From an optimization exercise on the open Yosys and OpenROAD flow, aimed at small area and few clock cycles; shortcuts taken in it are not production practice. The RTL was checked by simulation tests, not by an equivalence proof against the original design. Some runs may be left out. An edit can pass the tests and still lose a function that they never use.

[flow/design.v]
module IOTDF( clk, rst, in_en, iot_in, fn_sel, busy, valid, iot_out);
input          clk;
input          rst;
input          in_en;
input  [7:0]   iot_in;
input  [2:0]   fn_sel;
output         busy;
output         valid;
output [127:0] iot_out;
localparam      INIT = 3'd0;
localparam      IDLE = 3'd1;
localparam READ_DATA = 3'd2;
localparam MOVE_DATA = 3'd3;
localparam  WAIT_OUT = 3'd4;
reg [2 : 0] current_state;
reg [2 : 0] next_state;
reg [5 : 0] data_index_w;
reg [5 : 0] data_index_r;
reg [5 : 0] valid_index_w;
reg [5 : 0] valid_index_r;
reg [3 : 0] data_byte_w;
reg [3 : 0] data_byte_r;
reg [7 : 0] iot_data_w [15 : 0];
reg [7 : 0] iot_data_r [15 : 0];
reg busy_w;
reg busy_r;
reg valid_w;
reg valid_r;
reg [127 : 0] iot_out_w;
reg [127 : 0] iot_out_r;
wire DES_valid;
wire [127 : 0] DES_iot_out;
wire DES_clk;
reg DES_enable;
wire MAXMIN_valid;
wire [127 : 0] MAXMIN_iot_out;
wire MAXMIN_clk;
reg MAXMIN_enable;
reg MAXMIN_new_data;
wire CRC_valid;
wire [2 : 0] CRC_iot_out;
reg CRC_enable;
reg [3 : 0] index;
integer i;
assign busy = busy_r;
assign valid = valid_w;
assign iot_out = iot_out_w;
always @ (*)
begin
	data_index_w = data_index_r;
	if (current_state == MOVE_DATA)
	begin
		if (data_index_r < 6'd63)
		begin
			data_index_w = data_index_r + 1;
		end
	end
end
always @ (*)
begin
	valid_index_w = valid_index_r;
	case (fn_sel)
		3'd1, 3'd2:
		begin
			if (DES_valid)
			begin
				valid_index_w = valid_index_r + 1;
			end
		end
		3'd3:
		begin
			if (CRC_valid)
			begin
				valid_index_w = valid_index_r + 1;
			end
		end
		3'd4, 3'd5:
		begin
			if (MAXMIN_valid)
			begin
				valid_index_w = valid_index_r + 1;
			end
		end
	endcase
end
always @ (*)
begin
	MAXMIN_enable = 0;
    MAXMIN_new_data = 0;
	if (fn_sel == 3'd4 || fn_sel == 3'd5)
	begin
		case (current_state)
            READ_DATA:
            begin
                if (data_index_r[2 : 0] != 3'd0)
                begin
                    MAXMIN_enable = 1;
                end
                else if (data_byte_r == 4'd15)
                begin
                    MAXMIN_enable = 1;
                end
            end
			MOVE_DATA:
			begin
                MAXMIN_enable = 1;
				MAXMIN_new_data = 1;
			end
		endcase
	end
end
always @ (*)
begin
	CRC_enable = 0;
	if (fn_sel == 3'd3)
	begin
		case (current_state)
			READ_DATA:
			begin
				CRC_enable = in_en;
			end
		endcase
	end
end
always @ (*)
begin
	DES_enable = 0;
	if (fn_sel == 3'd1 || fn_sel == 3'd2)
	begin
		case (current_state)
			READ_DATA:
			begin
				if (data_index_r != 6'd0)
				begin
					DES_enable = 1;
				end
			end
			MOVE_DATA:
			begin
				DES_enable = 1;
			end
			WAIT_OUT:
			begin
				DES_enable = 1;
			end
		endcase
	end
end
always @ (*)
begin
	data_byte_w = data_byte_r;
	case (current_state)
		READ_DATA:
		begin
			if (in_en)
			begin
				data_byte_w = data_byte_r + 1;
			end
		end
		WAIT_OUT, MOVE_DATA:
		begin
			data_byte_w = 0;
		end
	endcase
end
always @ (*)
begin
	busy_w = 1;
	case (current_state)
		IDLE:
		begin
			busy_w = 0;
		end
		READ_DATA:
		begin
			if (data_byte_r > 5'd13)
			begin
				busy_w = 1;
			end
			else
			begin
				busy_w = 0;
			end
		end
		MOVE_DATA:
		begin
			busy_w = 0;
		end
		WAIT_OUT:
		begin
			if (fn_sel > 5'd2)
			begin
				busy_w = 0;
			end
		end
	endcase
end
always @ (*)
begin
	for (i = 0; i < 16; i = i + 1)
	begin
		iot_data_w[i] = iot_data_r[i];
	end
	index = 0;
	case (current_state)
		IDLE:
		begin
			for (i = 0; i < 16; i = i + 1)
			begin
				iot_data_w[i] = 0;
			end
		end
		READ_DATA:
		begin
			iot_data_w[data_byte_r] = iot_in;
		end
		MOVE_DATA:
		begin
			for (i = 0; i < 16; i = i + 1)
			begin
				iot_data_w[i] = 0;
			end
		end
	endcase
end
always @ (posedge clk or posedge rst)
begin
	if (rst)
	begin
		for (i = 0; i < 16; i = i + 1)
		begin
			iot_data_r[i] <= 0;
		end
	end
	else
	begin
		for (i = 0; i < 16; i = i + 1)
		begin
			iot_data_r[i] <= iot_data_w[i];
		end
	end
end
always @ (posedge clk or posedge rst)
begin
	if (rst)
	begin
		data_byte_r <= 0;
	end
	else
	begin
		data_byte_r <= data_byte_w;
	end
end
always @ (posedge clk or posedge rst)
begin
	if (rst)
	begin
		data_index_r <= 0;
	end
	else
	begin
		data_index_r <= data_index_w;
	end
end
always @ (posedge clk or posedge rst)
begin
	if (rst)
	begin
		valid_index_r <= 0;
	end
	else
	begin
		valid_index_r <= valid_index_w;
	end
end
always @ (posedge clk or posedge rst)
begin
	if (rst)
	begin
		busy_r <= 1;
	end
	else
	begin
		busy_r <= busy_w;
	end
end
always @ (posedge clk or posedge rst)
begin
	if (rst)
	begin
		iot_out_r <= 0;
	end
	else
	begin
		iot_out_r <= iot_out_w;
	end
end
always @ (posedge clk or posedge rst)
begin
	if (rst)
	begin
		valid_r <= 0;
	end
	else
	begin
		valid_r <= valid_w;
	end
end
always @ (posedge clk or posedge rst)
begin
	if (rst)
	begin
		current_state <= INIT;
	end
	else
	begin
		current_state <= next_state;
	end
end
always @ (*)
begin
	case (current_state)
		INIT: next_state = IDLE;
		IDLE:
		begin
			if (data_index_r == 6'd63)
			begin
				next_state = IDLE;
			end
			else
			begin
				next_state = READ_DATA;
			end
		end
		READ_DATA:
		begin
			if (data_byte_r == 4'd15)
			begin
				case (fn_sel)
					3'd1, 3'd2:
					begin
						next_state = MOVE_DATA;
					end
					3'd3:
					begin
						next_state = WAIT_OUT;
					end
					3'd4, 3'd5:
					begin
						next_state = MOVE_DATA;
					end
					default: next_state = INIT;
				endcase
			end
			else
			begin
				next_state = READ_DATA;
			end
		end
		MOVE_DATA:
		begin
			if (data_index_r == 6'd63)
			begin
				next_state = WAIT_OUT;
			end
			else
			begin
				next_state = READ_DATA;
			end
		end
		WAIT_OUT:
		begin
			if (valid_w)
			begin
				case (fn_sel)
					3'd1, 3'd2:
					begin
						if (valid_index_r == 6'd63)
						begin
							next_state = IDLE;
						end
						else
						begin
							next_state = MOVE_DATA;
						end
					end
					3'd3:
					begin
						if (valid_index_r == 6'd63)
						begin
							next_state = IDLE;
						end
						else
						begin
							next_state = READ_DATA;
						end
					end
					3'd4, 3'd5:
					begin
						if (!valid_index_r[0])
						begin
							next_state = WAIT_OUT;
						end
						else
						begin
							next_state = IDLE;
						end
					end
					default next_state = IDLE;
				endcase
			end
			else
			begin
				next_state = WAIT_OUT;
			end
		end
		default: next_state = INIT;
	endcase
end
always @ (*)
begin
	iot_out_w = 0;
	valid_w = 0;
	case (fn_sel)
		3'd1, 3'd2:
		begin
			iot_out_w = DES_iot_out;
			valid_w = DES_valid;
		end
		3'd3:
		begin
			iot_out_w = {{125{1'b0}}, CRC_iot_out};
			valid_w = CRC_valid;
		end
		3'd4, 3'd5:
		begin
			iot_out_w = MAXMIN_iot_out;
			valid_w = MAXMIN_valid;
		end
	endcase
end
DES u_DES
(
	.clk     (clk),
	.rst     (rst),
	.enable  (DES_enable),
	.mode    (fn_sel[0]),
	.valid   (DES_valid),
	.iot_out (DES_iot_out),
	.iot_in
	({
		iot_data_r[15], iot_data_r[14], iot_data_r[13], iot_data_r[12], iot_data_r[11], iot_data_r[10], iot_data_r[ 9], iot_data_r[ 8],
		iot_data_r[ 7], iot_data_r[ 6], iot_data_r[ 5], iot_data_r[ 4], iot_data_r[ 3], iot_data_r[ 2], iot_data_r[ 1], iot_data_r[ 0]
	})
);
MAXMIN u_MAXMIN
(
	.clk      (clk),
	.rst      (rst),
	.enable   (MAXMIN_enable),
    .new_data (MAXMIN_new_data),
	.mode     (fn_sel[0]),
	.valid    (MAXMIN_valid),
	.iot_out  (MAXMIN_iot_out),
	.iot_in
	({
		iot_data_r[15], iot_data_r[14], iot_data_r[13], iot_data_r[12], iot_data_r[11], iot_data_r[10], iot_data_r[ 9], iot_data_r[ 8],
		iot_data_r[ 7], iot_data_r[ 6], iot_data_r[ 5], iot_data_r[ 4], iot_data_r[ 3], iot_data_r[ 2], iot_data_r[ 1], iot_data_r[ 0]
	})
);
CRC u_CRC
(
	.clk     (clk),
	.rst     (rst),
	.enable  (CRC_enable),
	.iot_in  (iot_in),
	.valid   (CRC_valid),
	.iot_out (CRC_iot_out)
);
endmodule
module DES
(
	input clk,
	input rst,
	input enable,
	input mode,
	output valid,
	input  [127 : 0] iot_in,
	output [127 : 0] iot_out
);
localparam        IDLE = 2'd0;
localparam     ENCRYPT = 2'd1;
localparam     DECRYPT = 2'd2;
localparam      OUTPUT = 2'd3;
reg [1 : 0] current_state;
reg [1 : 0] next_state;
reg [127 : 0] iot_data_w;
reg [127 : 0] iot_data_r;
reg [3 : 0] counter_w;
reg [3 : 0] counter_r;
reg [47 : 0] key;
reg [31 : 0] F_out;
reg valid_w;
reg [127 : 0] iot_out_w;
assign valid = valid_w;
assign iot_out = iot_out_w;
always @ (*)
begin
	counter_w = counter_r;
	case (current_state)
		IDLE:
		begin
			if (mode)
			begin
				counter_w = 0;
			end
			else
			begin
				counter_w = 15;
			end
		end
		ENCRYPT:
		begin
			counter_w = counter_r + 1;
		end
		DECRYPT:
		begin
			counter_w = counter_r - 1;
		end
	endcase
end
always @ (*)
begin
	iot_data_w = iot_data_r;
	key = 0;
	F_out = 0;
	case (current_state)
		IDLE:
		begin
			if (enable)
			begin
				iot_data_w = {{iot_in[120], iot_in[112], iot_in[104], iot_in[96], iot_in[88], iot_in[80], iot_in[72], iot_in[64], init_mainkey(iot_in[127 : 64])}, init_plaintext(iot_in[63 : 0])};
			end
			else
			begin
				iot_data_w = 0;
			end
		end
		ENCRYPT:
		begin
			if (counter_r == 4'd0 || counter_r == 4'd1 || counter_r == 4'd8 || counter_r == 4'd15)
			begin
				iot_data_w[119 : 64] = {iot_data_r[118 : 92], iot_data_r[119], iot_data_r[90 : 64], iot_data_r[91]};
			end
			else
			begin
				iot_data_w[119 : 64] = {iot_data_r[117 : 92], iot_data_r[119 : 118], iot_data_r[89 : 64], iot_data_r[91 : 90]};
			end
			key = PC2(iot_data_w[119 : 64]);
			F_out = F(iot_data_r[31 : 0], key);
			if (counter_r == 4'd15)
			begin
				iot_data_w[31 :  0] = iot_data_r[31 : 0];
				iot_data_w[63 : 32] = F_out ^ iot_data_r[63 : 32];
			end
			else
			begin
				iot_data_w[31 :  0] = F_out ^ iot_data_r[63 : 32];
				iot_data_w[63 : 32] = iot_data_r[31 : 0];
			end
		end
		DECRYPT:
		begin
			if (counter_r == 4'd0 || counter_r == 4'd1 || counter_r == 4'd8 || counter_r == 4'd15)
			begin
				iot_data_w[119 : 64] = {iot_data_r[92], iot_data_r[119 : 93], iot_data_r[64], iot_data_r[91 : 65]};
			end
			else
			begin
				iot_data_w[119 : 64] = {iot_data_r[93 : 92], iot_data_r[119 : 94], iot_data_r[65 : 64], iot_data_r[91 : 66]};
			end
			key = PC2(iot_data_r[119 : 64]);
			F_out = F(iot_data_r[31 : 0], key);
			if (counter_r == 4'd0)
			begin
				iot_data_w[31 :  0] = iot_data_r[31 : 0];
				iot_data_w[63 : 32] = F_out ^ iot_data_r[63 : 32];
			end
			else
			begin
				iot_data_w[31 :  0] = F_out ^ iot_data_r[63 : 32];
				iot_data_w[63 : 32] = iot_data_r[31 : 0];
			end
		end
	endcase
end
always @ (posedge clk or posedge rst)
begin
	if (rst)
	begin
		counter_r <= 0;
	end
	else
	begin
		counter_r <= counter_w;
	end
end
always @ (posedge clk or posedge rst)
begin
	if (rst)
	begin
		iot_data_r <= 0;
	end
	else
	begin
		iot_data_r <= iot_data_w;
	end
end
always @ (posedge clk or posedge rst)
begin
	if (rst)
	begin
		current_state <= IDLE;
	end
	else
	begin
		current_state <= next_state;
	end
end
always @ (*)
begin
	next_state = IDLE;
	case (current_state)
		IDLE:
		begin
			if (enable)
			begin
				if (mode)
				begin
					next_state = ENCRYPT;
				end
				else
				begin
					next_state = DECRYPT;
				end
			end
		end
		ENCRYPT:
		begin
			if (counter_r == 4'd15)
			begin
				next_state = OUTPUT;
			end
			else
			begin
				next_state = ENCRYPT;
			end
		end
		DECRYPT:
		begin
			if (counter_r == 4'd0)
			begin
				next_state = OUTPUT;
			end
			else
			begin
				next_state = DECRYPT;
			end
		end
		OUTPUT: next_state = IDLE;
	endcase
end
always @ (*)
begin
	iot_out_w = 0;
	valid_w = 0;
	if (current_state == OUTPUT)
	begin
		iot_out_w = {inv_key(iot_data_r[127 : 64]), final_ciphertext(iot_data_r[63 : 0])};
		valid_w = 1;
	end
end
function automatic [63 : 0] init_plaintext;
	input [63 : 0] plaintext;
	begin
		init_plaintext = 
		{
			plaintext[ 6], plaintext[14], plaintext[22], plaintext[30], plaintext[38], plaintext[46], plaintext[54], plaintext[62],
			plaintext[ 4], plaintext[12], plaintext[20], plaintext[28], plaintext[36], plaintext[44], plaintext[52], plaintext[60],
			plaintext[ 2], plaintext[10], plaintext[18], plaintext[26], plaintext[34], plaintext[42], plaintext[50], plaintext[58],
			plaintext[ 0], plaintext[ 8], plaintext[16], plaintext[24], plaintext[32], plaintext[40], plaintext[48], plaintext[56],
			plaintext[ 7], plaintext[15], plaintext[23], plaintext[31], plaintext[39], plaintext[47], plaintext[55], plaintext[63],
			plaintext[ 5], plaintext[13], plaintext[21], plaintext[29], plaintext[37], plaintext[45], plaintext[53], plaintext[61],
			plaintext[ 3], plaintext[11], plaintext[19], plaintext[27], plaintext[35], plaintext[43], plaintext[51], plaintext[59],
			plaintext[ 1], plaintext[ 9], plaintext[17], plaintext[25], plaintext[33], plaintext[41], plaintext[49], plaintext[57]
		};
	end
endfunction
function automatic [55 : 0] init_mainkey;
	input [63 : 0] mainkey;
	begin
		init_mainkey = 
		{
			mainkey[ 7], mainkey[15], mainkey[23], mainkey[31], mainkey[39], mainkey[47], mainkey[55],
			mainkey[63], mainkey[ 6], mainkey[14], mainkey[22], mainkey[30], mainkey[38], mainkey[46],
			mainkey[54], mainkey[62], mainkey[ 5], mainkey[13], mainkey[21], mainkey[29], mainkey[37],
			mainkey[45], mainkey[53], mainkey[61], mainkey[ 4], mainkey[12], mainkey[20], mainkey[28],
			mainkey[ 1], mainkey[ 9], mainkey[17], mainkey[25], mainkey[33], mainkey[41], mainkey[49],
			mainkey[57], mainkey[ 2], mainkey[10], mainkey[18], mainkey[26], mainkey[34], mainkey[42],
			mainkey[50], mainkey[58], mainkey[ 3], mainkey[11], mainkey[19], mainkey[27], mainkey[35],
			mainkey[43], mainkey[51], mainkey[59], mainkey[36], mainkey[44], mainkey[52], mainkey[60]
		};
	end
endfunction
function automatic [63 : 0] inv_key;
	input [63 : 0] cipher_key;
	begin
		inv_key = 
		{
			cipher_key[48], cipher_key[40], cipher_key[32], cipher_key[ 0], cipher_key[ 4], cipher_key[12], cipher_key[20], cipher_key[63],
			cipher_key[49], cipher_key[41], cipher_key[33], cipher_key[ 1], cipher_key[ 5], cipher_key[13], cipher_key[21], cipher_key[62],
			cipher_key[50], cipher_key[42], cipher_key[34], cipher_key[ 2], cipher_key[ 6], cipher_key[14], cipher_key[22], cipher_key[61],
			cipher_key[51], cipher_key[43], cipher_key[35], cipher_key[ 3], cipher_key[ 7], cipher_key[15], cipher_key[23], cipher_key[60],
			cipher_key[52], cipher_key[44], cipher_key[36], cipher_key[28], cipher_key[ 8], cipher_key[16], cipher_key[24], cipher_key[59],
			cipher_key[53], cipher_key[45], cipher_key[37], cipher_key[29], cipher_key[ 9], cipher_key[17], cipher_key[25], cipher_key[58],
			cipher_key[54], cipher_key[46], cipher_key[38], cipher_key[30], cipher_key[10], cipher_key[18], cipher_key[26], cipher_key[57],
			cipher_key[55], cipher_key[47], cipher_key[39], cipher_key[31], cipher_key[11], cipher_key[19], cipher_key[27], cipher_key[56]
		};
	end
endfunction
function automatic [63 : 0] final_ciphertext;
	input [63 : 0] ciphertext;
	begin
		final_ciphertext = 
		{
			ciphertext[24], ciphertext[56], ciphertext[16], ciphertext[48], ciphertext[ 8], ciphertext[40], ciphertext[ 0], ciphertext[32],
			ciphertext[25], ciphertext[57], ciphertext[17], ciphertext[49], ciphertext[ 9], ciphertext[41], ciphertext[ 1], ciphertext[33],
			ciphertext[26], ciphertext[58], ciphertext[18], ciphertext[50], ciphertext[10], ciphertext[42], ciphertext[ 2], ciphertext[34],
			ciphertext[27], ciphertext[59], ciphertext[19], ciphertext[51], ciphertext[11], ciphertext[43], ciphertext[ 3], ciphertext[35],
			ciphertext[28], ciphertext[60], ciphertext[20], ciphertext[52], ciphertext[12], ciphertext[44], ciphertext[ 4], ciphertext[36],
			ciphertext[29], ciphertext[61], ciphertext[21], ciphertext[53], ciphertext[13], ciphertext[45], ciphertext[ 5], ciphertext[37],
			ciphertext[30], ciphertext[62], ciphertext[22], ciphertext[54], ciphertext[14], ciphertext[46], ciphertext[ 6], ciphertext[38],
			ciphertext[31], ciphertext[63], ciphertext[23], ciphertext[55], ciphertext[15], ciphertext[47], ciphertext[ 7], ciphertext[39]
		};
	end
endfunction
function automatic [47 : 0] PC2;
	input [55 : 0] cipher_key;
	begin
		PC2 = 
		{
			cipher_key[42], cipher_key[39], cipher_key[45], cipher_key[32], cipher_key[55], cipher_key[51], cipher_key[53], cipher_key[28],
			cipher_key[41], cipher_key[50], cipher_key[35], cipher_key[46], cipher_key[33], cipher_key[37], cipher_key[44], cipher_key[52],
			cipher_key[30], cipher_key[48], cipher_key[40], cipher_key[49], cipher_key[29], cipher_key[36], cipher_key[43], cipher_key[54],
			cipher_key[15], cipher_key[ 4], cipher_key[25], cipher_key[19], cipher_key[ 9], cipher_key[ 1], cipher_key[26], cipher_key[16],
			cipher_key[ 5], cipher_key[11], cipher_key[23], cipher_key[ 8], cipher_key[12], cipher_key[ 7], cipher_key[17], cipher_key[ 0],
			cipher_key[22], cipher_key[ 3], cipher_key[10], cipher_key[14], cipher_key[ 6], cipher_key[20], cipher_key[27], cipher_key[24]
		};
	end
endfunction
function automatic [31 : 0] P;
	input [31 : 0] box_text;
	begin
		P =
		{
			box_text[16], box_text[25], box_text[12], box_text[11], box_text[ 3], box_text[20], box_text[ 4], box_text[15],
			box_text[31], box_text[17], box_text[ 9], box_text[ 6], box_text[27], box_text[14], box_text[ 1], box_text[22],
			box_text[30], box_text[24], box_text[ 8], box_text[18], box_text[ 0], box_text[ 5], box_text[29], box_text[23],
			box_text[13], box_text[19], box_text[ 2], box_text[26], box_text[10], box_text[21], box_text[28], box_text[ 7]
		};
	end
endfunction
function automatic [31 : 0] F;
	input [31 : 0] R;
	input [47 : 0] K;
	reg [47 : 0] F_0;
	begin
		F_0 = expansion(R) ^ K;
		F = P
		({
			S_BOX_1(F_0[47 : 42]), S_BOX_2(F_0[41 : 36]), S_BOX_3(F_0[35 : 30]), S_BOX_4(F_0[29 : 24]),
			S_BOX_5(F_0[23 : 18]), S_BOX_6(F_0[17 : 12]), S_BOX_7(F_0[11 :  6]) ,S_BOX_8(F_0[ 5 :  0])
		});
	end
endfunction
function automatic [47 : 0] expansion;
	input [31 : 0] text;
	begin
		expansion =
		{
			text[ 0], text[31], text[30], text[29], text[28], text[27], text[28], text[27],
			text[26], text[25], text[24], text[23], text[24], text[23], text[22], text[21],
			text[20], text[19], text[20], text[19], text[18], text[17], text[16], text[15],
			text[16], text[15], text[14], text[13], text[12], text[11], text[12], text[11],
			text[10], text[ 9], text[ 8], text[ 7], text[ 8], text[ 7], text[ 6], text[ 5],
			text[ 4], text[ 3], text[ 4], text[ 3], text[ 2], text[ 1], text[ 0], text[31]
		};
	end
endfunction
function automatic [3 : 0] S_BOX_8;
	input [5 : 0] i_data;
	begin
		case ({i_data[5], i_data[0]})
			2'b00:  
			begin
				case (i_data[4 : 1])
					4'd0: S_BOX_8 = 4'd13;
					4'd1: S_BOX_8 = 4'd2;
					4'd2: S_BOX_8 = 4'd8;
					4'd3: S_BOX_8 = 4'd4;
					4'd4: S_BOX_8 = 4'd6;
					4'd5: S_BOX_8 = 4'd15;
					4'd6: S_BOX_8 = 4'd11;
					4'd7: S_BOX_8 = 4'd1;
					4'd8: S_BOX_8 = 4'd10;
					4'd9: S_BOX_8 = 4'd9;
					4'd10: S_BOX_8 = 4'd3;
					4'd11: S_BOX_8 = 4'd14;
					4'd12: S_BOX_8 = 4'd5;
					4'd13: S_BOX_8 = 4'd0;
					4'd14: S_BOX_8 = 4'd12;
					4'd15: S_BOX_8 = 4'd7;
				endcase
			end
			2'b01:  
			begin
				case (i_data[4 : 1])
					4'd0: S_BOX_8 = 4'd1;
					4'd1: S_BOX_8 = 4'd15;
					4'd2: S_BOX_8 = 4'd13;
					4'd3: S_BOX_8 = 4'd8;
					4'd4: S_BOX_8 = 4'd10;
					4'd5: S_BOX_8 = 4'd3;
					4'd6: S_BOX_8 = 4'd7;
					4'd7: S_BOX_8 = 4'd4;
					4'd8: S_BOX_8 = 4'd12;
					4'd9: S_BOX_8 = 4'd5;
					4'd10: S_BOX_8 = 4'd6;
					4'd11: S_BOX_8 = 4'd11;
					4'd12: S_BOX_8 = 4'd0;
					4'd13: S_BOX_8 = 4'd14;
					4'd14: S_BOX_8 = 4'd9;
					4'd15: S_BOX_8 = 4'd2;
				endcase
			end
			2'b10:
			begin
				case (i_data[4 : 1])
					4'd0: S_BOX_8 = 4'd7;
					4'd1: S_BOX_8 = 4'd11;
					4'd2: S_BOX_8 = 4'd4;
					4'd3: S_BOX_8 = 4'd1;
					4'd4: S_BOX_8 = 4'd9;
					4'd5: S_BOX_8 = 4'd12;
					4'd6: S_BOX_8 = 4'd14;
					4'd7: S_BOX_8 = 4'd2;
					4'd8: S_BOX_8 = 4'd0;
					4'd9: S_BOX_8 = 4'd6;
					4'd10: S_BOX_8 = 4'd10;
					4'd11: S_BOX_8 = 4'd13;
					4'd12: S_BOX_8 = 4'd15;
					4'd13: S_BOX_8 = 4'd3;
					4'd14: S_BOX_8 = 4'd5;
					4'd15: S_BOX_8 = 4'd8;
				endcase
			end
			2'b11:  
			begin
				case (i_data[4 : 1])
					4'd0: S_BOX_8 = 4'd2;
					4'd1: S_BOX_8 = 4'd1;
					4'd2: S_BOX_8 = 4'd14;
					4'd3: S_BOX_8 = 4'd7;
					4'd4: S_BOX_8 = 4'd4;
					4'd5: S_BOX_8 = 4'd10;
					4'd6: S_BOX_8 = 4'd8;
					4'd7: S_BOX_8 = 4'd13;
					4'd8: S_BOX_8 = 4'd15;
					4'd9: S_BOX_8 = 4'd12;
					4'd10: S_BOX_8 = 4'd9;
					4'd11: S_BOX_8 = 4'd0;
					4'd12: S_BOX_8 = 4'd3;
					4'd13: S_BOX_8 = 4'd5;
					4'd14: S_BOX_8 = 4'd6;
					4'd15: S_BOX_8 = 4'd11;
				endcase
			end
		endcase
	end
endfunction
function automatic [3 : 0] S_BOX_7;
	input [5 : 0] i_data;
	begin
		case ({i_data[5], i_data[0]})
			2'b00:  
			begin
				case (i_data[4 : 1])
					4'd0: S_BOX_7 = 4'd4;
					4'd1: S_BOX_7 = 4'd11;
					4'd2: S_BOX_7 = 4'd2;
					4'd3: S_BOX_7 = 4'd14;
					4'd4: S_BOX_7 = 4'd15;
					4'd5: S_BOX_7 = 4'd0;
					4'd6: S_BOX_7 = 4'd8;
					4'd7: S_BOX_7 = 4'd13;
					4'd8: S_BOX_7 = 4'd3;
					4'd9: S_BOX_7 = 4'd12;
					4'd10: S_BOX_7 = 4'd9;
					4'd11: S_BOX_7 = 4'd7;
					4'd12: S_BOX_7 = 4'd5;
					4'd13: S_BOX_7 = 4'd10;
					4'd14: S_BOX_7 = 4'd6;
					4'd15: S_BOX_7 = 4'd1;
				endcase
			end
			2'b01:  
			begin
				case (i_data[4 : 1])
					4'd0: S_BOX_7 = 4'd13;
					4'd1: S_BOX_7 = 4'd0;
					4'd2: S_BOX_7 = 4'd11;
					4'd3: S_BOX_7 = 4'd7;
					4'd4: S_BOX_7 = 4'd4;
					4'd5: S_BOX_7 = 4'd9;
					4'd6: S_BOX_7 = 4'd1;
					4'd7: S_BOX_7 = 4'd10;
					4'd8: S_BOX_7 = 4'd14;
					4'd9: S_BOX_7 = 4'd3;
					4'd10: S_BOX_7 = 4'd5;
					4'd11: S_BOX_7 = 4'd12;
					4'd12: S_BOX_7 = 4'd2;
					4'd13: S_BOX_7 = 4'd15;
					4'd14: S_BOX_7 = 4'd8;
					4'd15: S_BOX_7 = 4'd6;
				endcase
			end
			2'b10:  
			begin
				case (i_data[4 : 1])
					4'd0: S_BOX_7 = 4'd1;
					4'd1: S_BOX_7 = 4'd4;
					4'd2: S_BOX_7 = 4'd11;
					4'd3: S_BOX_7 = 4'd13;
					4'd4: S_BOX_7 = 4'd12;
					4'd5: S_BOX_7 = 4'd3;
					4'd6: S_BOX_7 = 4'd7;
					4'd7: S_BOX_7 = 4'd14;
					4'd8: S_BOX_7 = 4'd10;
					4'd9: S_BOX_7 = 4'd15;
					4'd10: S_BOX_7 = 4'd6;
					4'd11: S_BOX_7 = 4'd8;
					4'd12: S_BOX_7 = 4'd0;
					4'd13: S_BOX_7 = 4'd5;
					4'd14: S_BOX_7 = 4'd9;
					4'd15: S_BOX_7 = 4'd2;
				endcase
			end
			2'b11:  
			begin
				case (i_data[4 : 1])
					4'd0: S_BOX_7 = 4'd6;
					4'd1: S_BOX_7 = 4'd11;
					4'd2: S_BOX_7 = 4'd13;
					4'd3: S_BOX_7 = 4'd8;
					4'd4: S_BOX_7 = 4'd1;
					4'd5: S_BOX_7 = 4'd4;
					4'd6: S_BOX_7 = 4'd10;
					4'd7: S_BOX_7 = 4'd7;
					4'd8: S_BOX_7 = 4'd9;
					4'd9: S_BOX_7 = 4'd5;
					4'd10: S_BOX_7 = 4'd0;
					4'd11: S_BOX_7 = 4'd15;
					4'd12: S_BOX_7 = 4'd14;
					4'd13: S_BOX_7 = 4'd2;
					4'd14: S_BOX_7 = 4'd3;
					4'd15: S_BOX_7 = 4'd12;
				endcase
			end
		endcase
	end
endfunction
function automatic [3 : 0] S_BOX_6;
	input [5 : 0] i_data;
	begin
		case ({i_data[5], i_data[0]})
			2'b00:  
			begin
				case (i_data[4 : 1])
					4'd0: S_BOX_6 = 4'd12;
					4'd1: S_BOX_6 = 4'd1;
					4'd2: S_BOX_6 = 4'd10;
					4'd3: S_BOX_6 = 4'd15;
					4'd4: S_BOX_6 = 4'd9;
					4'd5: S_BOX_6 = 4'd2;
					4'd6: S_BOX_6 = 4'd6;
					4'd7: S_BOX_6 = 4'd8;
					4'd8: S_BOX_6 = 4'd0;
					4'd9: S_BOX_6 = 4'd13;
					4'd10: S_BOX_6 = 4'd3;
					4'd11: S_BOX_6 = 4'd4;
					4'd12: S_BOX_6 = 4'd14;
					4'd13: S_BOX_6 = 4'd7;
					4'd14: S_BOX_6 = 4'd5;
					4'd15: S_BOX_6 = 4'd11;
				endcase
			end
			2'b01:  
			begin
				case (i_data[4 : 1])
					4'd0: S_BOX_6 = 4'd10;
					4'd1: S_BOX_6 = 4'd15;
					4'd2: S_BOX_6 = 4'd4;
					4'd3: S_BOX_6 = 4'd2;
					4'd4: S_BOX_6 = 4'd7;
					4'd5: S_BOX_6 = 4'd12;
					4'd6: S_BOX_6 = 4'd9;
					4'd7: S_BOX_6 = 4'd5;
					4'd8: S_BOX_6 = 4'd6;
					4'd9: S_BOX_6 = 4'd1;
					4'd10: S_BOX_6 = 4'd13;
					4'd11: S_BOX_6 = 4'd14;
					4'd12: S_BOX_6 = 4'd0;
					4'd13: S_BOX_6 = 4'd11;
					4'd14: S_BOX_6 = 4'd3;
					4'd15: S_BOX_6 = 4'd8;
				endcase
			end
			2'b10:  
			begin
				case (i_data[4 : 1])
					4'd0: S_BOX_6 = 4'd9;
					4'd1: S_BOX_6 = 4'd14;
					4'd2: S_BOX_6 = 4'd15;
					4'd3: S_BOX_6 = 4'd5;
					4'd4: S_BOX_6 = 4'd2;
					4'd5: S_BOX_6 = 4'd8;
					4'd6: S_BOX_6 = 4'd12;
					4'd7: S_BOX_6 = 4'd3;
					4'd8: S_BOX_6 = 4'd7;
					4'd9: S_BOX_6 = 4'd0;
					4'd10: S_BOX_6 = 4'd4;
					4'd11: S_BOX_6 = 4'd10;
					4'd12: S_BOX_6 = 4'd1;
					4'd13: S_BOX_6 = 4'd13;
					4'd14: S_BOX_6 = 4'd11;
					4'd15: S_BOX_6 = 4'd6;
				endcase
			end
			2'b11:  
			begin
				case (i_data[4 : 1])
					4'd0: S_BOX_6 = 4'd4;
					4'd1: S_BOX_6 = 4'd3;
					4'd2: S_BOX_6 = 4'd2;
					4'd3: S_BOX_6 = 4'd12;
					4'd4: S_BOX_6 = 4'd9;
					4'd5: S_BOX_6 = 4'd5;
					4'd6: S_BOX_6 = 4'd15;
					4'd7: S_BOX_6 = 4'd10;
					4'd8: S_BOX_6 = 4'd11;
					4'd9: S_BOX_6 = 4'd14;
					4'd10: S_BOX_6 = 4'd1;
					4'd11: S_BOX_6 = 4'd7;
					4'd12: S_BOX_6 = 4'd6;
					4'd13: S_BOX_6 = 4'd0;
					4'd14: S_BOX_6 = 4'd8;
					4'd15: S_BOX_6 = 4'd13;
				endcase
			end
		endcase
	end
endfunction
function automatic [3 : 0] S_BOX_5;
	input [5 : 0] i_data;
	begin
		case ({i_data[5], i_data[0]})
			2'b00:  
			begin
				case (i_data[4 : 1])
					4'd0: S_BOX_5 = 4'd2;
					4'd1: S_BOX_5 = 4'd12;
					4'd2: S_BOX_5 = 4'd4;
					4'd3: S_BOX_5 = 4'd1;
					4'd4: S_BOX_5 = 4'd7;
					4'd5: S_BOX_5 = 4'd10;
					4'd6: S_BOX_5 = 4'd11;
					4'd7: S_BOX_5 = 4'd6;
					4'd8: S_BOX_5 = 4'd8;
					4'd9: S_BOX_5 = 4'd5;
					4'd10: S_BOX_5 = 4'd3;
					4'd11: S_BOX_5 = 4'd15;
					4'd12: S_BOX_5 = 4'd13;
					4'd13: S_BOX_5 = 4'd0;
					4'd14: S_BOX_5 = 4'd14;
					4'd15: S_BOX_5 = 4'd9;
				endcase
			end
			2'b01:  
			begin
				case (i_data[4 : 1])
					4'd0: S_BOX_5 = 4'd14;
					4'd1: S_BOX_5 = 4'd11;
					4'd2: S_BOX_5 = 4'd2;
					4'd3: S_BOX_5 = 4'd12;
					4'd4: S_BOX_5 = 4'd4;
					4'd5: S_BOX_5 = 4'd7;
					4'd6: S_BOX_5 = 4'd13;
					4'd7: S_BOX_5 = 4'd1;
					4'd8: S_BOX_5 = 4'd5;
					4'd9: S_BOX_5 = 4'd0;
					4'd10: S_BOX_5 = 4'd15;
					4'd11: S_BOX_5 = 4'd10;
					4'd12: S_BOX_5 = 4'd3;
					4'd13: S_BOX_5 = 4'd9;
					4'd14: S_BOX_5 = 4'd8;
					4'd15: S_BOX_5 = 4'd6;
				endcase
			end
			2'b10:  
			begin
				case (i_data[4 : 1])
					4'd0: S_BOX_5 = 4'd4;
					4'd1: S_BOX_5 = 4'd2;
					4'd2: S_BOX_5 = 4'd1;
					4'd3: S_BOX_5 = 4'd11;
					4'd4: S_BOX_5 = 4'd10;
					4'd5: S_BOX_5 = 4'd13;
					4'd6: S_BOX_5 = 4'd7;
					4'd7: S_BOX_5 = 4'd8;
					4'd8: S_BOX_5 = 4'd15;
					4'd9: S_BOX_5 = 4'd9;
					4'd10: S_BOX_5 = 4'd12;
					4'd11: S_BOX_5 = 4'd5;
					4'd12: S_BOX_5 = 4'd6;
					4'd13: S_BOX_5 = 4'd3;
					4'd14: S_BOX_5 = 4'd0;
					4'd15: S_BOX_5 = 4'd14;
				endcase
			end
			2'b11:  
			begin
				case (i_data[4 : 1])
					4'd0: S_BOX_5 = 4'd11;
					4'd1: S_BOX_5 = 4'd8;
					4'd2: S_BOX_5 = 4'd12;
					4'd3: S_BOX_5 = 4'd7;
					4'd4: S_BOX_5 = 4'd1;
					4'd5: S_BOX_5 = 4'd14;
					4'd6: S_BOX_5 = 4'd2;
					4'd7: S_BOX_5 = 4'd13;
					4'd8: S_BOX_5 = 4'd6;
					4'd9: S_BOX_5 = 4'd15;
					4'd10: S_BOX_5 = 4'd0;
					4'd11: S_BOX_5 = 4'd9;
					4'd12: S_BOX_5 = 4'd10;
					4'd13: S_BOX_5 = 4'd4;
					4'd14: S_BOX_5 = 4'd5;
					4'd15: S_BOX_5 = 4'd3;
				endcase
			end
		endcase
	end
endfunction
function automatic [3 : 0] S_BOX_4;
	input [5 : 0] i_data;
	begin
		case ({i_data[5], i_data[0]})
			2'b00:  
			begin
				case (i_data[4 : 1])
					4'd0: S_BOX_4 = 4'd7;
					4'd1: S_BOX_4 = 4'd13;
					4'd2: S_BOX_4 = 4'd14;
					4'd3: S_BOX_4 = 4'd3;
					4'd4: S_BOX_4 = 4'd0;
					4'd5: S_BOX_4 = 4'd6;
					4'd6: S_BOX_4 = 4'd9;
					4'd7: S_BOX_4 = 4'd10;
					4'd8: S_BOX_4 = 4'd1;
					4'd9: S_BOX_4 = 4'd2;
					4'd10: S_BOX_4 = 4'd8;
					4'd11: S_BOX_4 = 4'd5;
					4'd12: S_BOX_4 = 4'd11;
					4'd13: S_BOX_4 = 4'd12;
					4'd14: S_BOX_4 = 4'd4;
					4'd15: S_BOX_4 = 4'd15;
				endcase
			end
			2'b01:  
			begin
				case (i_data[4 : 1])
					4'd0: S_BOX_4 = 4'd13;
					4'd1: S_BOX_4 = 4'd8;
					4'd2: S_BOX_4 = 4'd11;
					4'd3: S_BOX_4 = 4'd5;
					4'd4: S_BOX_4 = 4'd6;
					4'd5: S_BOX_4 = 4'd15;
					4'd6: S_BOX_4 = 4'd0;
					4'd7: S_BOX_4 = 4'd3;
					4'd8: S_BOX_4 = 4'd4;
					4'd9: S_BOX_4 = 4'd7;
					4'd10: S_BOX_4 = 4'd2;
					4'd11: S_BOX_4 = 4'd12;
					4'd12: S_BOX_4 = 4'd1;
					4'd13: S_BOX_4 = 4'd10;
					4'd14: S_BOX_4 = 4'd14;
					4'd15: S_BOX_4 = 4'd9;
				endcase
			end
			2'b10:  
			begin
				case (i_data[4 : 1])
					4'd0: S_BOX_4 = 4'd10;
					4'd1: S_BOX_4 = 4'd6;
					4'd2: S_BOX_4 = 4'd9;
					4'd3: S_BOX_4 = 4'd0;
					4'd4: S_BOX_4 = 4'd12;
					4'd5: S_BOX_4 = 4'd11;
					4'd6: S_BOX_4 = 4'd7;
					4'd7: S_BOX_4 = 4'd13;
					4'd8: S_BOX_4 = 4'd15;
					4'd9: S_BOX_4 = 4'd1;
					4'd10: S_BOX_4 = 4'd3;
					4'd11: S_BOX_4 = 4'd14;
					4'd12: S_BOX_4 = 4'd5;
					4'd13: S_BOX_4 = 4'd2;
					4'd14: S_BOX_4 = 4'd8;
					4'd15: S_BOX_4 = 4'd4;
				endcase
			end
			2'b11:  
			begin
				case (i_data[4 : 1])
					4'd0: S_BOX_4 = 4'd3;
					4'd1: S_BOX_4 = 4'd15;
					4'd2: S_BOX_4 = 4'd0;
					4'd3: S_BOX_4 = 4'd6;
					4'd4: S_BOX_4 = 4'd10;
					4'd5: S_BOX_4 = 4'd1;
					4'd6: S_BOX_4 = 4'd13;
					4'd7: S_BOX_4 = 4'd8;
					4'd8: S_BOX_4 = 4'd9;
					4'd9: S_BOX_4 = 4'd4;
					4'd10: S_BOX_4 = 4'd5;
					4'd11: S_BOX_4 = 4'd11;
					4'd12: S_BOX_4 = 4'd12;
					4'd13: S_BOX_4 = 4'd7;
					4'd14: S_BOX_4 = 4'd2;
					4'd15: S_BOX_4 = 4'd14;
				endcase
			end
		endcase
	end
endfunction
function automatic [3 : 0] S_BOX_3;
	input [5 : 0] i_data;
	begin
		case ({i_data[5], i_data[0]})
			2'b00:  
			begin
				case (i_data[4 : 1])
					4'd0: S_BOX_3 = 4'd10;
					4'd1: S_BOX_3 = 4'd0;
					4'd2: S_BOX_3 = 4'd9;
					4'd3: S_BOX_3 = 4'd14;
					4'd4: S_BOX_3 = 4'd6;
					4'd5: S_BOX_3 = 4'd3;
					4'd6: S_BOX_3 = 4'd15;
					4'd7: S_BOX_3 = 4'd5;
					4'd8: S_BOX_3 = 4'd1;
					4'd9: S_BOX_3 = 4'd13;
					4'd10: S_BOX_3 = 4'd12;
					4'd11: S_BOX_3 = 4'd7;
					4'd12: S_BOX_3 = 4'd11;
					4'd13: S_BOX_3 = 4'd4;
					4'd14: S_BOX_3 = 4'd2;
					4'd15: S_BOX_3 = 4'd8;
				endcase
			end
			2'b01:  
			begin
				case (i_data[4 : 1])
					4'd0: S_BOX_3 = 4'd13;
					4'd1: S_BOX_3 = 4'd7;
					4'd2: S_BOX_3 = 4'd0;
					4'd3: S_BOX_3 = 4'd9;
					4'd4: S_BOX_3 = 4'd3;
					4'd5: S_BOX_3 = 4'd4;
					4'd6: S_BOX_3 = 4'd6;
					4'd7: S_BOX_3 = 4'd10;
					4'd8: S_BOX_3 = 4'd2;
					4'd9: S_BOX_3 = 4'd8;
					4'd10: S_BOX_3 = 4'd5;
					4'd11: S_BOX_3 = 4'd14;
					4'd12: S_BOX_3 = 4'd12;
					4'd13: S_BOX_3 = 4'd11;
					4'd14: S_BOX_3 = 4'd15;
					4'd15: S_BOX_3 = 4'd1;
				endcase
			end
			2'b10:  
			begin
				case (i_data[4 : 1])
					4'd0: S_BOX_3 = 4'd13;
					4'd1: S_BOX_3 = 4'd6;
					4'd2: S_BOX_3 = 4'd4;
					4'd3: S_BOX_3 = 4'd9;
					4'd4: S_BOX_3 = 4'd8;
					4'd5: S_BOX_3 = 4'd15;
					4'd6: S_BOX_3 = 4'd3;
					4'd7: S_BOX_3 = 4'd0;
					4'd8: S_BOX_3 = 4'd11;
					4'd9: S_BOX_3 = 4'd1;
					4'd10: S_BOX_3 = 4'd2;
					4'd11: S_BOX_3 = 4'd12;
					4'd12: S_BOX_3 = 4'd5;
					4'd13: S_BOX_3 = 4'd10;
					4'd14: S_BOX_3 = 4'd14;
					4'd15: S_BOX_3 = 4'd7;
				endcase
			end
			2'b11:  
			begin
				case (i_data[4 : 1])
					4'd0: S_BOX_3 = 4'd1;
					4'd1: S_BOX_3 = 4'd10;
					4'd2: S_BOX_3 = 4'd13;
					4'd3: S_BOX_3 = 4'd0;
					4'd4: S_BOX_3 = 4'd6;
					4'd5: S_BOX_3 = 4'd9;
					4'd6: S_BOX_3 = 4'd8;
					4'd7: S_BOX_3 = 4'd7;
					4'd8: S_BOX_3 = 4'd4;
					4'd9: S_BOX_3 = 4'd15;
					4'd10: S_BOX_3 = 4'd14;
					4'd11: S_BOX_3 = 4'd3;
					4'd12: S_BOX_3 = 4'd11;
					4'd13: S_BOX_3 = 4'd5;
					4'd14: S_BOX_3 = 4'd2;
					4'd15: S_BOX_3 = 4'd12;
				endcase
			end
		endcase
	end
endfunction
function automatic [3 : 0] S_BOX_2;
	input [5 : 0] i_data;
	begin
		case ({i_data[5], i_data[0]})
			2'b00:  
			begin
				case (i_data[4 : 1])
					4'd0: S_BOX_2 = 4'd15;
					4'd1: S_BOX_2 = 4'd1;
					4'd2: S_BOX_2 = 4'd8;
					4'd3: S_BOX_2 = 4'd14;
					4'd4: S_BOX_2 = 4'd6;
					4'd5: S_BOX_2 = 4'd11;
					4'd6: S_BOX_2 = 4'd3;
					4'd7: S_BOX_2 = 4'd4;
					4'd8: S_BOX_2 = 4'd9;
					4'd9: S_BOX_2 = 4'd7;
					4'd10: S_BOX_2 = 4'd2;
					4'd11: S_BOX_2 = 4'd13;
					4'd12: S_BOX_2 = 4'd12;
					4'd13: S_BOX_2 = 4'd0;
					4'd14: S_BOX_2 = 4'd5;
					4'd15: S_BOX_2 = 4'd10;
				endcase
			end
			2'b01:  
			begin
				case (i_data[4 : 1])
					4'd0: S_BOX_2 = 4'd3;
					4'd1: S_BOX_2 = 4'd13;
					4'd2: S_BOX_2 = 4'd4;
					4'd3: S_BOX_2 = 4'd7;
					4'd4: S_BOX_2 = 4'd15;
					4'd5: S_BOX_2 = 4'd2;
					4'd6: S_BOX_2 = 4'd8;
					4'd7: S_BOX_2 = 4'd14;
					4'd8: S_BOX_2 = 4'd12;
					4'd9: S_BOX_2 = 4'd0;
					4'd10: S_BOX_2 = 4'd1;
					4'd11: S_BOX_2 = 4'd10;
					4'd12: S_BOX_2 = 4'd6;
					4'd13: S_BOX_2 = 4'd9;
					4'd14: S_BOX_2 = 4'd11;
					4'd15: S_BOX_2 = 4'd5;
				endcase
			end
			2'b10:  
			begin
				case (i_data[4 : 1])
					4'd0: S_BOX_2 = 4'd0;
					4'd1: S_BOX_2 = 4'd14;
					4'd2: S_BOX_2 = 4'd7;
					4'd3: S_BOX_2 = 4'd11;
					4'd4: S_BOX_2 = 4'd10;
					4'd5: S_BOX_2 = 4'd4;
					4'd6: S_BOX_2 = 4'd13;
					4'd7: S_BOX_2 = 4'd1;
					4'd8: S_BOX_2 = 4'd5;
					4'd9: S_BOX_2 = 4'd8;
					4'd10: S_BOX_2 = 4'd12;
					4'd11: S_BOX_2 = 4'd6;
					4'd12: S_BOX_2 = 4'd9;
					4'd13: S_BOX_2 = 4'd3;
					4'd14: S_BOX_2 = 4'd2;
					4'd15: S_BOX_2 = 4'd15;
				endcase
			end
			2'b11:  
			begin
				case (i_data[4 : 1])
					4'd0: S_BOX_2 = 4'd13;
					4'd1: S_BOX_2 = 4'd8;
					4'd2: S_BOX_2 = 4'd10;
					4'd3: S_BOX_2 = 4'd1;
					4'd4: S_BOX_2 = 4'd3;
					4'd5: S_BOX_2 = 4'd15;
					4'd6: S_BOX_2 = 4'd4;
					4'd7: S_BOX_2 = 4'd2;
					4'd8: S_BOX_2 = 4'd11;
					4'd9: S_BOX_2 = 4'd6;
					4'd10: S_BOX_2 = 4'd7;
					4'd11: S_BOX_2 = 4'd12;
					4'd12: S_BOX_2 = 4'd0;
					4'd13: S_BOX_2 = 4'd5;
					4'd14: S_BOX_2 = 4'd14;
					4'd15: S_BOX_2 = 4'd9;
				endcase
			end
		endcase
	end
endfunction
function automatic [3 : 0] S_BOX_1;
	input [5 : 0] i_data;
	begin
		case ({i_data[5], i_data[0]})
			2'b00:  
			begin
				case (i_data[4 : 1])
					4'd0: S_BOX_1 = 4'd14;
					4'd1: S_BOX_1 = 4'd4;
					4'd2: S_BOX_1 = 4'd13;
					4'd3: S_BOX_1 = 4'd1;
					4'd4: S_BOX_1 = 4'd2;
					4'd5: S_BOX_1 = 4'd15;
					4'd6: S_BOX_1 = 4'd11;
					4'd7: S_BOX_1 = 4'd8;
					4'd8: S_BOX_1 = 4'd3;
					4'd9: S_BOX_1 = 4'd10;
					4'd10: S_BOX_1 = 4'd6;
					4'd11: S_BOX_1 = 4'd12;
					4'd12: S_BOX_1 = 4'd5;
					4'd13: S_BOX_1 = 4'd9;
					4'd14: S_BOX_1 = 4'd0;
					4'd15: S_BOX_1 = 4'd7;
				endcase
			end
			2'b01:  
			begin
				case (i_data[4 : 1])
					4'd0: S_BOX_1 = 4'd0;
					4'd1: S_BOX_1 = 4'd15;
					4'd2: S_BOX_1 = 4'd7;
					4'd3: S_BOX_1 = 4'd4;
					4'd4: S_BOX_1 = 4'd14;
					4'd5: S_BOX_1 = 4'd2;
					4'd6: S_BOX_1 = 4'd13;
					4'd7: S_BOX_1 = 4'd1;
					4'd8: S_BOX_1 = 4'd10;
					4'd9: S_BOX_1 = 4'd6;
					4'd10: S_BOX_1 = 4'd12;
					4'd11: S_BOX_1 = 4'd11;
					4'd12: S_BOX_1 = 4'd9;
					4'd13: S_BOX_1 = 4'd5;
					4'd14: S_BOX_1 = 4'd3;
					4'd15: S_BOX_1 = 4'd8;
				endcase
			end
			2'b10:  
			begin
				case (i_data[4 : 1])
					4'd0: S_BOX_1 = 4'd4;
					4'd1: S_BOX_1 = 4'd1;
					4'd2: S_BOX_1 = 4'd14;
					4'd3: S_BOX_1 = 4'd8;
					4'd4: S_BOX_1 = 4'd13;
					4'd5: S_BOX_1 = 4'd6;
					4'd6: S_BOX_1 = 4'd2;
					4'd7: S_BOX_1 = 4'd11;
					4'd8: S_BOX_1 = 4'd15;
					4'd9: S_BOX_1 = 4'd12;
					4'd10: S_BOX_1 = 4'd9;
					4'd11: S_BOX_1 = 4'd7;
					4'd12: S_BOX_1 = 4'd3;
					4'd13: S_BOX_1 = 4'd10;
					4'd14: S_BOX_1 = 4'd5;
					4'd15: S_BOX_1 = 4'd0;
				endcase
			end
			2'b11:  
			begin
				case (i_data[4 : 1])
					4'd0: S_BOX_1 = 4'd15;
					4'd1: S_BOX_1 = 4'd12;
					4'd2: S_BOX_1 = 4'd8;
					4'd3: S_BOX_1 = 4'd2;
					4'd4: S_BOX_1 = 4'd4;
					4'd5: S_BOX_1 = 4'd9;
					4'd6: S_BOX_1 = 4'd1;
					4'd7: S_BOX_1 = 4'd7;
					4'd8: S_BOX_1 = 4'd5;
					4'd9: S_BOX_1 = 4'd11;
					4'd10: S_BOX_1 = 4'd3;
					4'd11: S_BOX_1 = 4'd14;
					4'd12: S_BOX_1 = 4'd10;
					4'd13: S_BOX_1 = 4'd0;
					4'd14: S_BOX_1 = 4'd6;
					4'd15: S_BOX_1 = 4'd13;
				endcase
			end
		endcase
	end
endfunction
endmodule
module MAXMIN
(
	input clk,
	input rst,
	input enable,
	input new_data,
	input mode,
	output valid,
	input  [127 : 0] iot_in,
	output [127 : 0] iot_out
);
localparam      IDLE = 3'd0;
localparam      CMP1 = 3'd1;
localparam      CMP2 = 3'd2;
localparam WAIT_DATA = 3'd3;
localparam    OUTPUT = 3'd4;
reg valid_w;
reg [127 : 0] iot_out_w;
reg [2 : 0] current_state;
reg [2 : 0] next_state;
reg [2 : 0] counter_w;
reg [2 : 0] counter_r;
reg [127 : 0] iot_data_w [1 : 0];
reg [127 : 0] iot_data_r [1 : 0];
reg [127 : 0] iot_in_w;
reg [127 : 0] iot_in_r;
reg is_need_CMP2;
integer i;
assign valid = valid_w;
assign iot_out = iot_out_w;
always @ (*)
begin
	for (i = 0; i < 2; i = i + 1)
	begin
		iot_data_w[i] = iot_data_r[i];
	end
	is_need_CMP2 = 1;
	case (current_state)
		IDLE:
		begin
			for (i = 0; i < 2; i = i + 1)
			begin
				iot_data_w[i] = {128{mode}};
			end
		end
		CMP1:
		begin
			if (mode)
			begin
				if (iot_in_r < iot_data_r[0])
				begin
					is_need_CMP2 = 0;
					begin iot_data_w[1] = iot_data_r[0]; iot_data_w[0] = iot_in_r; end
				end
			end
			else
			begin
				if (iot_in_r > iot_data_r[0])
				begin
					is_need_CMP2 = 0;
					begin iot_data_w[1] = iot_data_r[0]; iot_data_w[0] = iot_in_r; end
				end
			end
		end
		CMP2:
		begin
			if (mode)
			begin
				if (iot_in_r < iot_data_r[1])
				begin
					iot_data_w[1] = iot_in_r;
				end
			end
			else
			begin
				if (iot_in_r >  iot_data_r[1])
				begin
					iot_data_w[1] = iot_in_r;
				end
			end
		end
	endcase
end
always @ (*)
begin
	counter_w = counter_r;
	case (current_state)
		CMP1:
		begin
			if (!is_need_CMP2)
			begin
				counter_w = counter_r + 1;
			end
		end
		CMP2:
		begin
			counter_w = counter_r + 1;
		end
		OUTPUT:
		begin
			if (counter_r == 3'd1)
			begin
				counter_w = 0;
			end
			else
			begin
				counter_w = counter_r + 1;
			end
		end
	endcase
end
always @ (*)
begin
	iot_in_w = iot_in_r;
	if (current_state == WAIT_DATA)
	begin
		if (new_data)
		begin
			iot_in_w = iot_in;
		end
	end
end
always @ (posedge clk or posedge rst)
begin
	if (rst)
	begin
		counter_r <= 0;
	end
	else
	begin
		counter_r <= counter_w;
	end
end
always @ (posedge clk or posedge rst)
begin
	if (rst)
	begin
		for (i = 0; i < 2; i = i + 1)
		begin
			iot_data_r[i] <= 0;
		end
	end
	else
	begin
		for (i = 0; i < 2; i = i + 1)
		begin
			iot_data_r[i] <= iot_data_w[i];
		end
	end
end
always @ (posedge clk or posedge rst)
begin
	if (rst)
	begin
		iot_in_r <= 0;
	end
	else
	begin
		iot_in_r <= iot_in_w;
	end
end
always @ (posedge clk or posedge rst)
begin
	if (rst)
	begin
		current_state <= IDLE;
	end
	else
	begin
		current_state <= next_state;
	end
end
always @ (*)
begin
	case (current_state)
		IDLE:
		begin
			if (enable)
			begin
				next_state = WAIT_DATA;
			end
			else
			begin
				next_state = IDLE;
			end
		end
		WAIT_DATA:
		begin
			if (new_data)
			begin
				next_state = CMP1;
			end
			else
			begin
				next_state = WAIT_DATA;
			end
		end
		CMP1:
		begin
			if (is_need_CMP2)
			begin
				next_state = CMP2;
			end
			else
			begin
				if (counter_r == 3'd7)
				begin
					next_state = OUTPUT;
				end
				else
				begin
					next_state = WAIT_DATA;
				end
			end
		end
		CMP2:
		begin
			if (counter_r == 3'd7)
			begin
				next_state = OUTPUT;
			end
			else
			begin
				next_state = WAIT_DATA;
			end
		end
		OUTPUT:
		begin
			if (counter_r == 3'd1)
			begin
				next_state = IDLE;
			end
			else
			begin
				next_state = OUTPUT;
			end
		end
		default: next_state = IDLE;
	endcase
end
always @ (*)
begin
	valid_w = 0;
	iot_out_w = 0;
	if (current_state == OUTPUT)
	begin
		iot_out_w = iot_data_r[counter_r[0]];
		valid_w = 1;
	end
end
endmodule
module CRC
(
	input clk,
	input rst,
	input enable,
	output valid,
	input  [7 : 0] iot_in,
	output [2 : 0] iot_out
);
reg valid_w;
reg [2 : 0] iot_out_w;
reg [2 : 0] crc_w;
reg [2 : 0] crc_r;
reg [4 : 0] counter_w;
reg [4 : 0] counter_r;
integer i;
assign iot_out = iot_out_w;
assign valid = valid_w;
always @ (*)
begin
	crc_w = crc_r;
	if (enable)
	begin
		case (counter_r)
			5'd0, 5'd3, 5'd6, 5'd09, 5'd12, 5'd15:
			begin
				crc_w[1] = crc_r[1] ^ iot_in[7] ^ iot_in[6] ^ iot_in[4] ^ iot_in[3] ^ iot_in[1] ^ iot_in[0];
				crc_w[2] = crc_r[2] ^ iot_in[6] ^ iot_in[5] ^ iot_in[3] ^ iot_in[2] ^ iot_in[0];
			end
			5'd1, 5'd4, 5'd7, 5'd10, 5'd13:
			begin
				crc_w[1] = crc_r[1] ^ iot_in[7] ^ iot_in[5] ^ iot_in[4] ^ iot_in[2] ^ iot_in[1];
				crc_w[2] = crc_r[2] ^ iot_in[7] ^ iot_in[6] ^ iot_in[4] ^ iot_in[3] ^ iot_in[1] ^ iot_in[0];
			end
			5'd2, 5'd5, 5'd8, 5'd11, 5'd14:
			begin
				crc_w[1] = crc_r[1] ^ iot_in[6] ^ iot_in[5] ^ iot_in[3] ^ iot_in[2] ^ iot_in[0];
				crc_w[2] = crc_r[2] ^ iot_in[7] ^ iot_in[5] ^ iot_in[4] ^ iot_in[2] ^ iot_in[1];
			end
		endcase
	end
	else
	begin
		crc_w = 0;
	end
end
always @ (*)
begin
	counter_w = counter_r;
	if (enable)
	begin
		counter_w = counter_r + 1;
	end
	else
	begin
		counter_w = 0;
	end
end
always @ (posedge clk or posedge rst)
begin
	if (rst)
	begin
		crc_r <= 0;
	end
	else
	begin
		crc_r <= crc_w;
	end
end
always @ (posedge clk or posedge rst)
begin
	if (rst)
	begin
		counter_r <= 0;
	end
	else
	begin
		counter_r <= counter_w;
	end
end
always @ (*)
begin
	iot_out_w = 0;
	valid_w = 0;
	if (counter_r == 5'd16)
	begin
		iot_out_w = crc_r;
		valid_w = 1;
	end
end
endmodule
[flow/run.sh]
#!/bin/bash
# synth_recipe.tcl (not shown) runs the flow's synth.tcl, then flattens the netlist and writes it again
# the make line also repeats each setting of config.mk as NAME=value (left out here)
make -C /OpenROAD-flow-scripts/flow DESIGN_CONFIG=/design/flow/config.mk WORK_HOME=/design/flow/orfs CLKGATE_MAP_FILE= SYNTH_SCRIPT=/design/flow/synth_recipe.tcl finish
[flow/config.mk]
export PLATFORM = sky130hd
export DESIGN_NAME = IOTDF
export DESIGN_NICKNAME = IOTDF
export VERILOG_FILES = /design/flow/design.v
export SDC_FILE = /design/flow/constraint.sdc
export NUM_CORES = 4
export LEC_CHECK = 0
export CAP_MARGIN = 20
export CORE_MARGIN = 2
export CORE_UTILIZATION = 40
export SLEW_MARGIN = 20
[flow/constraint.sdc]
create_clock -name core_clock -period 8.0 [get_ports {clk}]
set_input_delay 1.6000 -clock core_clock [delete_from_list [all_inputs] [get_ports {clk}]]
set_output_delay 1.6000 -clock core_clock [all_outputs]
set_load 0.01 [all_outputs]
**Run 1: local utilization**

37 x 37 tiles, from black (low) to pale yellow (high), 0 to 100% covered.
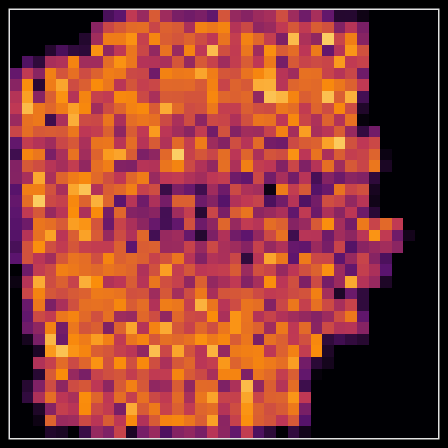
The fullest tile reaches 90%. 21% of the tiles are nearly empty. The mean over all tiles is 42%. 6.1% of the tiles are over 75% full. The emptiest ninth of the die: south-east.
Initial Util: 40.2%
placeable core region: 131000 µm²
Core Util, Final: 44.4%

**Run 1: worst path highlighted**

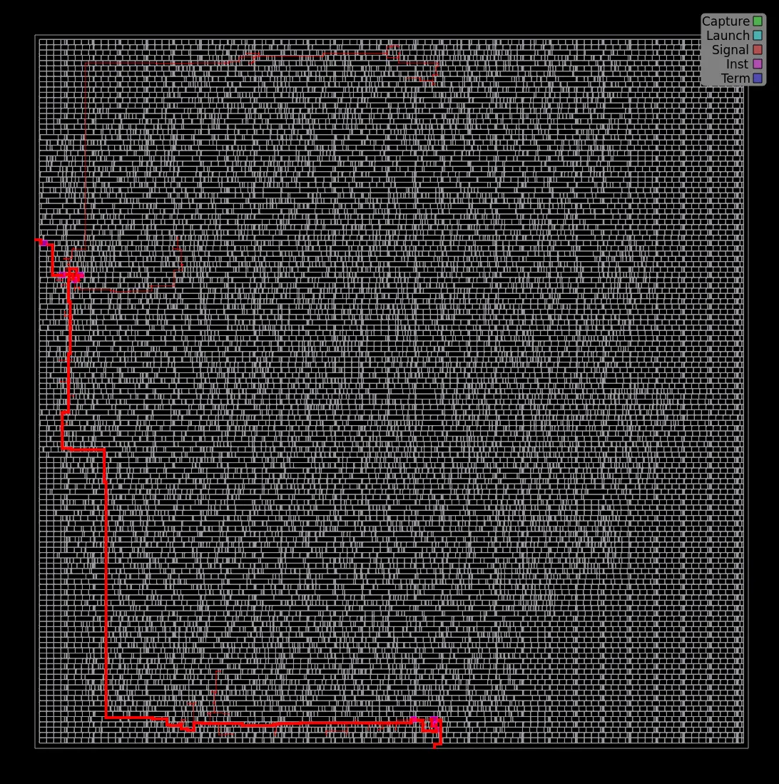
fin cells: 7741
post-route setup slack: 1.53 ns

**Run 1: selected gate families**

The bar under the picture is 100 µm long.
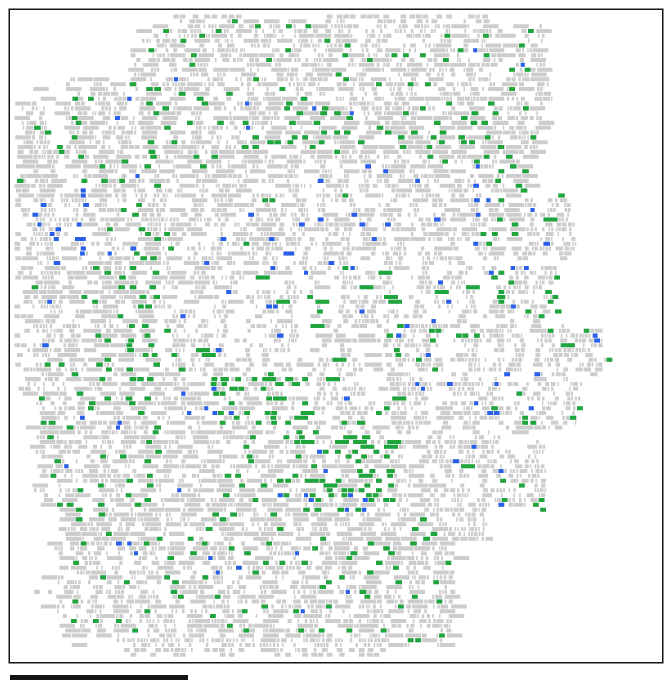
mux cells: shown in green, cells 482, most used mux2i_1, where all over the die. non-inverting ao/oa cells: shown in blue, cells 119, most used a21o_1.
most common cell after layout, fill and taps aside: dfrtp_1
fraction of area in multi-input gates: 55.9%

**Run 1: metal 2**

The bar under the picture is 100 µm long. Cells faint in the background.
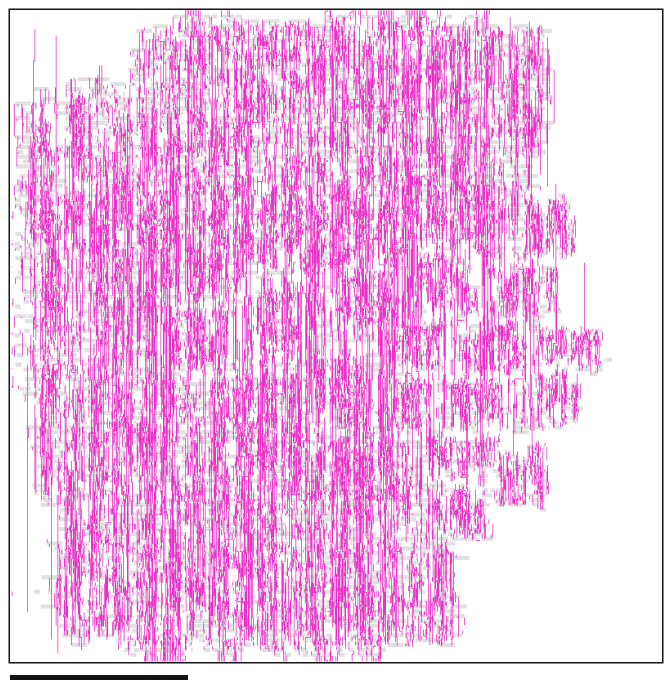
The longest straight run is 139 µm. The layer holds 44% of the routed length. The layer carries 89.8 mm of wire.
GR met2 Demand/Resource: 44.9%
routed via count: 47900
final wirelength: 202000 µm

==> results.toml, run 1 <==
[worst_setup_path]
cp_max_fo = 84
worst_path_most_repeated_cell = "clkdlybuf4s50_1"
cp_slowest_cell = "clkdlybuf4s50_1"
worstPathRequired_ns = 6.40
crit_chain = "clkdlybuf4s50_1, xor2_1, nor2b_1, and2_4, buf_4, nand2_1, o21ai_0, clkdlybuf4s50_1"
crit_family = "buffers and inverters"
slowest_delay_ns = 0.81
critPathArrivalTime_ns = 4.87
criticalPathCategory = "input pin to primary output"
cp_num_buf_inv = 3
worstSetupEndpointType = "primary output"
endpoint = "iot_out[75]"
crit_cells = 8
reg2reg_slack_ns = 2.10
r2r_cells = 13
cp-startpoint = "fn_sel[0]"
timing.rr.start = "u_MAXMIN.iot_in_r[86]$_DFFE_PP0P_"
reg2reg_to = "u_MAXMIN.iot_data_r[1][93]$_DFFE_PP0P_"
worst_setup_path_start_kind = "input pin"

[detailed_routing]
drc = 0
wl_met3_um = 15800
drtIter0Drc = 5605
viasPerCell = 6.19
wl_met2_um = 89800
highest_layer = "met5"
met1_length_um = 86400
avgRoutedWirePerCell_um = 26.1
antenna_left = 0
firstDrtPassIters = 6

[layout]
nets = 6339
multi_input_area_um2 = 32500
final_cell_mix = "dfrtp_1 (677), nand2_1 (605), a21oi_1 (580)"
regMostFlops = "u_MAXMIN.iot_data_r"
buf_share_pct = 4.05
largest_reg_flops = 256
syn_to_final_growth_pct = 10.6
dominant-cell-class = "multi-input combinational cells"
nFlopsAndLatches = 679
comb.multi_input.count = 4565
fill_cells = 12700
fin_area_um2 = 58200
clk_share_pct = 4.80
diodes = 0
final-seq-area_um2 = 17000
sh_seq_area_pct = 29.2
non_clock_inverter_count = 355
num-nonclk-buffers = 248
layout-drive-gt1-share_pct = 9.71
n_clock_buffer = 97

[placement]
place_inst = 7602
globalplace.congestion = 0.979
dp_worst_setup_slack_ns = 1.54
io_buffers = 143
place_area_um2 = 55400
hpwl_um = 146000

[yosys]
synthAdderAreaFrac_pct = 9.46
synth_commonest_cells = "dfrtp_1 (678), nand2_1 (606), a21oi_1 (585), o21ai_0 (447), nor2_1 (433)"
synthTopCellsByArea = "dfrtp_1 (32%), ha_1 (9.5%), a21oi_1 (5.6%), mux2i_1 (5.4%), nand2_1 (4.3%)"
synth_xor_area_share_pct = 5.28
syn_avg_cell_area_um2 = 8.67
async_flop_share_pct = 100
synthFlopType = "dfrtp_1"
synth_edf_count = 0
synth_warnings = 8
synthSimpleGateAreaFrac_pct = 12.0
synth-compound-area-share_pct = 24.2
synth_most_common_cell = "dfrtp_1"
synth_top_family_by_area = "compound AO/OA/AOI/OAI gates"
seq_area_frac_synth_pct = 32.3
synth_cell_types = 109
yosysTopAreaCellShare_pct = 32.2
yosysTopAreaCell = "dfrtp_1"
synth-seq-cells = 679
synthCells = 6075
synth_fp_nets = 6487
netlist_area_um2 = 52600
synthMuxAreaShare_pct = 10.4

[grt]
grt_max_degree = 190
first_global_vias = 44500
grt_pass1_wl_um = 300000
track_usage_pct = 29.1
use_met1_pct = 40.0
grtUsageMet3_pct = 4.93
overflow = 0
grt_antenna_before_repair = 3
busiest_layer = "met2"

[cts]
hold_buffers = 0
root_buffer = "clkbuf_16"
cts_tree = "built"
cts.sinks = 679
htree_num_levels = 3
cts_resized = 0
clock_latency_ns = 0.68
post_cts_buffers = 0
clkTransAtPathRegs_ns = 0.06
numCtsBuffers = 78
cts_buffer_depth = 3

[job]
max-cap-violations = 0

[floorplanning]
fp-row-count = 133
die_area_um2 = 135000
dieWidth_um = 367
tapCellCount = 1755
io_pins = 144
die_h_um = 367

[worst_hold_path]
hp-start = "valid_index_r[5]$_DFFE_PP0P_"
hold_class = "flip-flop to flip-flop"
hold_end = "valid_index_r[5]$_DFFE_PP0P_"
hold_depth = 1

[timing]
report.final.slew_viol_count = 0
fmax_ghz = 0.155
finalSetupTns_ns = 0
fin_crit_sh_pct = 80.8
setup_viol = 0
hold_violations = 0
finClkSkew_ns = 0.0282
tightestPinTransition_ns = 1.21
slew_headroom_pct = 18.8
finalCriticalPeriod_ns = 6.47
hold-worst-slack_ns = 0.486
grt_setup_unrepaired = "false"

[run_status]
status = "timing/DRC/antenna clean"
Testbench counts for the RTL of run 1, summed over its fixed seeds: cycles 92,990.
**Run 1: cell classes on the final placement**

Fill, decap, tap and diode cells in gray.
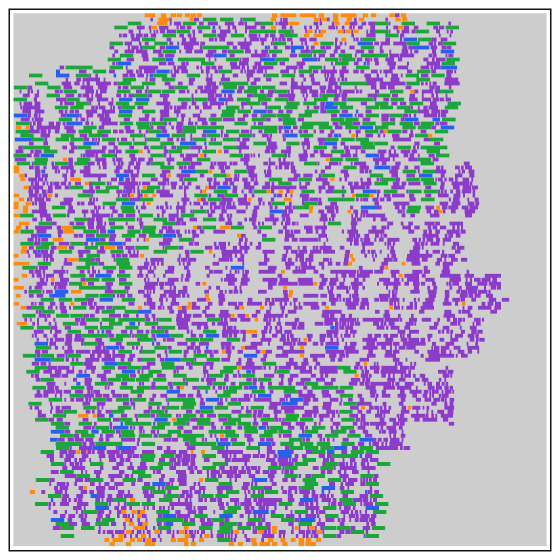

==> run 2: too many edits to list; what changed since run 1 <==
flow/design.v: 1870 -> 1129 lines; modules unchanged: 0
  IOTDF: edited, 480 -> 155 lines
  DES_ROUND: new, 840 lines
  DES_LOAD: new, 40 lines
  DES_UNLOAD: new, 39 lines
  MAXMIN: edited, 251 -> 11 lines
  MAXMIN_BYTE: new, 26 lines
  CRC: edited, 91 -> 18 lines
  removed: DES
==> module CRC as of run 2 <==
module CRC
(
	input  [3 : 0] k,       
	input  [7 : 0] iot_in,
	input  [1 : 0] crc,     
	output [1 : 0] crc_nx
);
reg [7 : 0] m1, m2;
always @ (*)
begin
	case (k)
		4'd0, 4'd3, 4'd6, 4'd9, 4'd12, 4'd15: begin m1 = 8'hDB; m2 = 8'h6D; end
		4'd1, 4'd4, 4'd7, 4'd10, 4'd13:       begin m1 = 8'hB6; m2 = 8'hDB; end
		default:                              begin m1 = 8'h6D; m2 = 8'hB6; end
	endcase
end
assign crc_nx = {crc[1] ^ (^(iot_in & m2)), crc[0] ^ (^(iot_in & m1))};
endmodule
==> module MAXMIN_BYTE as of run 2 <==
module MAXMIN_BYTE
(
	input  [127 : 0] st,
	input  [3 : 0]   k,
	output [7 : 0]   b
);
localparam [31 : 0] ROT_AT = {2'd1, 2'd0, 2'd1, 2'd0, 2'd1, 2'd0, 2'd1, 2'd0,
                              2'd1, 2'd0, 2'd1, 2'd2, 2'd0, 2'd2, 2'd1, 2'd0};
wire [7 : 0] bk [15 : 0];
genvar i;
generate
	for (i = 0; i < 16; i = i + 1)
	begin : g_byte
		localparam integer R = ROT_AT[2 * i +: 2];
		wire [27 : 0] c = st[119 : 92];
		wire [27 : 0] d = st[91 : 64];
		wire [27 : 0] cu = (R == 0) ? c : (R == 1) ? {c[0], c[27 : 1]} : {c[1 : 0], c[27 : 2]};
		wire [27 : 0] du = (R == 0) ? d : (R == 1) ? {d[0], d[27 : 1]} : {d[1 : 0], d[27 : 2]};
		wire [63 : 0] lr = (i % 2) ? {st[31 : 0], st[63 : 32]} : st[63 : 0];
		wire [127 : 0] blk;
		DES_UNLOAD u_unload (.st({st[127 : 120], cu, du, lr}), .blk(blk));
		assign bk[i] = blk[8 * i +: 8];
	end
endgenerate
assign b = bk[k];
endmodule
==> module DES_LOAD as of run 2 <==
module DES_LOAD
(
	input  [127 : 0] blk,
	output [127 : 0] st
);
assign st = {blk[120], blk[112], blk[104], blk[96], blk[88], blk[80], blk[72], blk[64],
             init_mainkey(blk[127 : 64]), init_plaintext(blk[63 : 0])};
function automatic [63 : 0] init_plaintext;
	input [63 : 0] plaintext;
	begin
		init_plaintext = 
		{
			plaintext[ 6], plaintext[14], plaintext[22], plaintext[30], plaintext[38], plaintext[46], plaintext[54], plaintext[62],
			plaintext[ 4], plaintext[12], plaintext[20], plaintext[28], plaintext[36], plaintext[44], plaintext[52], plaintext[60],
			plaintext[ 2], plaintext[10], plaintext[18], plaintext[26], plaintext[34], plaintext[42], plaintext[50], plaintext[58],
			plaintext[ 0], plaintext[ 8], plaintext[16], plaintext[24], plaintext[32], plaintext[40], plaintext[48], plaintext[56],
			plaintext[ 7], plaintext[15], plaintext[23], plaintext[31], plaintext[39], plaintext[47], plaintext[55], plaintext[63],
			plaintext[ 5], plaintext[13], plaintext[21], plaintext[29], plaintext[37], plaintext[45], plaintext[53], plaintext[61],
			plaintext[ 3], plaintext[11], plaintext[19], plaintext[27], plaintext[35], plaintext[43], plaintext[51], plaintext[59],
			plaintext[ 1], plaintext[ 9], plaintext[17], plaintext[25], plaintext[33], plaintext[41], plaintext[49], plaintext[57]
		};
	end
endfunction
function automatic [55 : 0] init_mainkey;
	input [63 : 0] mainkey;
	begin
		init_mainkey = 
		{
			mainkey[ 7], mainkey[15], mainkey[23], mainkey[31], mainkey[39], mainkey[47], mainkey[55],
			mainkey[63], mainkey[ 6], mainkey[14], mainkey[22], mainkey[30], mainkey[38], mainkey[46],
			mainkey[54], mainkey[62], mainkey[ 5], mainkey[13], mainkey[21], mainkey[29], mainkey[37],
			mainkey[45], mainkey[53], mainkey[61], mainkey[ 4], mainkey[12], mainkey[20], mainkey[28],
			mainkey[ 1], mainkey[ 9], mainkey[17], mainkey[25], mainkey[33], mainkey[41], mainkey[49],
			mainkey[57], mainkey[ 2], mainkey[10], mainkey[18], mainkey[26], mainkey[34], mainkey[42],
			mainkey[50], mainkey[58], mainkey[ 3], mainkey[11], mainkey[19], mainkey[27], mainkey[35],
			mainkey[43], mainkey[51], mainkey[59], mainkey[36], mainkey[44], mainkey[52], mainkey[60]
		};
	end
endfunction
endmodule
==> module IOTDF as of run 2 <==
module IOTDF( clk, rst, in_en, iot_in, fn_sel, busy, valid, iot_out);
input          clk;
input          rst;
input          in_en;
input  [7:0]   iot_in;
input  [2:0]   fn_sel;
output         busy;
output         valid;
output [127:0] iot_out;
reg [10 : 0] cnt;        
wire [3 : 0] k   = cnt[3 : 0];
wire [6 : 0] blk = cnt[10 : 4];
wire m_enc = (fn_sel == 3'd1);
wire m_dec = (fn_sel == 3'd2);
wire m_des = m_enc | m_dec;
wire m_crc = (fn_sel == 3'd3);
wire m_mm  = (fn_sel == 3'd4) | (fn_sel == 3'd5);
wire m_min = fn_sel[0];
reg [127 : 0] A, X, Y;
reg           stl;      
reg           s_x;      
reg           a_hi;     
reg           q_x;      
reg           sh_px;    
reg           sh_qa;    
reg           f_a, f_c;
reg [1 : 0]   crc;
wire last  = (k == 4'd15);
wire [2 : 0] bi = blk[2 : 0];
wire g_first = (bi == 3'd0) & !stl;   
wire g_last  = (bi == 3'd7);          
wire a_ok  = (bi[2 : 1] != 2'd0);     
wire c_ok  = (bi != 3'd0);            
wire [7 : 0] a_b;
wire [7 : 0] x_o = X[7 : 0];
wire [7 : 0] y_o = Y[7 : 0];
reg [7 : 0] x_in, y_in;
always @ (*)
begin
	x_in = 8'd0;
	y_in = iot_in;
	if (m_des)
		x_in = iot_in;
	else if (m_mm)
	begin
		if (stl)
		begin
			x_in = sh_px ? x_o : y_o;
			y_in = sh_qa ? a_b : x_o;
		end
		else if (g_first)
			x_in = q_x ? x_o : y_o;
		else if (g_last)
			x_in = s_x ? y_o : x_o;
		else
		begin
			x_in = s_x ? iot_in : x_o;
			y_in = s_x ? y_o : iot_in;
		end
	end
end
wire [127 : 0] x_nx = {x_in, X[127 : 8]};
always @ (posedge clk)
begin
	X <= x_nx;
	Y <= {y_in, Y[127 : 8]};
end
MAXMIN_BYTE u_abyte (.st(A), .k(k), .b(a_b));
wire [7 : 0] c_b = s_x ? y_o : x_o;
wire b_a, b_c;
MAXMIN u_cmp_a (.nb(iot_in), .sb(a_b), .first(k == 4'd0), .better(f_a), .min(m_min), .better_nx(b_a));
MAXMIN u_cmp_c (.nb(iot_in), .sb(c_b), .first(k == 4'd0), .better(f_c), .min(m_min), .better_nx(b_c));
wire worse_a = !a_ok | !a_hi;
wire r_a = worse_a & (!a_ok | b_a);
wire r_c = !worse_a & (!c_ok | b_c);
wire p_a = a_hi & !b_a;
wire p_c = !a_hi & !b_c;
wire p_n = !p_a & !p_c;
wire stall = p_n | (p_c & !b_a);
always @ (posedge clk)
begin
	f_a <= b_a;
	f_c <= b_c;
	if (last)
	begin
		if (g_first | r_a)
			s_x <= 1'b1;
		else if (r_c)
			s_x <= !s_x;
		if (!g_first & !g_last & r_a)
			a_hi <= s_x ? b_c : !b_c;
		else if (!g_first & !g_last & r_c)
			a_hi <= !b_a;
		if (g_last)
		begin
			q_x   <= p_a & !b_c;
			sh_px <= p_c;
			sh_qa <= p_c | a_hi;
		end
	end
end
reg [1 : 0] rot;
always @ (*)
begin
	if (m_enc)
		rot = (k == 4'd0 || k == 4'd1 || k == 4'd8 || k == 4'd15) ? 2'd0 : 2'd1;
	else if (m_dec)
		rot = (k == 4'd0 || k == 4'd7 || k == 4'd14 || k == 4'd15) ? 2'd2 : 2'd3;
	else
		case (k)
			4'd0, 4'd1, 4'd6, 4'd8, 4'd10, 4'd12, 4'd14: rot = 2'd0;
			4'd2: rot = 2'd3;
			4'd3: rot = 2'd1;
			default: rot = 2'd2;
		endcase
end
wire [127 : 0] a_nx, a_view, a_ld;
DES_ROUND u_round (.st(A), .rot(rot), .enc(m_enc), .f_on(m_des), .nx(a_nx), .view(a_view));
DES_LOAD  u_load  (.blk(x_nx), .st(a_ld));
wire load = last & (m_des | m_crc | (m_mm & (stl | g_first | (g_last ? (p_c & b_a) : r_a))));
always @ (posedge clk)
begin
	A <= load ? a_ld : a_nx;
end
wire [1 : 0] crc_nx;
CRC u_crc (.k(k), .iot_in(iot_in), .crc((k == 4'd0) ? 2'd0 : crc), .crc_nx(crc_nx));
always @ (posedge clk)
begin
	crc <= crc_nx;
end
always @ (posedge clk or posedge rst)
begin
	if (rst)
	begin
		cnt <= 11'd0;
		stl <= 1'b0;
	end
	else if (in_en | (cnt != 11'd0))
	begin
		cnt[3 : 0] <= cnt[3 : 0] + 4'd1;
		if (last)
		begin
			if (!stl)
				cnt[10 : 4] <= cnt[10 : 4] + 7'd1;
			stl <= m_mm & g_last & !stl & stall;
		end
	end
end
wire in_1_64 = (blk != 7'd0) & (!blk[6] | (blk[5 : 0] == 6'd0));
assign valid = (m_des & last & in_1_64)
             | (m_crc & (k == 4'd0) & in_1_64)
             | (m_mm & (k == 4'd2) & !stl & (bi[2 : 1] == 2'd0) & (blk >= 7'd8) & (blk <= 7'd65));
assign iot_out = {a_view[127 : 3], m_crc ? {crc, 1'b0} : a_view[2 : 0]};
assign busy = m_mm & ((stl & !last) | (last & g_last & !stl & stall));
endmodule
==> module MAXMIN as of run 2 <==
module MAXMIN
(
	input  [7 : 0] nb,      
	input  [7 : 0] sb,      
	input          first,   
	input          better,  
	input          min,
	output         better_nx
);
assign better_nx = (nb != sb) ? ((nb > sb) ^ min) : (better & !first);
endmodule
==> module DES_UNLOAD as of run 2 <==
module DES_UNLOAD
(
	input  [127 : 0] st,
	output [127 : 0] blk
);
assign blk = {inv_key(st[127 : 64]), final_ciphertext(st[63 : 0])};
function automatic [63 : 0] inv_key;
	input [63 : 0] cipher_key;
	begin
		inv_key = 
		{
			cipher_key[48], cipher_key[40], cipher_key[32], cipher_key[ 0], cipher_key[ 4], cipher_key[12], cipher_key[20], cipher_key[63],
			cipher_key[49], cipher_key[41], cipher_key[33], cipher_key[ 1], cipher_key[ 5], cipher_key[13], cipher_key[21], cipher_key[62],
			cipher_key[50], cipher_key[42], cipher_key[34], cipher_key[ 2], cipher_key[ 6], cipher_key[14], cipher_key[22], cipher_key[61],
			cipher_key[51], cipher_key[43], cipher_key[35], cipher_key[ 3], cipher_key[ 7], cipher_key[15], cipher_key[23], cipher_key[60],
			cipher_key[52], cipher_key[44], cipher_key[36], cipher_key[28], cipher_key[ 8], cipher_key[16], cipher_key[24], cipher_key[59],
			cipher_key[53], cipher_key[45], cipher_key[37], cipher_key[29], cipher_key[ 9], cipher_key[17], cipher_key[25], cipher_key[58],
			cipher_key[54], cipher_key[46], cipher_key[38], cipher_key[30], cipher_key[10], cipher_key[18], cipher_key[26], cipher_key[57],
			cipher_key[55], cipher_key[47], cipher_key[39], cipher_key[31], cipher_key[11], cipher_key[19], cipher_key[27], cipher_key[56]
		};
	end
endfunction
function automatic [63 : 0] final_ciphertext;
	input [63 : 0] ciphertext;
	begin
		final_ciphertext = 
		{
			ciphertext[24], ciphertext[56], ciphertext[16], ciphertext[48], ciphertext[ 8], ciphertext[40], ciphertext[ 0], ciphertext[32],
			ciphertext[25], ciphertext[57], ciphertext[17], ciphertext[49], ciphertext[ 9], ciphertext[41], ciphertext[ 1], ciphertext[33],
			ciphertext[26], ciphertext[58], ciphertext[18], ciphertext[50], ciphertext[10], ciphertext[42], ciphertext[ 2], ciphertext[34],
			ciphertext[27], ciphertext[59], ciphertext[19], ciphertext[51], ciphertext[11], ciphertext[43], ciphertext[ 3], ciphertext[35],
			ciphertext[28], ciphertext[60], ciphertext[20], ciphertext[52], ciphertext[12], ciphertext[44], ciphertext[ 4], ciphertext[36],
			ciphertext[29], ciphertext[61], ciphertext[21], ciphertext[53], ciphertext[13], ciphertext[45], ciphertext[ 5], ciphertext[37],
			ciphertext[30], ciphertext[62], ciphertext[22], ciphertext[54], ciphertext[14], ciphertext[46], ciphertext[ 6], ciphertext[38],
			ciphertext[31], ciphertext[63], ciphertext[23], ciphertext[55], ciphertext[15], ciphertext[47], ciphertext[ 7], ciphertext[39]
		};
	end
endfunction
endmodule
**Run 2: cell classes on the final placement**

Fill, decap, tap and diode cells in gray.
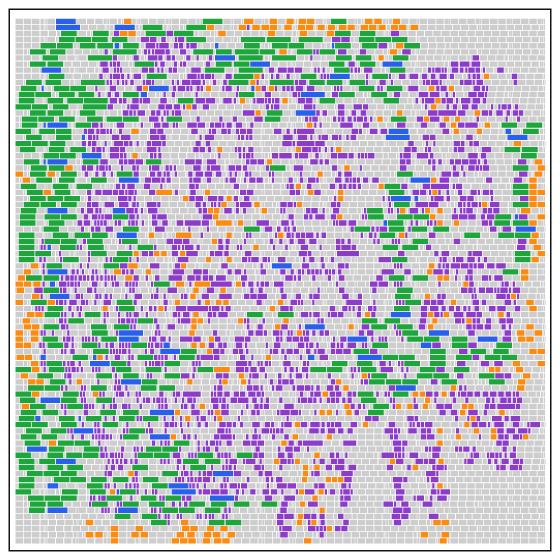
remaining buffers and delay cells: shown in orange, cells 339. combinational and other logic: shown in purple, cells 2058. clock drivers and dummy loads: shown in blue, cells 75. sequential cells: shown in green, cells 405.
Seq/total area: 31.0%
placeable core region: 55200 µm²
Core Util, Final: 48.6%

**Run 2: metal 2**

The bar under the picture is 50 µm long. Cells faint in the background.
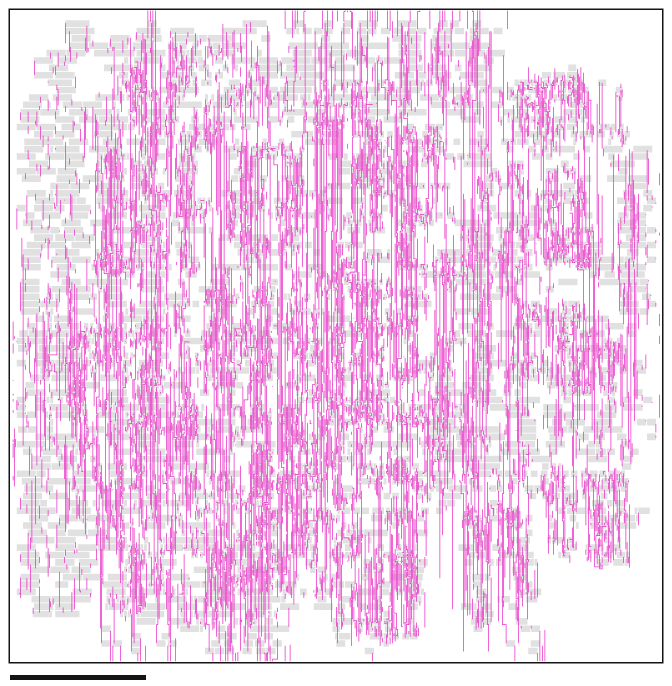
2402 nets have wire on it. The layer holds 43% of the routed length. The wires run mostly vertical. The layer carries 37.6 mm of wire. The longest straight run is 112 µm.
routed via count: 21300
final wirelength: 86700 µm
GR met2 Demand/Resource: 44.8%

**Run 2: finished layout with every layer on**

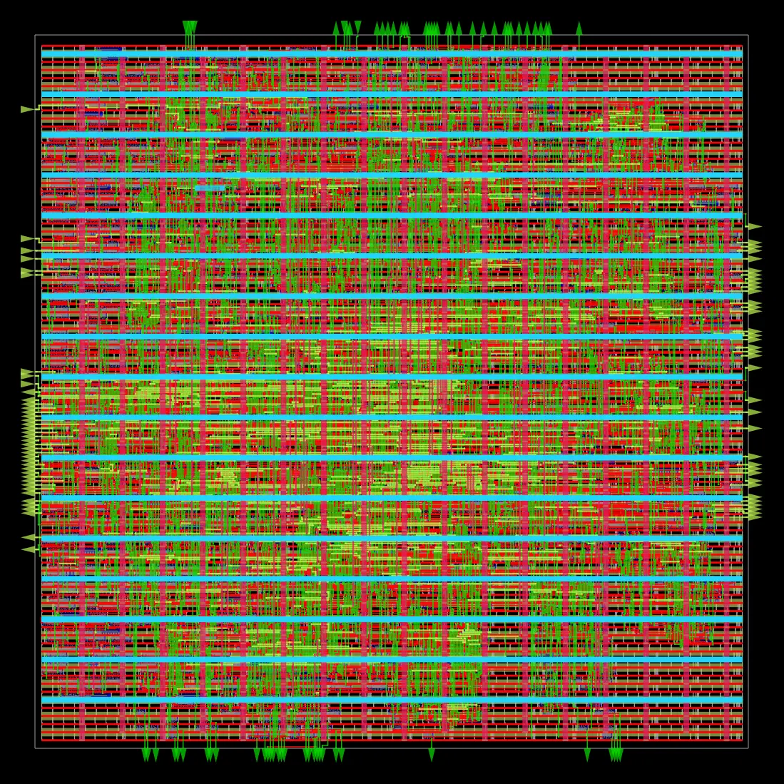
DIE AREA: 57700 µm²
row cnt: 86
fin cells: 3625
Ports: 144

==> run 2 against run 1 <==
  * Still clean
  * Global-route usage up 0.21 points
  * Sequential share of layout area up 1.8 points
  * Utilization up 4.1 points
  * Sequential cell count down 274
  * Worst setup slack worse by 1.4 ns
  * Maximum frequency down 18%
  * Critical endpoint is now iot_out[18]
  * Highest routed layer unchanged
==> results.toml, run 2 <==
[worst_setup_path]
cp_num_buf_inv = 7
worst_path_most_repeated_cell = "buf_4"
reg2reg_to = "A[65]$_DFF_P_"
criticalPathCategory = "input pin to primary output"
crit_cells = 16
crit_family = "buffers and inverters"
crit_chain = "clkdlybuf4s50_1, or3b_2, a221o_1, o21ai_4, buf_4, buf_4, buf_4, a21boi_0, buf_4, o211ai_1, buf_4, nor4_1, a2111oi_0, nand4_1, xnor2_1, clkdlybuf4s50_1"
cp-startpoint = "fn_sel[0]"
cp_max_fo = 30
r2r_cells = 23
critPathArrivalTime_ns = 6.25
worst_setup_path_start_kind = "input pin"

[grt]
grtUsageMet3_pct = 7.86
grt_max_degree = 119
use_met1_pct = 39.5
track_usage_pct = 29.4
grt_antenna_before_repair = 2
busiest_layer = "met2"

[detailed_routing]
wl_met2_um = 37600
wl_met3_um = 8570
drtIter0Drc = 2441
drc = 0
highest_layer = "met5"
viasPerCell = 5.87

[cts]
root_buffer = "clkbuf_16"
clkTransAtPathRegs_ns = 0.06
clock_latency_ns = 0.62
cts_resized = 4
cts.sinks = 405
cts_buffer_depth = 3
numCtsBuffers = 42

[yosys]
syn_avg_cell_area_um2 = 8.31
synth_top_family_by_area = "compound AO/OA/AOI/OAI gates"
synthAdderAreaFrac_pct = 4.79
synth-compound-area-share_pct = 21.2
yosysTopAreaCellShare_pct = 34.1
synthCells = 2687
synth_warnings = 6
synthMuxAreaShare_pct = 6.90
netlist_area_um2 = 22300
synthTopCellsByArea = "dfxtp_1 (34%), nand2_1 (9.1%), ha_1 (4.7%), mux2i_1 (3.7%), nor2_1 (3.2%)"
synth-seq-cells = 405

[layout]
layout-drive-gt1-share_pct = 14.3
fin_area_um2 = 26800
clk_share_pct = 5.45
diodes = 0
layout_commonest_cell = "nand2_1"
syn_to_final_growth_pct = 20.0
nets = 2944
n_clock_buffer = 50
num-nonclk-buffers = 339
buf_share_pct = 11.1
final-seq-area_um2 = 8300
multi_input_area_um2 = 12800
nFlopsAndLatches = 405
non_clock_inverter_count = 79

[timing]
hold_violations = 0
report.final.slew_viol_count = 0
finalCriticalPeriod_ns = 7.85
fmax_ghz = 0.127
tightestPinTransition_ns = 0.916
finClkSkew_ns = 0.0377
finalSetupTns_ns = 0
fin_crit_sh_pct = 98.1

[worst_hold_path]
hold_depth = 0
hp-start = "Y[40]$_DFF_P_"

[job]
max-cap-violations = 0

[run_status]
status = "timing/DRC/antenna clean"

[floorplanning]
die_h_um = 240
tapCellCount = 748
dieWidth_um = 240
initial_utilization_pct = 40.5

[placement]
place_inst = 3544
place_area_um2 = 25100
hpwl_um = 64800
Testbench counts for the RTL of run 2, summed over its fixed seeds: cycles 85,120.
**Run 2: selected gate families**

The bar under the picture is 50 µm long.
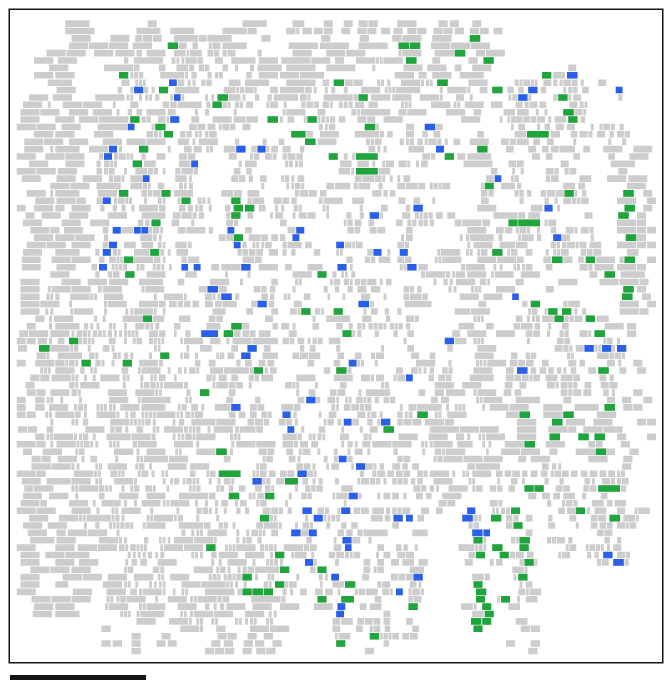

--- run 3 (diff from run 2) ---
--- a/flow/design.v
+++ b/flow/design.v
@@ -12,8 +12,12 @@
 wire [6 : 0] blk = cnt[10 : 4];
-wire m_enc = (fn_sel == 3'd1);
-wire m_dec = (fn_sel == 3'd2);
-wire m_des = m_enc | m_dec;
-wire m_crc = (fn_sel == 3'd3);
-wire m_mm  = (fn_sel == 3'd4) | (fn_sel == 3'd5);
-wire m_min = fn_sel[0];
+reg m_enc, m_dec, m_des, m_crc, m_mm, m_min;
+always @ (posedge clk)
+begin
+	m_enc <= (fn_sel == 3'd1);
+	m_dec <= (fn_sel == 3'd2);
+	m_des <= (fn_sel == 3'd1) | (fn_sel == 3'd2);
+	m_crc <= (fn_sel == 3'd3);
+	m_mm  <= (fn_sel == 3'd4) | (fn_sel == 3'd5);
+	m_min <= fn_sel[0];
+end
 reg [127 : 0] A, X, Y;
==> flow/flow/run.sh (new file) <==
#!/bin/bash
# Own layout flow: the standard flow (standard.sh) with
#  - synthesis: the standard synthesis script, but ABC maps for area
#    (flow/abc_area.script) instead of ORFS's speed script; registers are
#    mapped by the same dfflibmap step, so they keep their names and cells;
#    the half/full adder extraction step is skipped (ADDER_MAP_FILE empty);
#  - port buffers: sky130_fd_sc_hd__buf_1 on every input and output port;
#  - clock tree: no dummy loads, smaller clock buffers.
# Every tool's output goes to flow_*.log in this folder.
set -euo pipefail
here=$(pwd)
{
  echo 'proc abc {args} {'
  echo '  set i [lsearch -exact $args -script]'
  echo "  if {\$i >= 0} { set args [lreplace \$args [expr {\$i + 1}] [expr {\$i + 1}] {$here/flow/abc_area.script}] }"
  echo '  yosys abc {*}$args'
  echo '}'
  cat synth_recipe.tcl
} > own_synth.tcl
sed -e 's#synth_recipe\.tcl#own_synth.tcl#g' -e 's#CLKGATE_MAP_FILE= #CLKGATE_MAP_FILE= ADDER_MAP_FILE= #' standard.sh > own_standard.sh
grep -q own_synth.tcl own_standard.sh
grep -q 'ADDER_MAP_FILE= ' own_standard.sh
export BUFFER_PORTS_ARGS="-buffer_cell sky130_fd_sc_hd__buf_1"
export CTS_ARGS="-sink_clustering_enable -repair_clock_nets -dont_use_dummy_load -buf_list {sky130_fd_sc_hd__clkbuf_4 sky130_fd_sc_hd__clkbuf_8} -root_buf sky130_fd_sc_hd__clkbuf_8"
bash own_standard.sh > flow_orfs.log 2>&1
test -s out/final.def
==> flow/flow/abc_area.script (new file) <==
strash
dc2
dch -f
map -a
stime -p
==> flow/standard.sh (new file) <==
#!/bin/bash
# synth_recipe.tcl (not shown) runs the flow's synth.tcl, then flattens the netlist and writes it again
# the make line also repeats each setting of config.mk as NAME=value (left out here)
make -C /OpenROAD-flow-scripts/flow DESIGN_CONFIG=/design/flow/config.mk WORK_HOME=/design/flow/orfs CLKGATE_MAP_FILE= SYNTH_SCRIPT=/design/flow/synth_recipe.tcl "${@:-finish}"
--- a/flow/config.mk
+++ b/flow/config.mk
@@ -9,3 +9,3 @@
 export CORE_MARGIN = 2
-export CORE_UTILIZATION = 40
+export CORE_UTILIZATION = 50
 export SLEW_MARGIN = 20
removed: flow/run.sh
**Run 3: selected gate families**

The bar under the picture is 50 µm long.
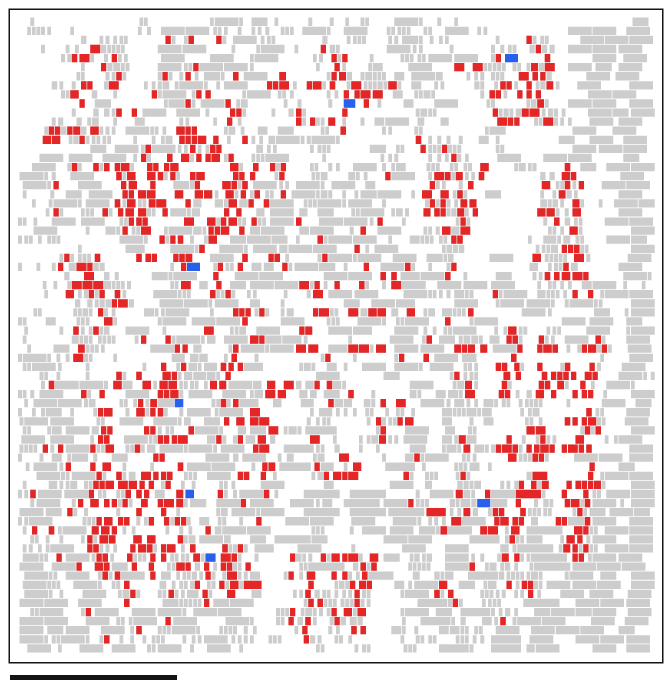
non-inverting ao/oa cells: shown in blue, cells 7, most used o21a_1. aoi and oai cells: shown in red, cells 704, most used a21oi_1, where all over the die.
fraction of area in multi-input gates: 42.0%
most common cell after layout, fill and taps aside: nand2_1
fin cells: 3138

**Run 3: finished layout with every layer on**

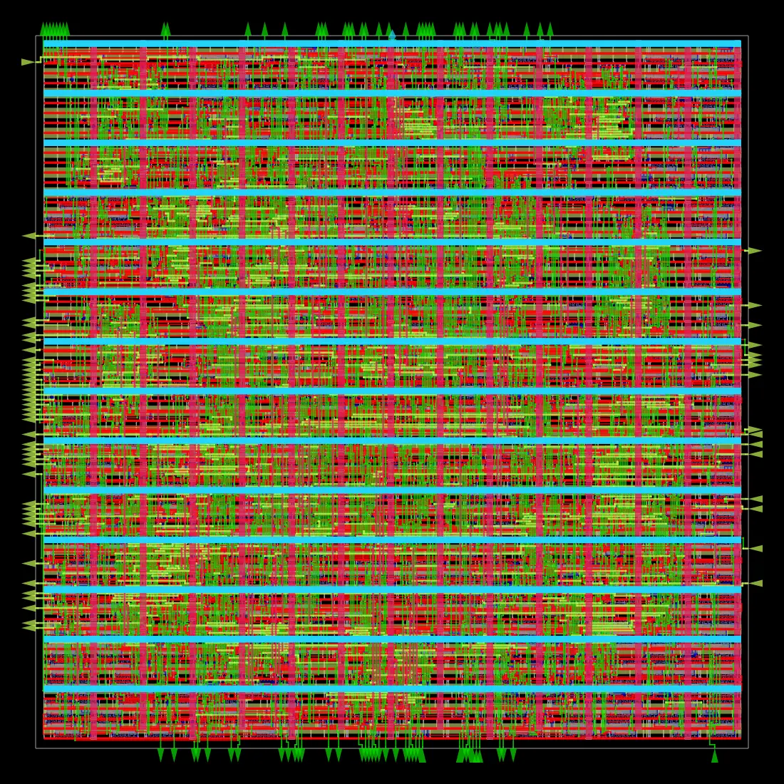
die width: 195 µm
final instance area: 20600 µm²
Die Span Y: 195 µm
Core Util, Final: 56.6%

==> run 3 against run 2 <==
  * Global-route usage is 4.2 points higher
  * Hold slack worse by 0.0063 ns
  * Non-clock buffer count down 160
  * Critical endpoint is now iot_out[62]
  * Count of clock-buffer cells in the layout is 19 higher
  * Area after synthesis down 18%
  * Die area is 34% lower
  * Synthesized cell count fell by 8.4%
  * Clock skew is 0.0030 ns higher
  * Critical path type is now flip-flop to primary output
  * Worst setup slack improved by 0.15 ns
==> results.toml, run 3 <==
[timing]
finalCriticalPeriod_ns = 7.70
report.final.slew_viol_count = 0
finalSetupTns_ns = 0
hold-worst-slack_ns = 0.316
finClkSkew_ns = 0.0407
setup_viol = 0

[grt]
use_met1_pct = 44.5
track_usage_pct = 33.5
busiest_layer = "met2"
gr-usage-met2_pct = 53.4
grtUsageMet3_pct = 6.39

[worst_setup_path]
reg2reg_slack_ns = 1.62
endpoint = "iot_out[62]"
timing.rr.start = "cnt[0]$_DFFE_PP0P_"
cp_num_buf_inv = 6
critPathArrivalTime_ns = 6.10
cp_slowest_cell = "o21ai_1"
crit_cells = 28
worstPathRequired_ns = 6.40
cp_max_fo = 18

[layout]
num-nonclk-buffers = 179
fill_cells = 3463
nets = 2686
sh_seq_area_pct = 40.9
dominant-cell-class = "multi-input combinational cells"
nFlopsAndLatches = 411
layout-drive-gt1-share_pct = 7.12
n_clock_buffer = 69
comb.multi_input.count = 1709
non_clock_inverter_count = 302

[cts]
numCtsBuffers = 69
clock_latency_ns = 0.63
hold_buffers = 0
root_buffer = "clkbuf_8"
cts_tree = "built"
cts.sinks = 411
cts_buffer_depth = 3

[placement]
hpwl_um = 48800
globalplace.congestion = 0.977
place_area_um2 = 19500

[run_status]
status = "timing/DRC/antenna clean"

[yosys]
synth_commonest_cells = "nand2_1 (457), dfxtp_1 (386), nor2_1 (344), clkinv_1 (302), a21oi_1 (283)"
synthMuxAreaShare_pct = 0
synth-compound-area-share_pct = 22.6
yosysTopAreaCellShare_pct = 42.2
synth_warnings = 6
synthFlopType = "dfxtp_1"
synth_edf_count = 13
synth_top_family_by_area = "compound AO/OA/AOI/OAI gates"
synth-seq-cells = 411
synthSimpleGateAreaFrac_pct = 20.4
netlist_area_um2 = 18300
seq_area_frac_synth_pct = 46.0

[floorplanning]
fp-row-count = 70
io_pins = 144
die_area_um2 = 38100

[detailed_routing]
drtIter0Drc = 2118
met1_length_um = 27100
vias = 18500
antenna_left = 0

[worst_hold_path]
hp-start = "Y[113]$_DFF_P_"
hold_class = "flip-flop to flip-flop"
hold_depth = 0

[job]
max-cap-violations = 0
Testbench counts for the RTL of run 3, summed over its fixed seeds: cycles 85,120.
**Run 3: local utilization**

20 x 20 tiles, from black (low) to pale yellow (high), 0 to 100% covered.
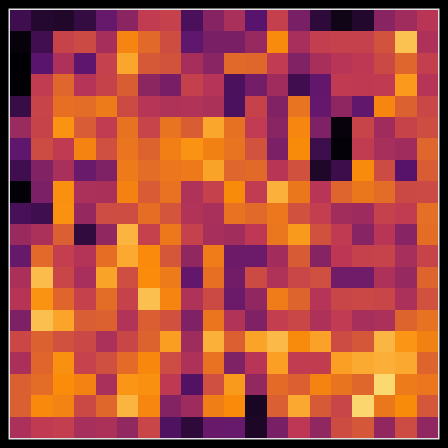
The fullest tile reaches 92%. 9.8% of the tiles are over 75% full. The mean over all tiles is 52%. 1.3% of the tiles are nearly empty.
placeable core region: 36300 µm²
Initial Util: 50.3%

**Run 3: cell classes on the final placement**

Fill, decap, tap and diode cells in gray.
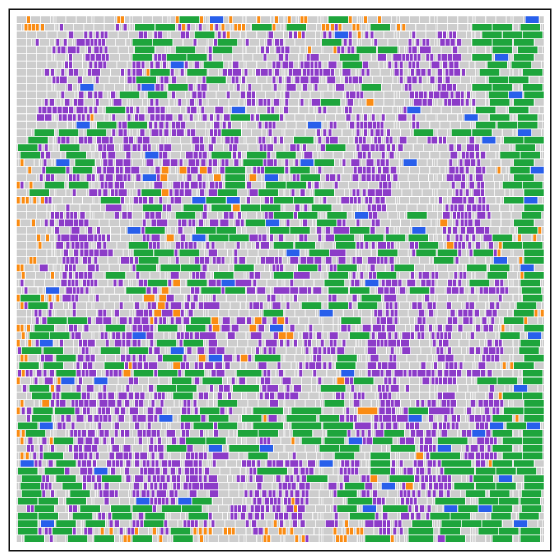

--- run 4 (diff from run 3) ---
--- a/flow/design.v
+++ b/flow/design.v
@@ -1122,3 +1122,7 @@
 );
-reg [7 : 0] m1, m2;
+wire q0 = iot_in[0] ^ iot_in[3] ^ iot_in[6];
+wire q1 = iot_in[1] ^ iot_in[4] ^ iot_in[7];
+wire q2 = iot_in[2] ^ iot_in[5];
+wire qa = q0 ^ q1 ^ q2;
+reg  n1, n2;    
 always @ (*)
@@ -1126,8 +1130,8 @@
 	case (k)
-		4'd0, 4'd3, 4'd6, 4'd9, 4'd12, 4'd15: begin m1 = 8'hDB; m2 = 8'h6D; end
-		4'd1, 4'd4, 4'd7, 4'd10, 4'd13:       begin m1 = 8'hB6; m2 = 8'hDB; end
-		default:                              begin m1 = 8'h6D; m2 = 8'hB6; end
+		4'd0, 4'd3, 4'd6, 4'd9, 4'd12, 4'd15: begin n1 = q2; n2 = q1; end   
+		4'd2, 4'd5, 4'd8, 4'd11, 4'd14:       begin n1 = q1; n2 = q0; end   
+		default:                              begin n1 = q0; n2 = q2; end   
 	endcase
 end
-assign crc_nx = {crc[1] ^ (^(iot_in & m2)), crc[0] ^ (^(iot_in & m1))};
+assign crc_nx = {crc[1] ^ qa ^ n2, crc[0] ^ qa ^ n1};
 endmodule
--- a/flow/flow/run.sh
+++ b/flow/flow/run.sh
@@ -3,3 +3,3 @@
 #  - synthesis: the standard synthesis script, but ABC maps for area
-#    (flow/abc_area.script) instead of ORFS's speed script; registers are
+#    (flow/abc_area.script: deepsyn restructuring, then amap) instead of ORFS's speed script; registers are
 #    mapped by the same dfflibmap step, so they keep their names and cells;
@@ -7,3 +7,3 @@
 #  - port buffers: sky130_fd_sc_hd__buf_1 on every input and output port;
-#  - clock tree: no dummy loads, smaller clock buffers.
+#  - clock tree: no dummy loads, fewer and larger leaf clusters.
 # Every tool's output goes to flow_*.log in this folder.
@@ -23,3 +23,3 @@
 export BUFFER_PORTS_ARGS="-buffer_cell sky130_fd_sc_hd__buf_1"
-export CTS_ARGS="-sink_clustering_enable -repair_clock_nets -dont_use_dummy_load -buf_list {sky130_fd_sc_hd__clkbuf_4 sky130_fd_sc_hd__clkbuf_8} -root_buf sky130_fd_sc_hd__clkbuf_8"
+export CTS_ARGS="-sink_clustering_enable -repair_clock_nets -dont_use_dummy_load -buf_list {sky130_fd_sc_hd__clkbuf_16} -root_buf sky130_fd_sc_hd__clkbuf_16 -sink_clustering_size 25 -sink_clustering_max_diameter 70"
 bash own_standard.sh > flow_orfs.log 2>&1
==> flow/flow/abc_area.script (replaced) <==
strash
&get -n
&deepsyn -T 60
&put
dch -f
amap
stime -p
**Run 4: cell classes on the final placement**

Fill, decap, tap and diode cells in gray.
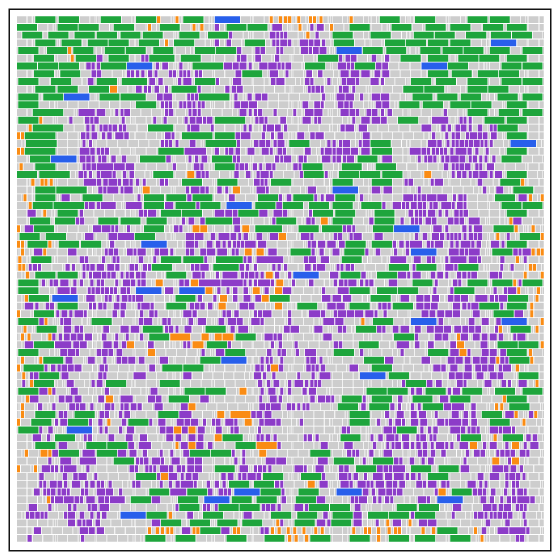
sequential cells: shown in green, cells 411. clock drivers: shown in blue, cells 27. remaining buffers and delay cells: shown in orange, cells 196. combinational and other logic: shown in purple, cells 1627.
Core Util, Final: 57.9%
placeable core region: 34300 µm²
Seq/total area: 42.4%
final instance area: 19900 µm²
row cnt: 68

**Run 4: local utilization**

19 x 19 tiles, from black (low) to pale yellow (high), 0 to 100% covered.
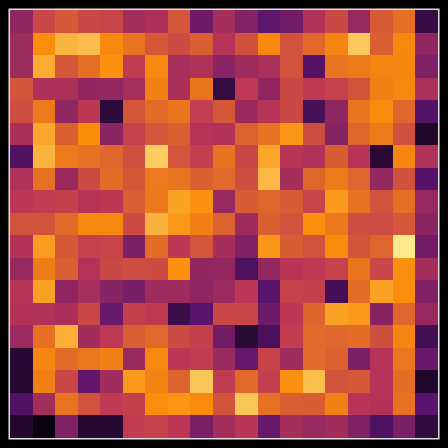
10% of the tiles are over 75% full. The mean over all tiles is 54%. The fullest tile reaches 96%.
Initial Util: 50.3%

**Run 4: metal 2**

The bar under the picture is 50 µm long. Cells faint in the background.
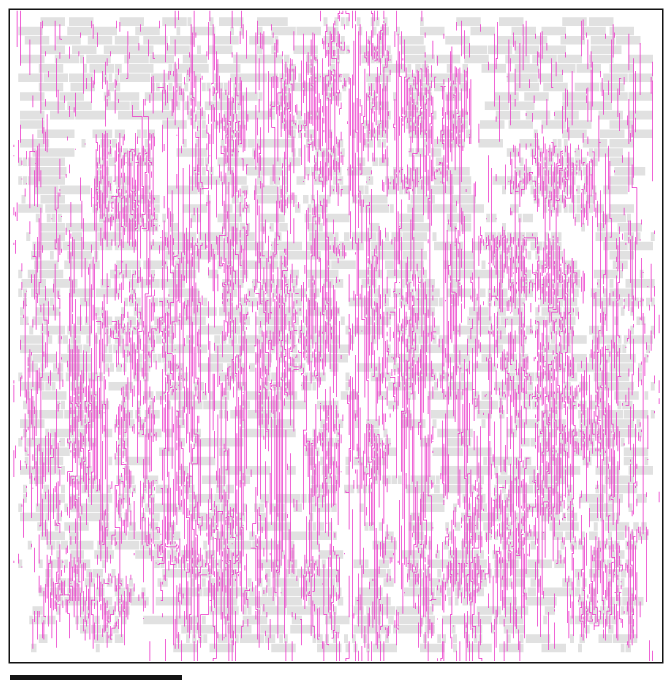
The layer holds 43% of the routed length. The wires run mostly vertical. The layer carries 26.3 mm of wire.
GR met2 Demand/Resource: 50.0%
final wirelength: 61000 µm

==> run 4 against run 3 <==
  * Sequential share of layout area grew 1.5 points
  * Hold slack got worse by 0.012 ns
  * First-iteration DRC count rose by 0.47%
  * Worst setup slack better by 0.035 ns
  * Synthesized cell count shrank 16%
  * Final area decreased by 3.5%
  * Non-clock buffer count rose by 17
  * Critical path depth up 3
  * Count of clock-buffer cells in the layout down 42
  * Die area down 5.6%
==> results.toml, run 4 <==
[run_status]
status = "timing/DRC/antenna clean"

[yosys]
async_flop_share_pct = 2.92
syn_avg_cell_area_um2 = 8.31
synthTopCellsByArea = "dfxtp_1 (45%), nor2_1 (8.4%), clkinv_1 (4.8%), a21oi_1 (4.8%), o21ai_0 (4.7%)"
yosysTopAreaCell = "dfxtp_1"
synth_fp_nets = 2090
synth_commonest_cells = "dfxtp_1 (386), nor2_1 (386), clkinv_1 (221), a21oi_1 (165), o21ai_0 (162)"
synth_top_family_by_area = "compound AO/OA/AOI/OAI gates"
seq_area_frac_synth_pct = 48.8
synth_cell_types = 48
yosysTopAreaCellShare_pct = 44.8
synthCells = 2076
synthMuxAreaShare_pct = 0
synthAdderAreaFrac_pct = 0
synthFlopType = "dfxtp_1"

[placement]
place_area_um2 = 18900
globalplace.congestion = 1.00
place_inst = 2676

[timing]
fmax_ghz = 0.131
report.final.slew_viol_count = 0
finalCriticalPeriod_ns = 7.66
slew_headroom_pct = 31.4
finalSetupTns_ns = 0
fin_crit_sh_pct = 95.8
hold-worst-slack_ns = 0.304

[worst_setup_path]
cp_num_buf_inv = 9
reg2reg_to = "A[89]$_DFF_P_"
slowest_delay_ns = 0.42
worstPathRequired_ns = 6.40
endpoint = "iot_out[44]"
r2r_cells = 27
crit_family = "compound AO/OA/AOI/OAI gates"
cp_max_fo = 29
criticalPathCategory = "flip-flop to primary output"
worstSetupEndpointType = "primary output"
timing.rr.start = "cnt[1]$_DFFE_PP0P_"

[cts]
clock_latency_ns = 0.59
root_buffer = "clkbuf_16"
clkTransAtPathRegs_ns = 0.09
cts_resized = 4

[layout]
dominant-cell-class = "flip-flops and latches"
instances_no_fill = 2716
multi_input_area_share_pct = 42.0
layout-drive-gt1-share_pct = 10.2
comb.multi_input.count = 1406
non_clock_inverter_count = 221
final_cell_mix = "dfxtp_1 (386), nor2_1 (361), clkinv_1 (189)"
nets = 2277
clk_share_pct = 3.40

[worst_hold_path]
hold_depth = 0

[detailed_routing]
wl_met3_um = 5710
met1_length_um = 25500
wl_met2_um = 26300
antenna_left = 0
avgRoutedWirePerCell_um = 22.5
viasPerCell = 6.27
vias = 17000

[grt]
grt_antenna_before_repair = 1
use_met1_pct = 45.5
first_global_vias = 15300
grtUsageMet3_pct = 5.33
grt_max_degree = 78

[floorplanning]
die_area_um2 = 36000
io_pins = 144
dieWidth_um = 190
Testbench counts for the RTL of run 4, summed over its fixed seeds: cycles 85,120.
**Run 4: selected gate families**

The bar under the picture is 50 µm long.
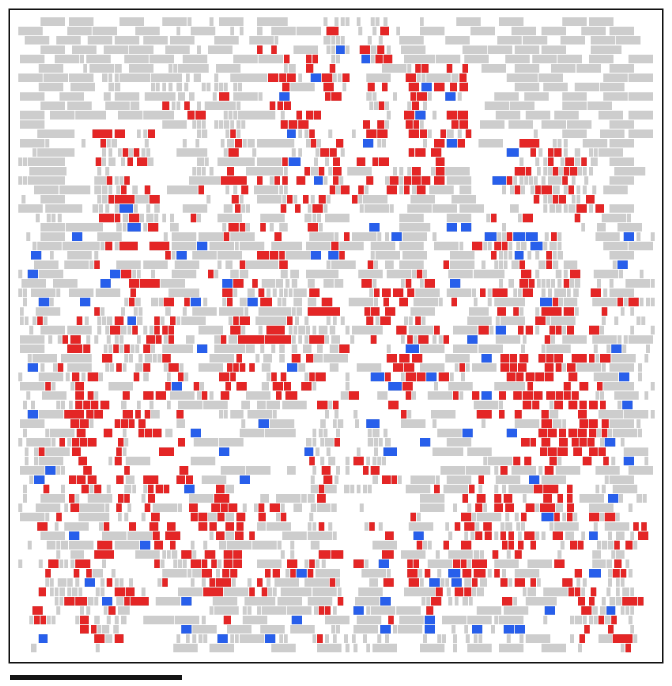

--- run 5 (diff from run 4) ---
--- a/flow/design.v
+++ b/flow/design.v
@@ -105,15 +105,17 @@
 end
-reg [1 : 0] rot;
-always @ (*)
+wire       run  = in_en | (cnt != 11'd0);
+wire [3 : 0] k_nx = run ? k + 4'd1 : k;
+reg  [3 : 0] rot;
+always @ (posedge clk)
 begin
 	if (m_enc)
-		rot = (k == 4'd0 || k == 4'd1 || k == 4'd8 || k == 4'd15) ? 2'd0 : 2'd1;
+		rot <= (k_nx == 4'd0 || k_nx == 4'd1 || k_nx == 4'd8 || k_nx == 4'd15) ? 4'b0001 : 4'b0010;
 	else if (m_dec)
-		rot = (k == 4'd0 || k == 4'd7 || k == 4'd14 || k == 4'd15) ? 2'd2 : 2'd3;
+		rot <= (k_nx == 4'd0 || k_nx == 4'd7 || k_nx == 4'd14 || k_nx == 4'd15) ? 4'b0100 : 4'b1000;
 	else
-		case (k)
-			4'd0, 4'd1, 4'd6, 4'd8, 4'd10, 4'd12, 4'd14: rot = 2'd0;
-			4'd2: rot = 2'd3;
-			4'd3: rot = 2'd1;
-			default: rot = 2'd2;
+		case (k_nx)
+			4'd0, 4'd1, 4'd6, 4'd8, 4'd10, 4'd12, 4'd14: rot <= 4'b0001;
+			4'd2: rot <= 4'b1000;
+			4'd3: rot <= 4'b0010;
+			default: rot <= 4'b0100;
 		endcase
@@ -141,3 +143,3 @@
 	end
-	else if (in_en | (cnt != 11'd0))
+	else if (run)
 	begin
@@ -162,3 +164,3 @@
 	input  [127 : 0] st,       
-	input  [1 : 0]   rot,      
+	input  [3 : 0]   rot,      
 	input            enc,      
@@ -170,12 +172,10 @@
 wire [27 : 0] d = st[91 : 64];
-reg  [27 : 0] cn, dn;
-always @ (*)
-begin
-	case (rot)
-		2'd0: begin cn = {c[26 : 0], c[27]};      dn = {d[26 : 0], d[27]};      end
-		2'd1: begin cn = {c[25 : 0], c[27 : 26]}; dn = {d[25 : 0], d[27 : 26]}; end
-		2'd2: begin cn = {c[0], c[27 : 1]};       dn = {d[0], d[27 : 1]};       end
-		default: begin cn = {c[1 : 0], c[27 : 2]}; dn = {d[1 : 0], d[27 : 2]}; end
-	endcase
-end
+wire [27 : 0] cn = ({28{rot[0]}} & {c[26 : 0], c[27]})
+                 | ({28{rot[1]}} & {c[25 : 0], c[27 : 26]})
+                 | ({28{rot[2]}} & {c[0], c[27 : 1]})
+                 | ({28{rot[3]}} & {c[1 : 0], c[27 : 2]});
+wire [27 : 0] dn = ({28{rot[0]}} & {d[26 : 0], d[27]})
+                 | ({28{rot[1]}} & {d[25 : 0], d[27 : 26]})
+                 | ({28{rot[2]}} & {d[0], d[27 : 1]})
+                 | ({28{rot[3]}} & {d[1 : 0], d[27 : 2]});
 wire [47 : 0] k  = PC2(enc ? {cn, dn} : {c, d});
**Run 5: selected gate families**

The bar under the picture is 50 µm long.
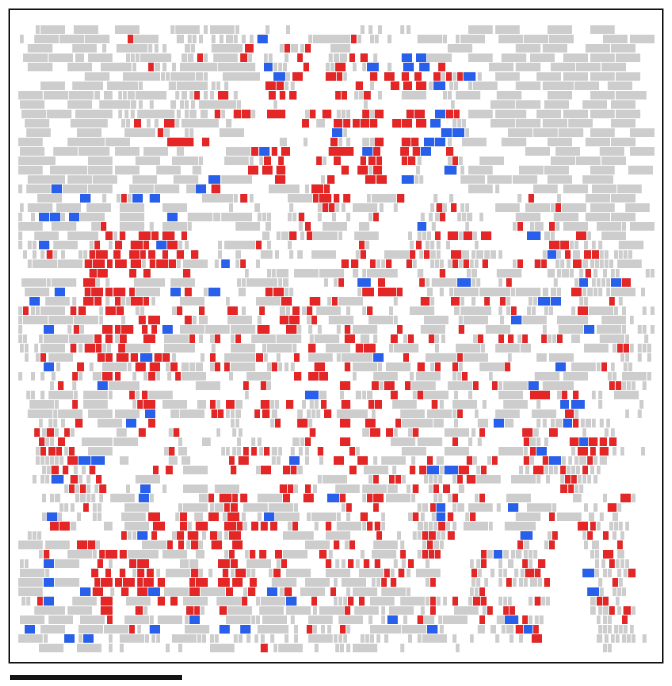
non-inverting ao/oa cells: shown in blue, cells 105, most used a22o_1, where all over the die. aoi and oai cells: shown in red, cells 621, most used o21ai_0, where all over the die.
fin cells: 2677
most common cell after layout, fill and taps aside: dfxtp_1
fraction of area in multi-input gates: 38.9%

**Run 5: worst path highlighted**

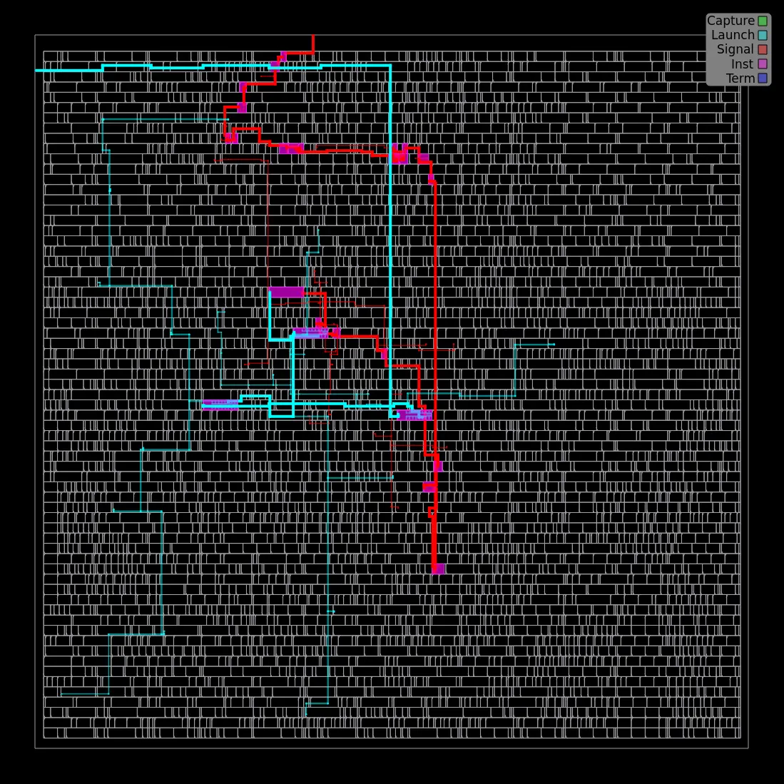
post-route setup slack: 0.641 ns
Core Util, Final: 56.5%
min Tclk post-route: 7.36 ns
TNS Setup: 0 ns

**Run 5: finished layout with every layer on**

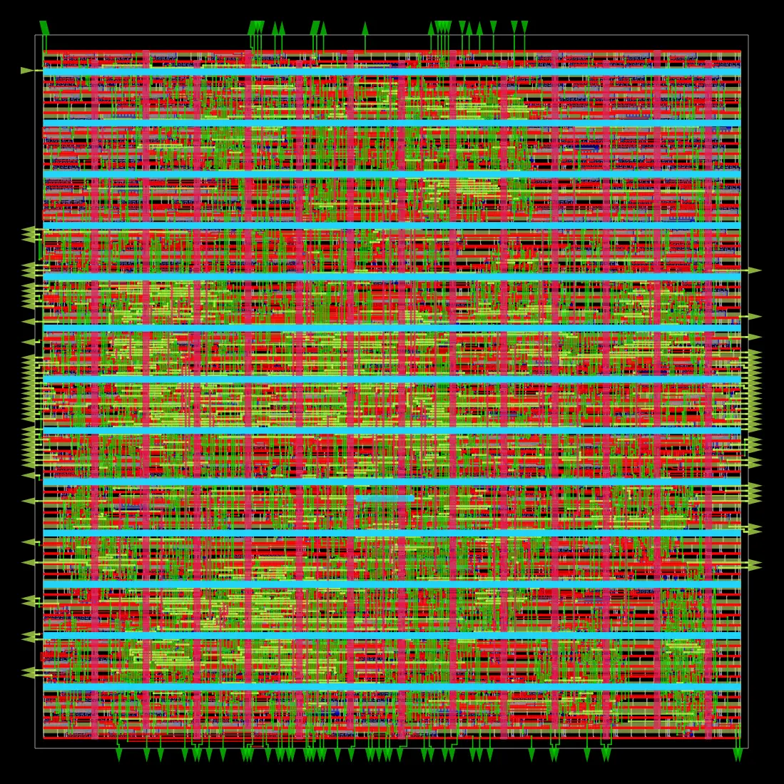
final wirelength: 61600 µm
Die Span Y: 189 µm
final instance area: 19000 µm²

==> run 5 against run 4 <==
  * Sequential cell count is 4 higher
  * First-iteration DRC count is 5.8% higher
  * Still clean on timing, DRC and antenna
  * Hold slack better by 0.014 ns
  * Via count is 1.7% lower
  * Count of clock-buffer cells in the layout is 3 higher
  * Maximum frequency is 4.1% higher
  * Non-clock buffer count is 26 lower
  * Critical path depth is 10 lower
  * Die area is 0.43% lower
  * Routed wire length is 1.0% higher
==> results.toml, run 5 <==
[run_status]
status = "timing/DRC/antenna clean"

[detailed_routing]
vias = 16700
met1_length_um = 27300
antenna_left = 0
drc = 0
viasPerCell = 6.26
highest_layer = "met5"
drtIter0Drc = 2252
avgRoutedWirePerCell_um = 23.0
firstDrtPassIters = 8
wl_met2_um = 25400
wl_met3_um = 6700

[timing]
grt_setup_unrepaired = "false"
hold_violations = 0
setup_viol = 0
report.final.slew_viol_count = 0
hold-worst-slack_ns = 0.318
finClkSkew_ns = 0.0787
tightestPinTransition_ns = 1.16
fin_crit_sh_pct = 92.0
fmax_ghz = 0.136

[grt]
first_global_vias = 15200
grt_antenna_before_repair = 1
use_met1_pct = 49.2
overflow = 0
track_usage_pct = 33.3
grt_pass1_wl_um = 91500
grt_max_degree = 73
grtUsageMet3_pct = 6.73
gr-usage-met2_pct = 48.6
busiest_layer = "met1"

[layout]
final-seq-area_um2 = 8500
nets = 2245
non_clock_inverter_count = 276
sh_seq_area_pct = 44.6
num-nonclk-buffers = 170
multi_input_area_um2 = 7400
layout-drive-gt1-share_pct = 3.14
comb.multi_input.count = 1338
nFlopsAndLatches = 415
dominant-cell-class = "flip-flops and latches"
fill_cells = 3223
diodes = 0
n_clock_buffer = 30
final_cell_mix = "dfxtp_1 (389), nor2_1 (346), clkinv_1 (273)"
buf_share_pct = 3.95
syn_to_final_growth_pct = 10.9
clk_share_pct = 3.94

[cts]
cts_resized = 0
clock_latency_ns = 0.62
hold_buffers = 0
htree_num_levels = 1
root_buffer = "clkbuf_16"
post_cts_buffers = 0
cts_buffer_depth = 3
cts.sinks = 415
clkTransAtPathRegs_ns = 0.09
cts_tree = "built"
numCtsBuffers = 30

[yosys]
synthCells = 2068
synth_commonest_cells = "dfxtp_1 (390), nor2_1 (348), clkinv_1 (276), o21ai_0 (201), nand2_1 (157)"
synthFlopType = "dfxtp_1"
synth-compound-area-share_pct = 28.1
synth_xor_area_share_pct = 0.408
synth_warnings = 6
seq_area_frac_synth_pct = 49.5
synth_cell_types = 50
synthAdderAreaFrac_pct = 0
netlist_area_um2 = 17200
synth-seq-cells = 415
synthMuxAreaShare_pct = 0
synthSimpleGateAreaFrac_pct = 14.2
synth_most_common_cell = "dfxtp_1"
yosysTopAreaCellShare_pct = 45.5
synthTopCellsByArea = "dfxtp_1 (45%), nor2_1 (7.6%), clkinv_1 (6.0%), o21ai_0 (5.9%), o22ai_1 (5.1%)"
syn_avg_cell_area_um2 = 8.30
yosysTopAreaCell = "dfxtp_1"
synth_top_family_by_area = "compound AO/OA/AOI/OAI gates"
synth_edf_count = 13
synth_fp_nets = 2082
async_flop_share_pct = 2.89

[floorplanning]
io_pins = 144
initial_utilization_pct = 50.9
tapCellCount = 448
dieWidth_um = 189
fp-row-count = 67
coreArea_um2 = 33700

[worst_setup_path]
cp_slowest_cell = "nor3_1"
reg2reg_to = "A[28]$_DFF_P_"
crit_family = "simple AND/OR/NAND/NOR gates"
criticalPathCategory = "flip-flop to primary output"
cp_max_fo = 7
slowest_delay_ns = 0.98
worst_setup_path_start_kind = "flip-flop"
critPathArrivalTime_ns = 5.76
endpoint = "busy"
timing.rr.start = "cnt[1]$_DFF_PP0_"
r2r_cells = 25
cp_num_buf_inv = 4
worstSetupEndpointType = "primary output"
crit_chain = "clkinv_1, nor3_1, clkinv_1, o22ai_1, a221oi_1, o2111ai_1, clkinv_1, a22oi_1, nand2_1, nor2_1, a211oi_1, o22ai_1, nor2_1, a211oi_1, a31oi_1, nor2_1, nand2_1, nand4_1, o21ai_0, and2_0, buf_1"
crit_cells = 21

[placement]
place_area_um2 = 18300
globalplace.congestion = 1.01
dp_worst_setup_slack_ns = 1.29
place_inst = 2647
hpwl_um = 47100
io_buffers = 143

[worst_hold_path]
hold_end = "Y[29]$_DFF_P_"
hold_depth = 0
hold_class = "flip-flop to flip-flop"
hp-start = "Y[37]$_DFF_P_"

[job]
max-cap-violations = 0
Testbench counts for the RTL of run 5, summed over its fixed seeds: cycles 85,120.

==> layout pictures side by side <==
Worst path highlighted.
Plate I
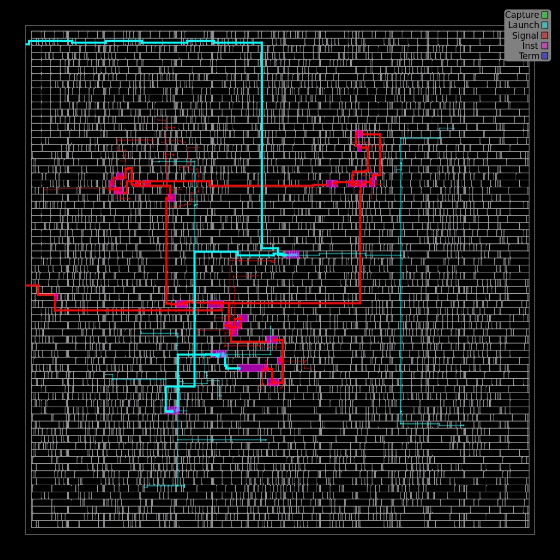
Plate II
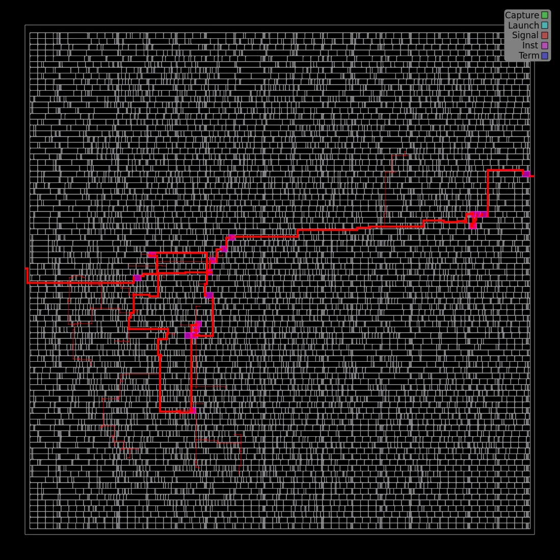
| picture | from |
|---|---|
| Plate I | run 3 |
| Plate II | run 2 |
Of these, most cells: Plate II

## port drivers added, routing unchanged
The results above use ideal ports. As a check the final layouts listed here were re-extracted and re-timed, cells and wires unchanged.
Step 1 (the two cells are an assumption about what drives the block):
set clk [get_ports {clk}]
set_driving_cell -lib_cell sky130_fd_sc_hd__clkbuf_16 $clk
set_driving_cell -lib_cell sky130_fd_sc_hd__buf_2 [delete_from_list [all_inputs] $clk]
Step 2 moves the port delays by t, midway between the first and last clock arrival at a register: inputs arrive t later, outputs are due t later. That takes back most of the time a late clock gives input paths.
a / b / c = no drivers / after step 1 / after step 2; a / b = the first two.
run	t (ns)	slack for setup (ns)	worst slew at a driven data input, ns
run 1	0.745	1.532 / 1.510 / 1.510	0.03
run 2	0.654	0.152 / 0.069 / 0.069	0.08
run 3	0.658	0.302 / 0.249 / 0.907	0.05
run 4	0.619	0.337 / 0.281 / 0.900	0.05
run 5	0.633	0.641 / 0.585 / 1.217	0.05
After both steps every run listed still meets setup and hold. The setup slack of run 2, which loses most, moves by -0.083 ns with the drivers and by -0.083 ns with both steps.
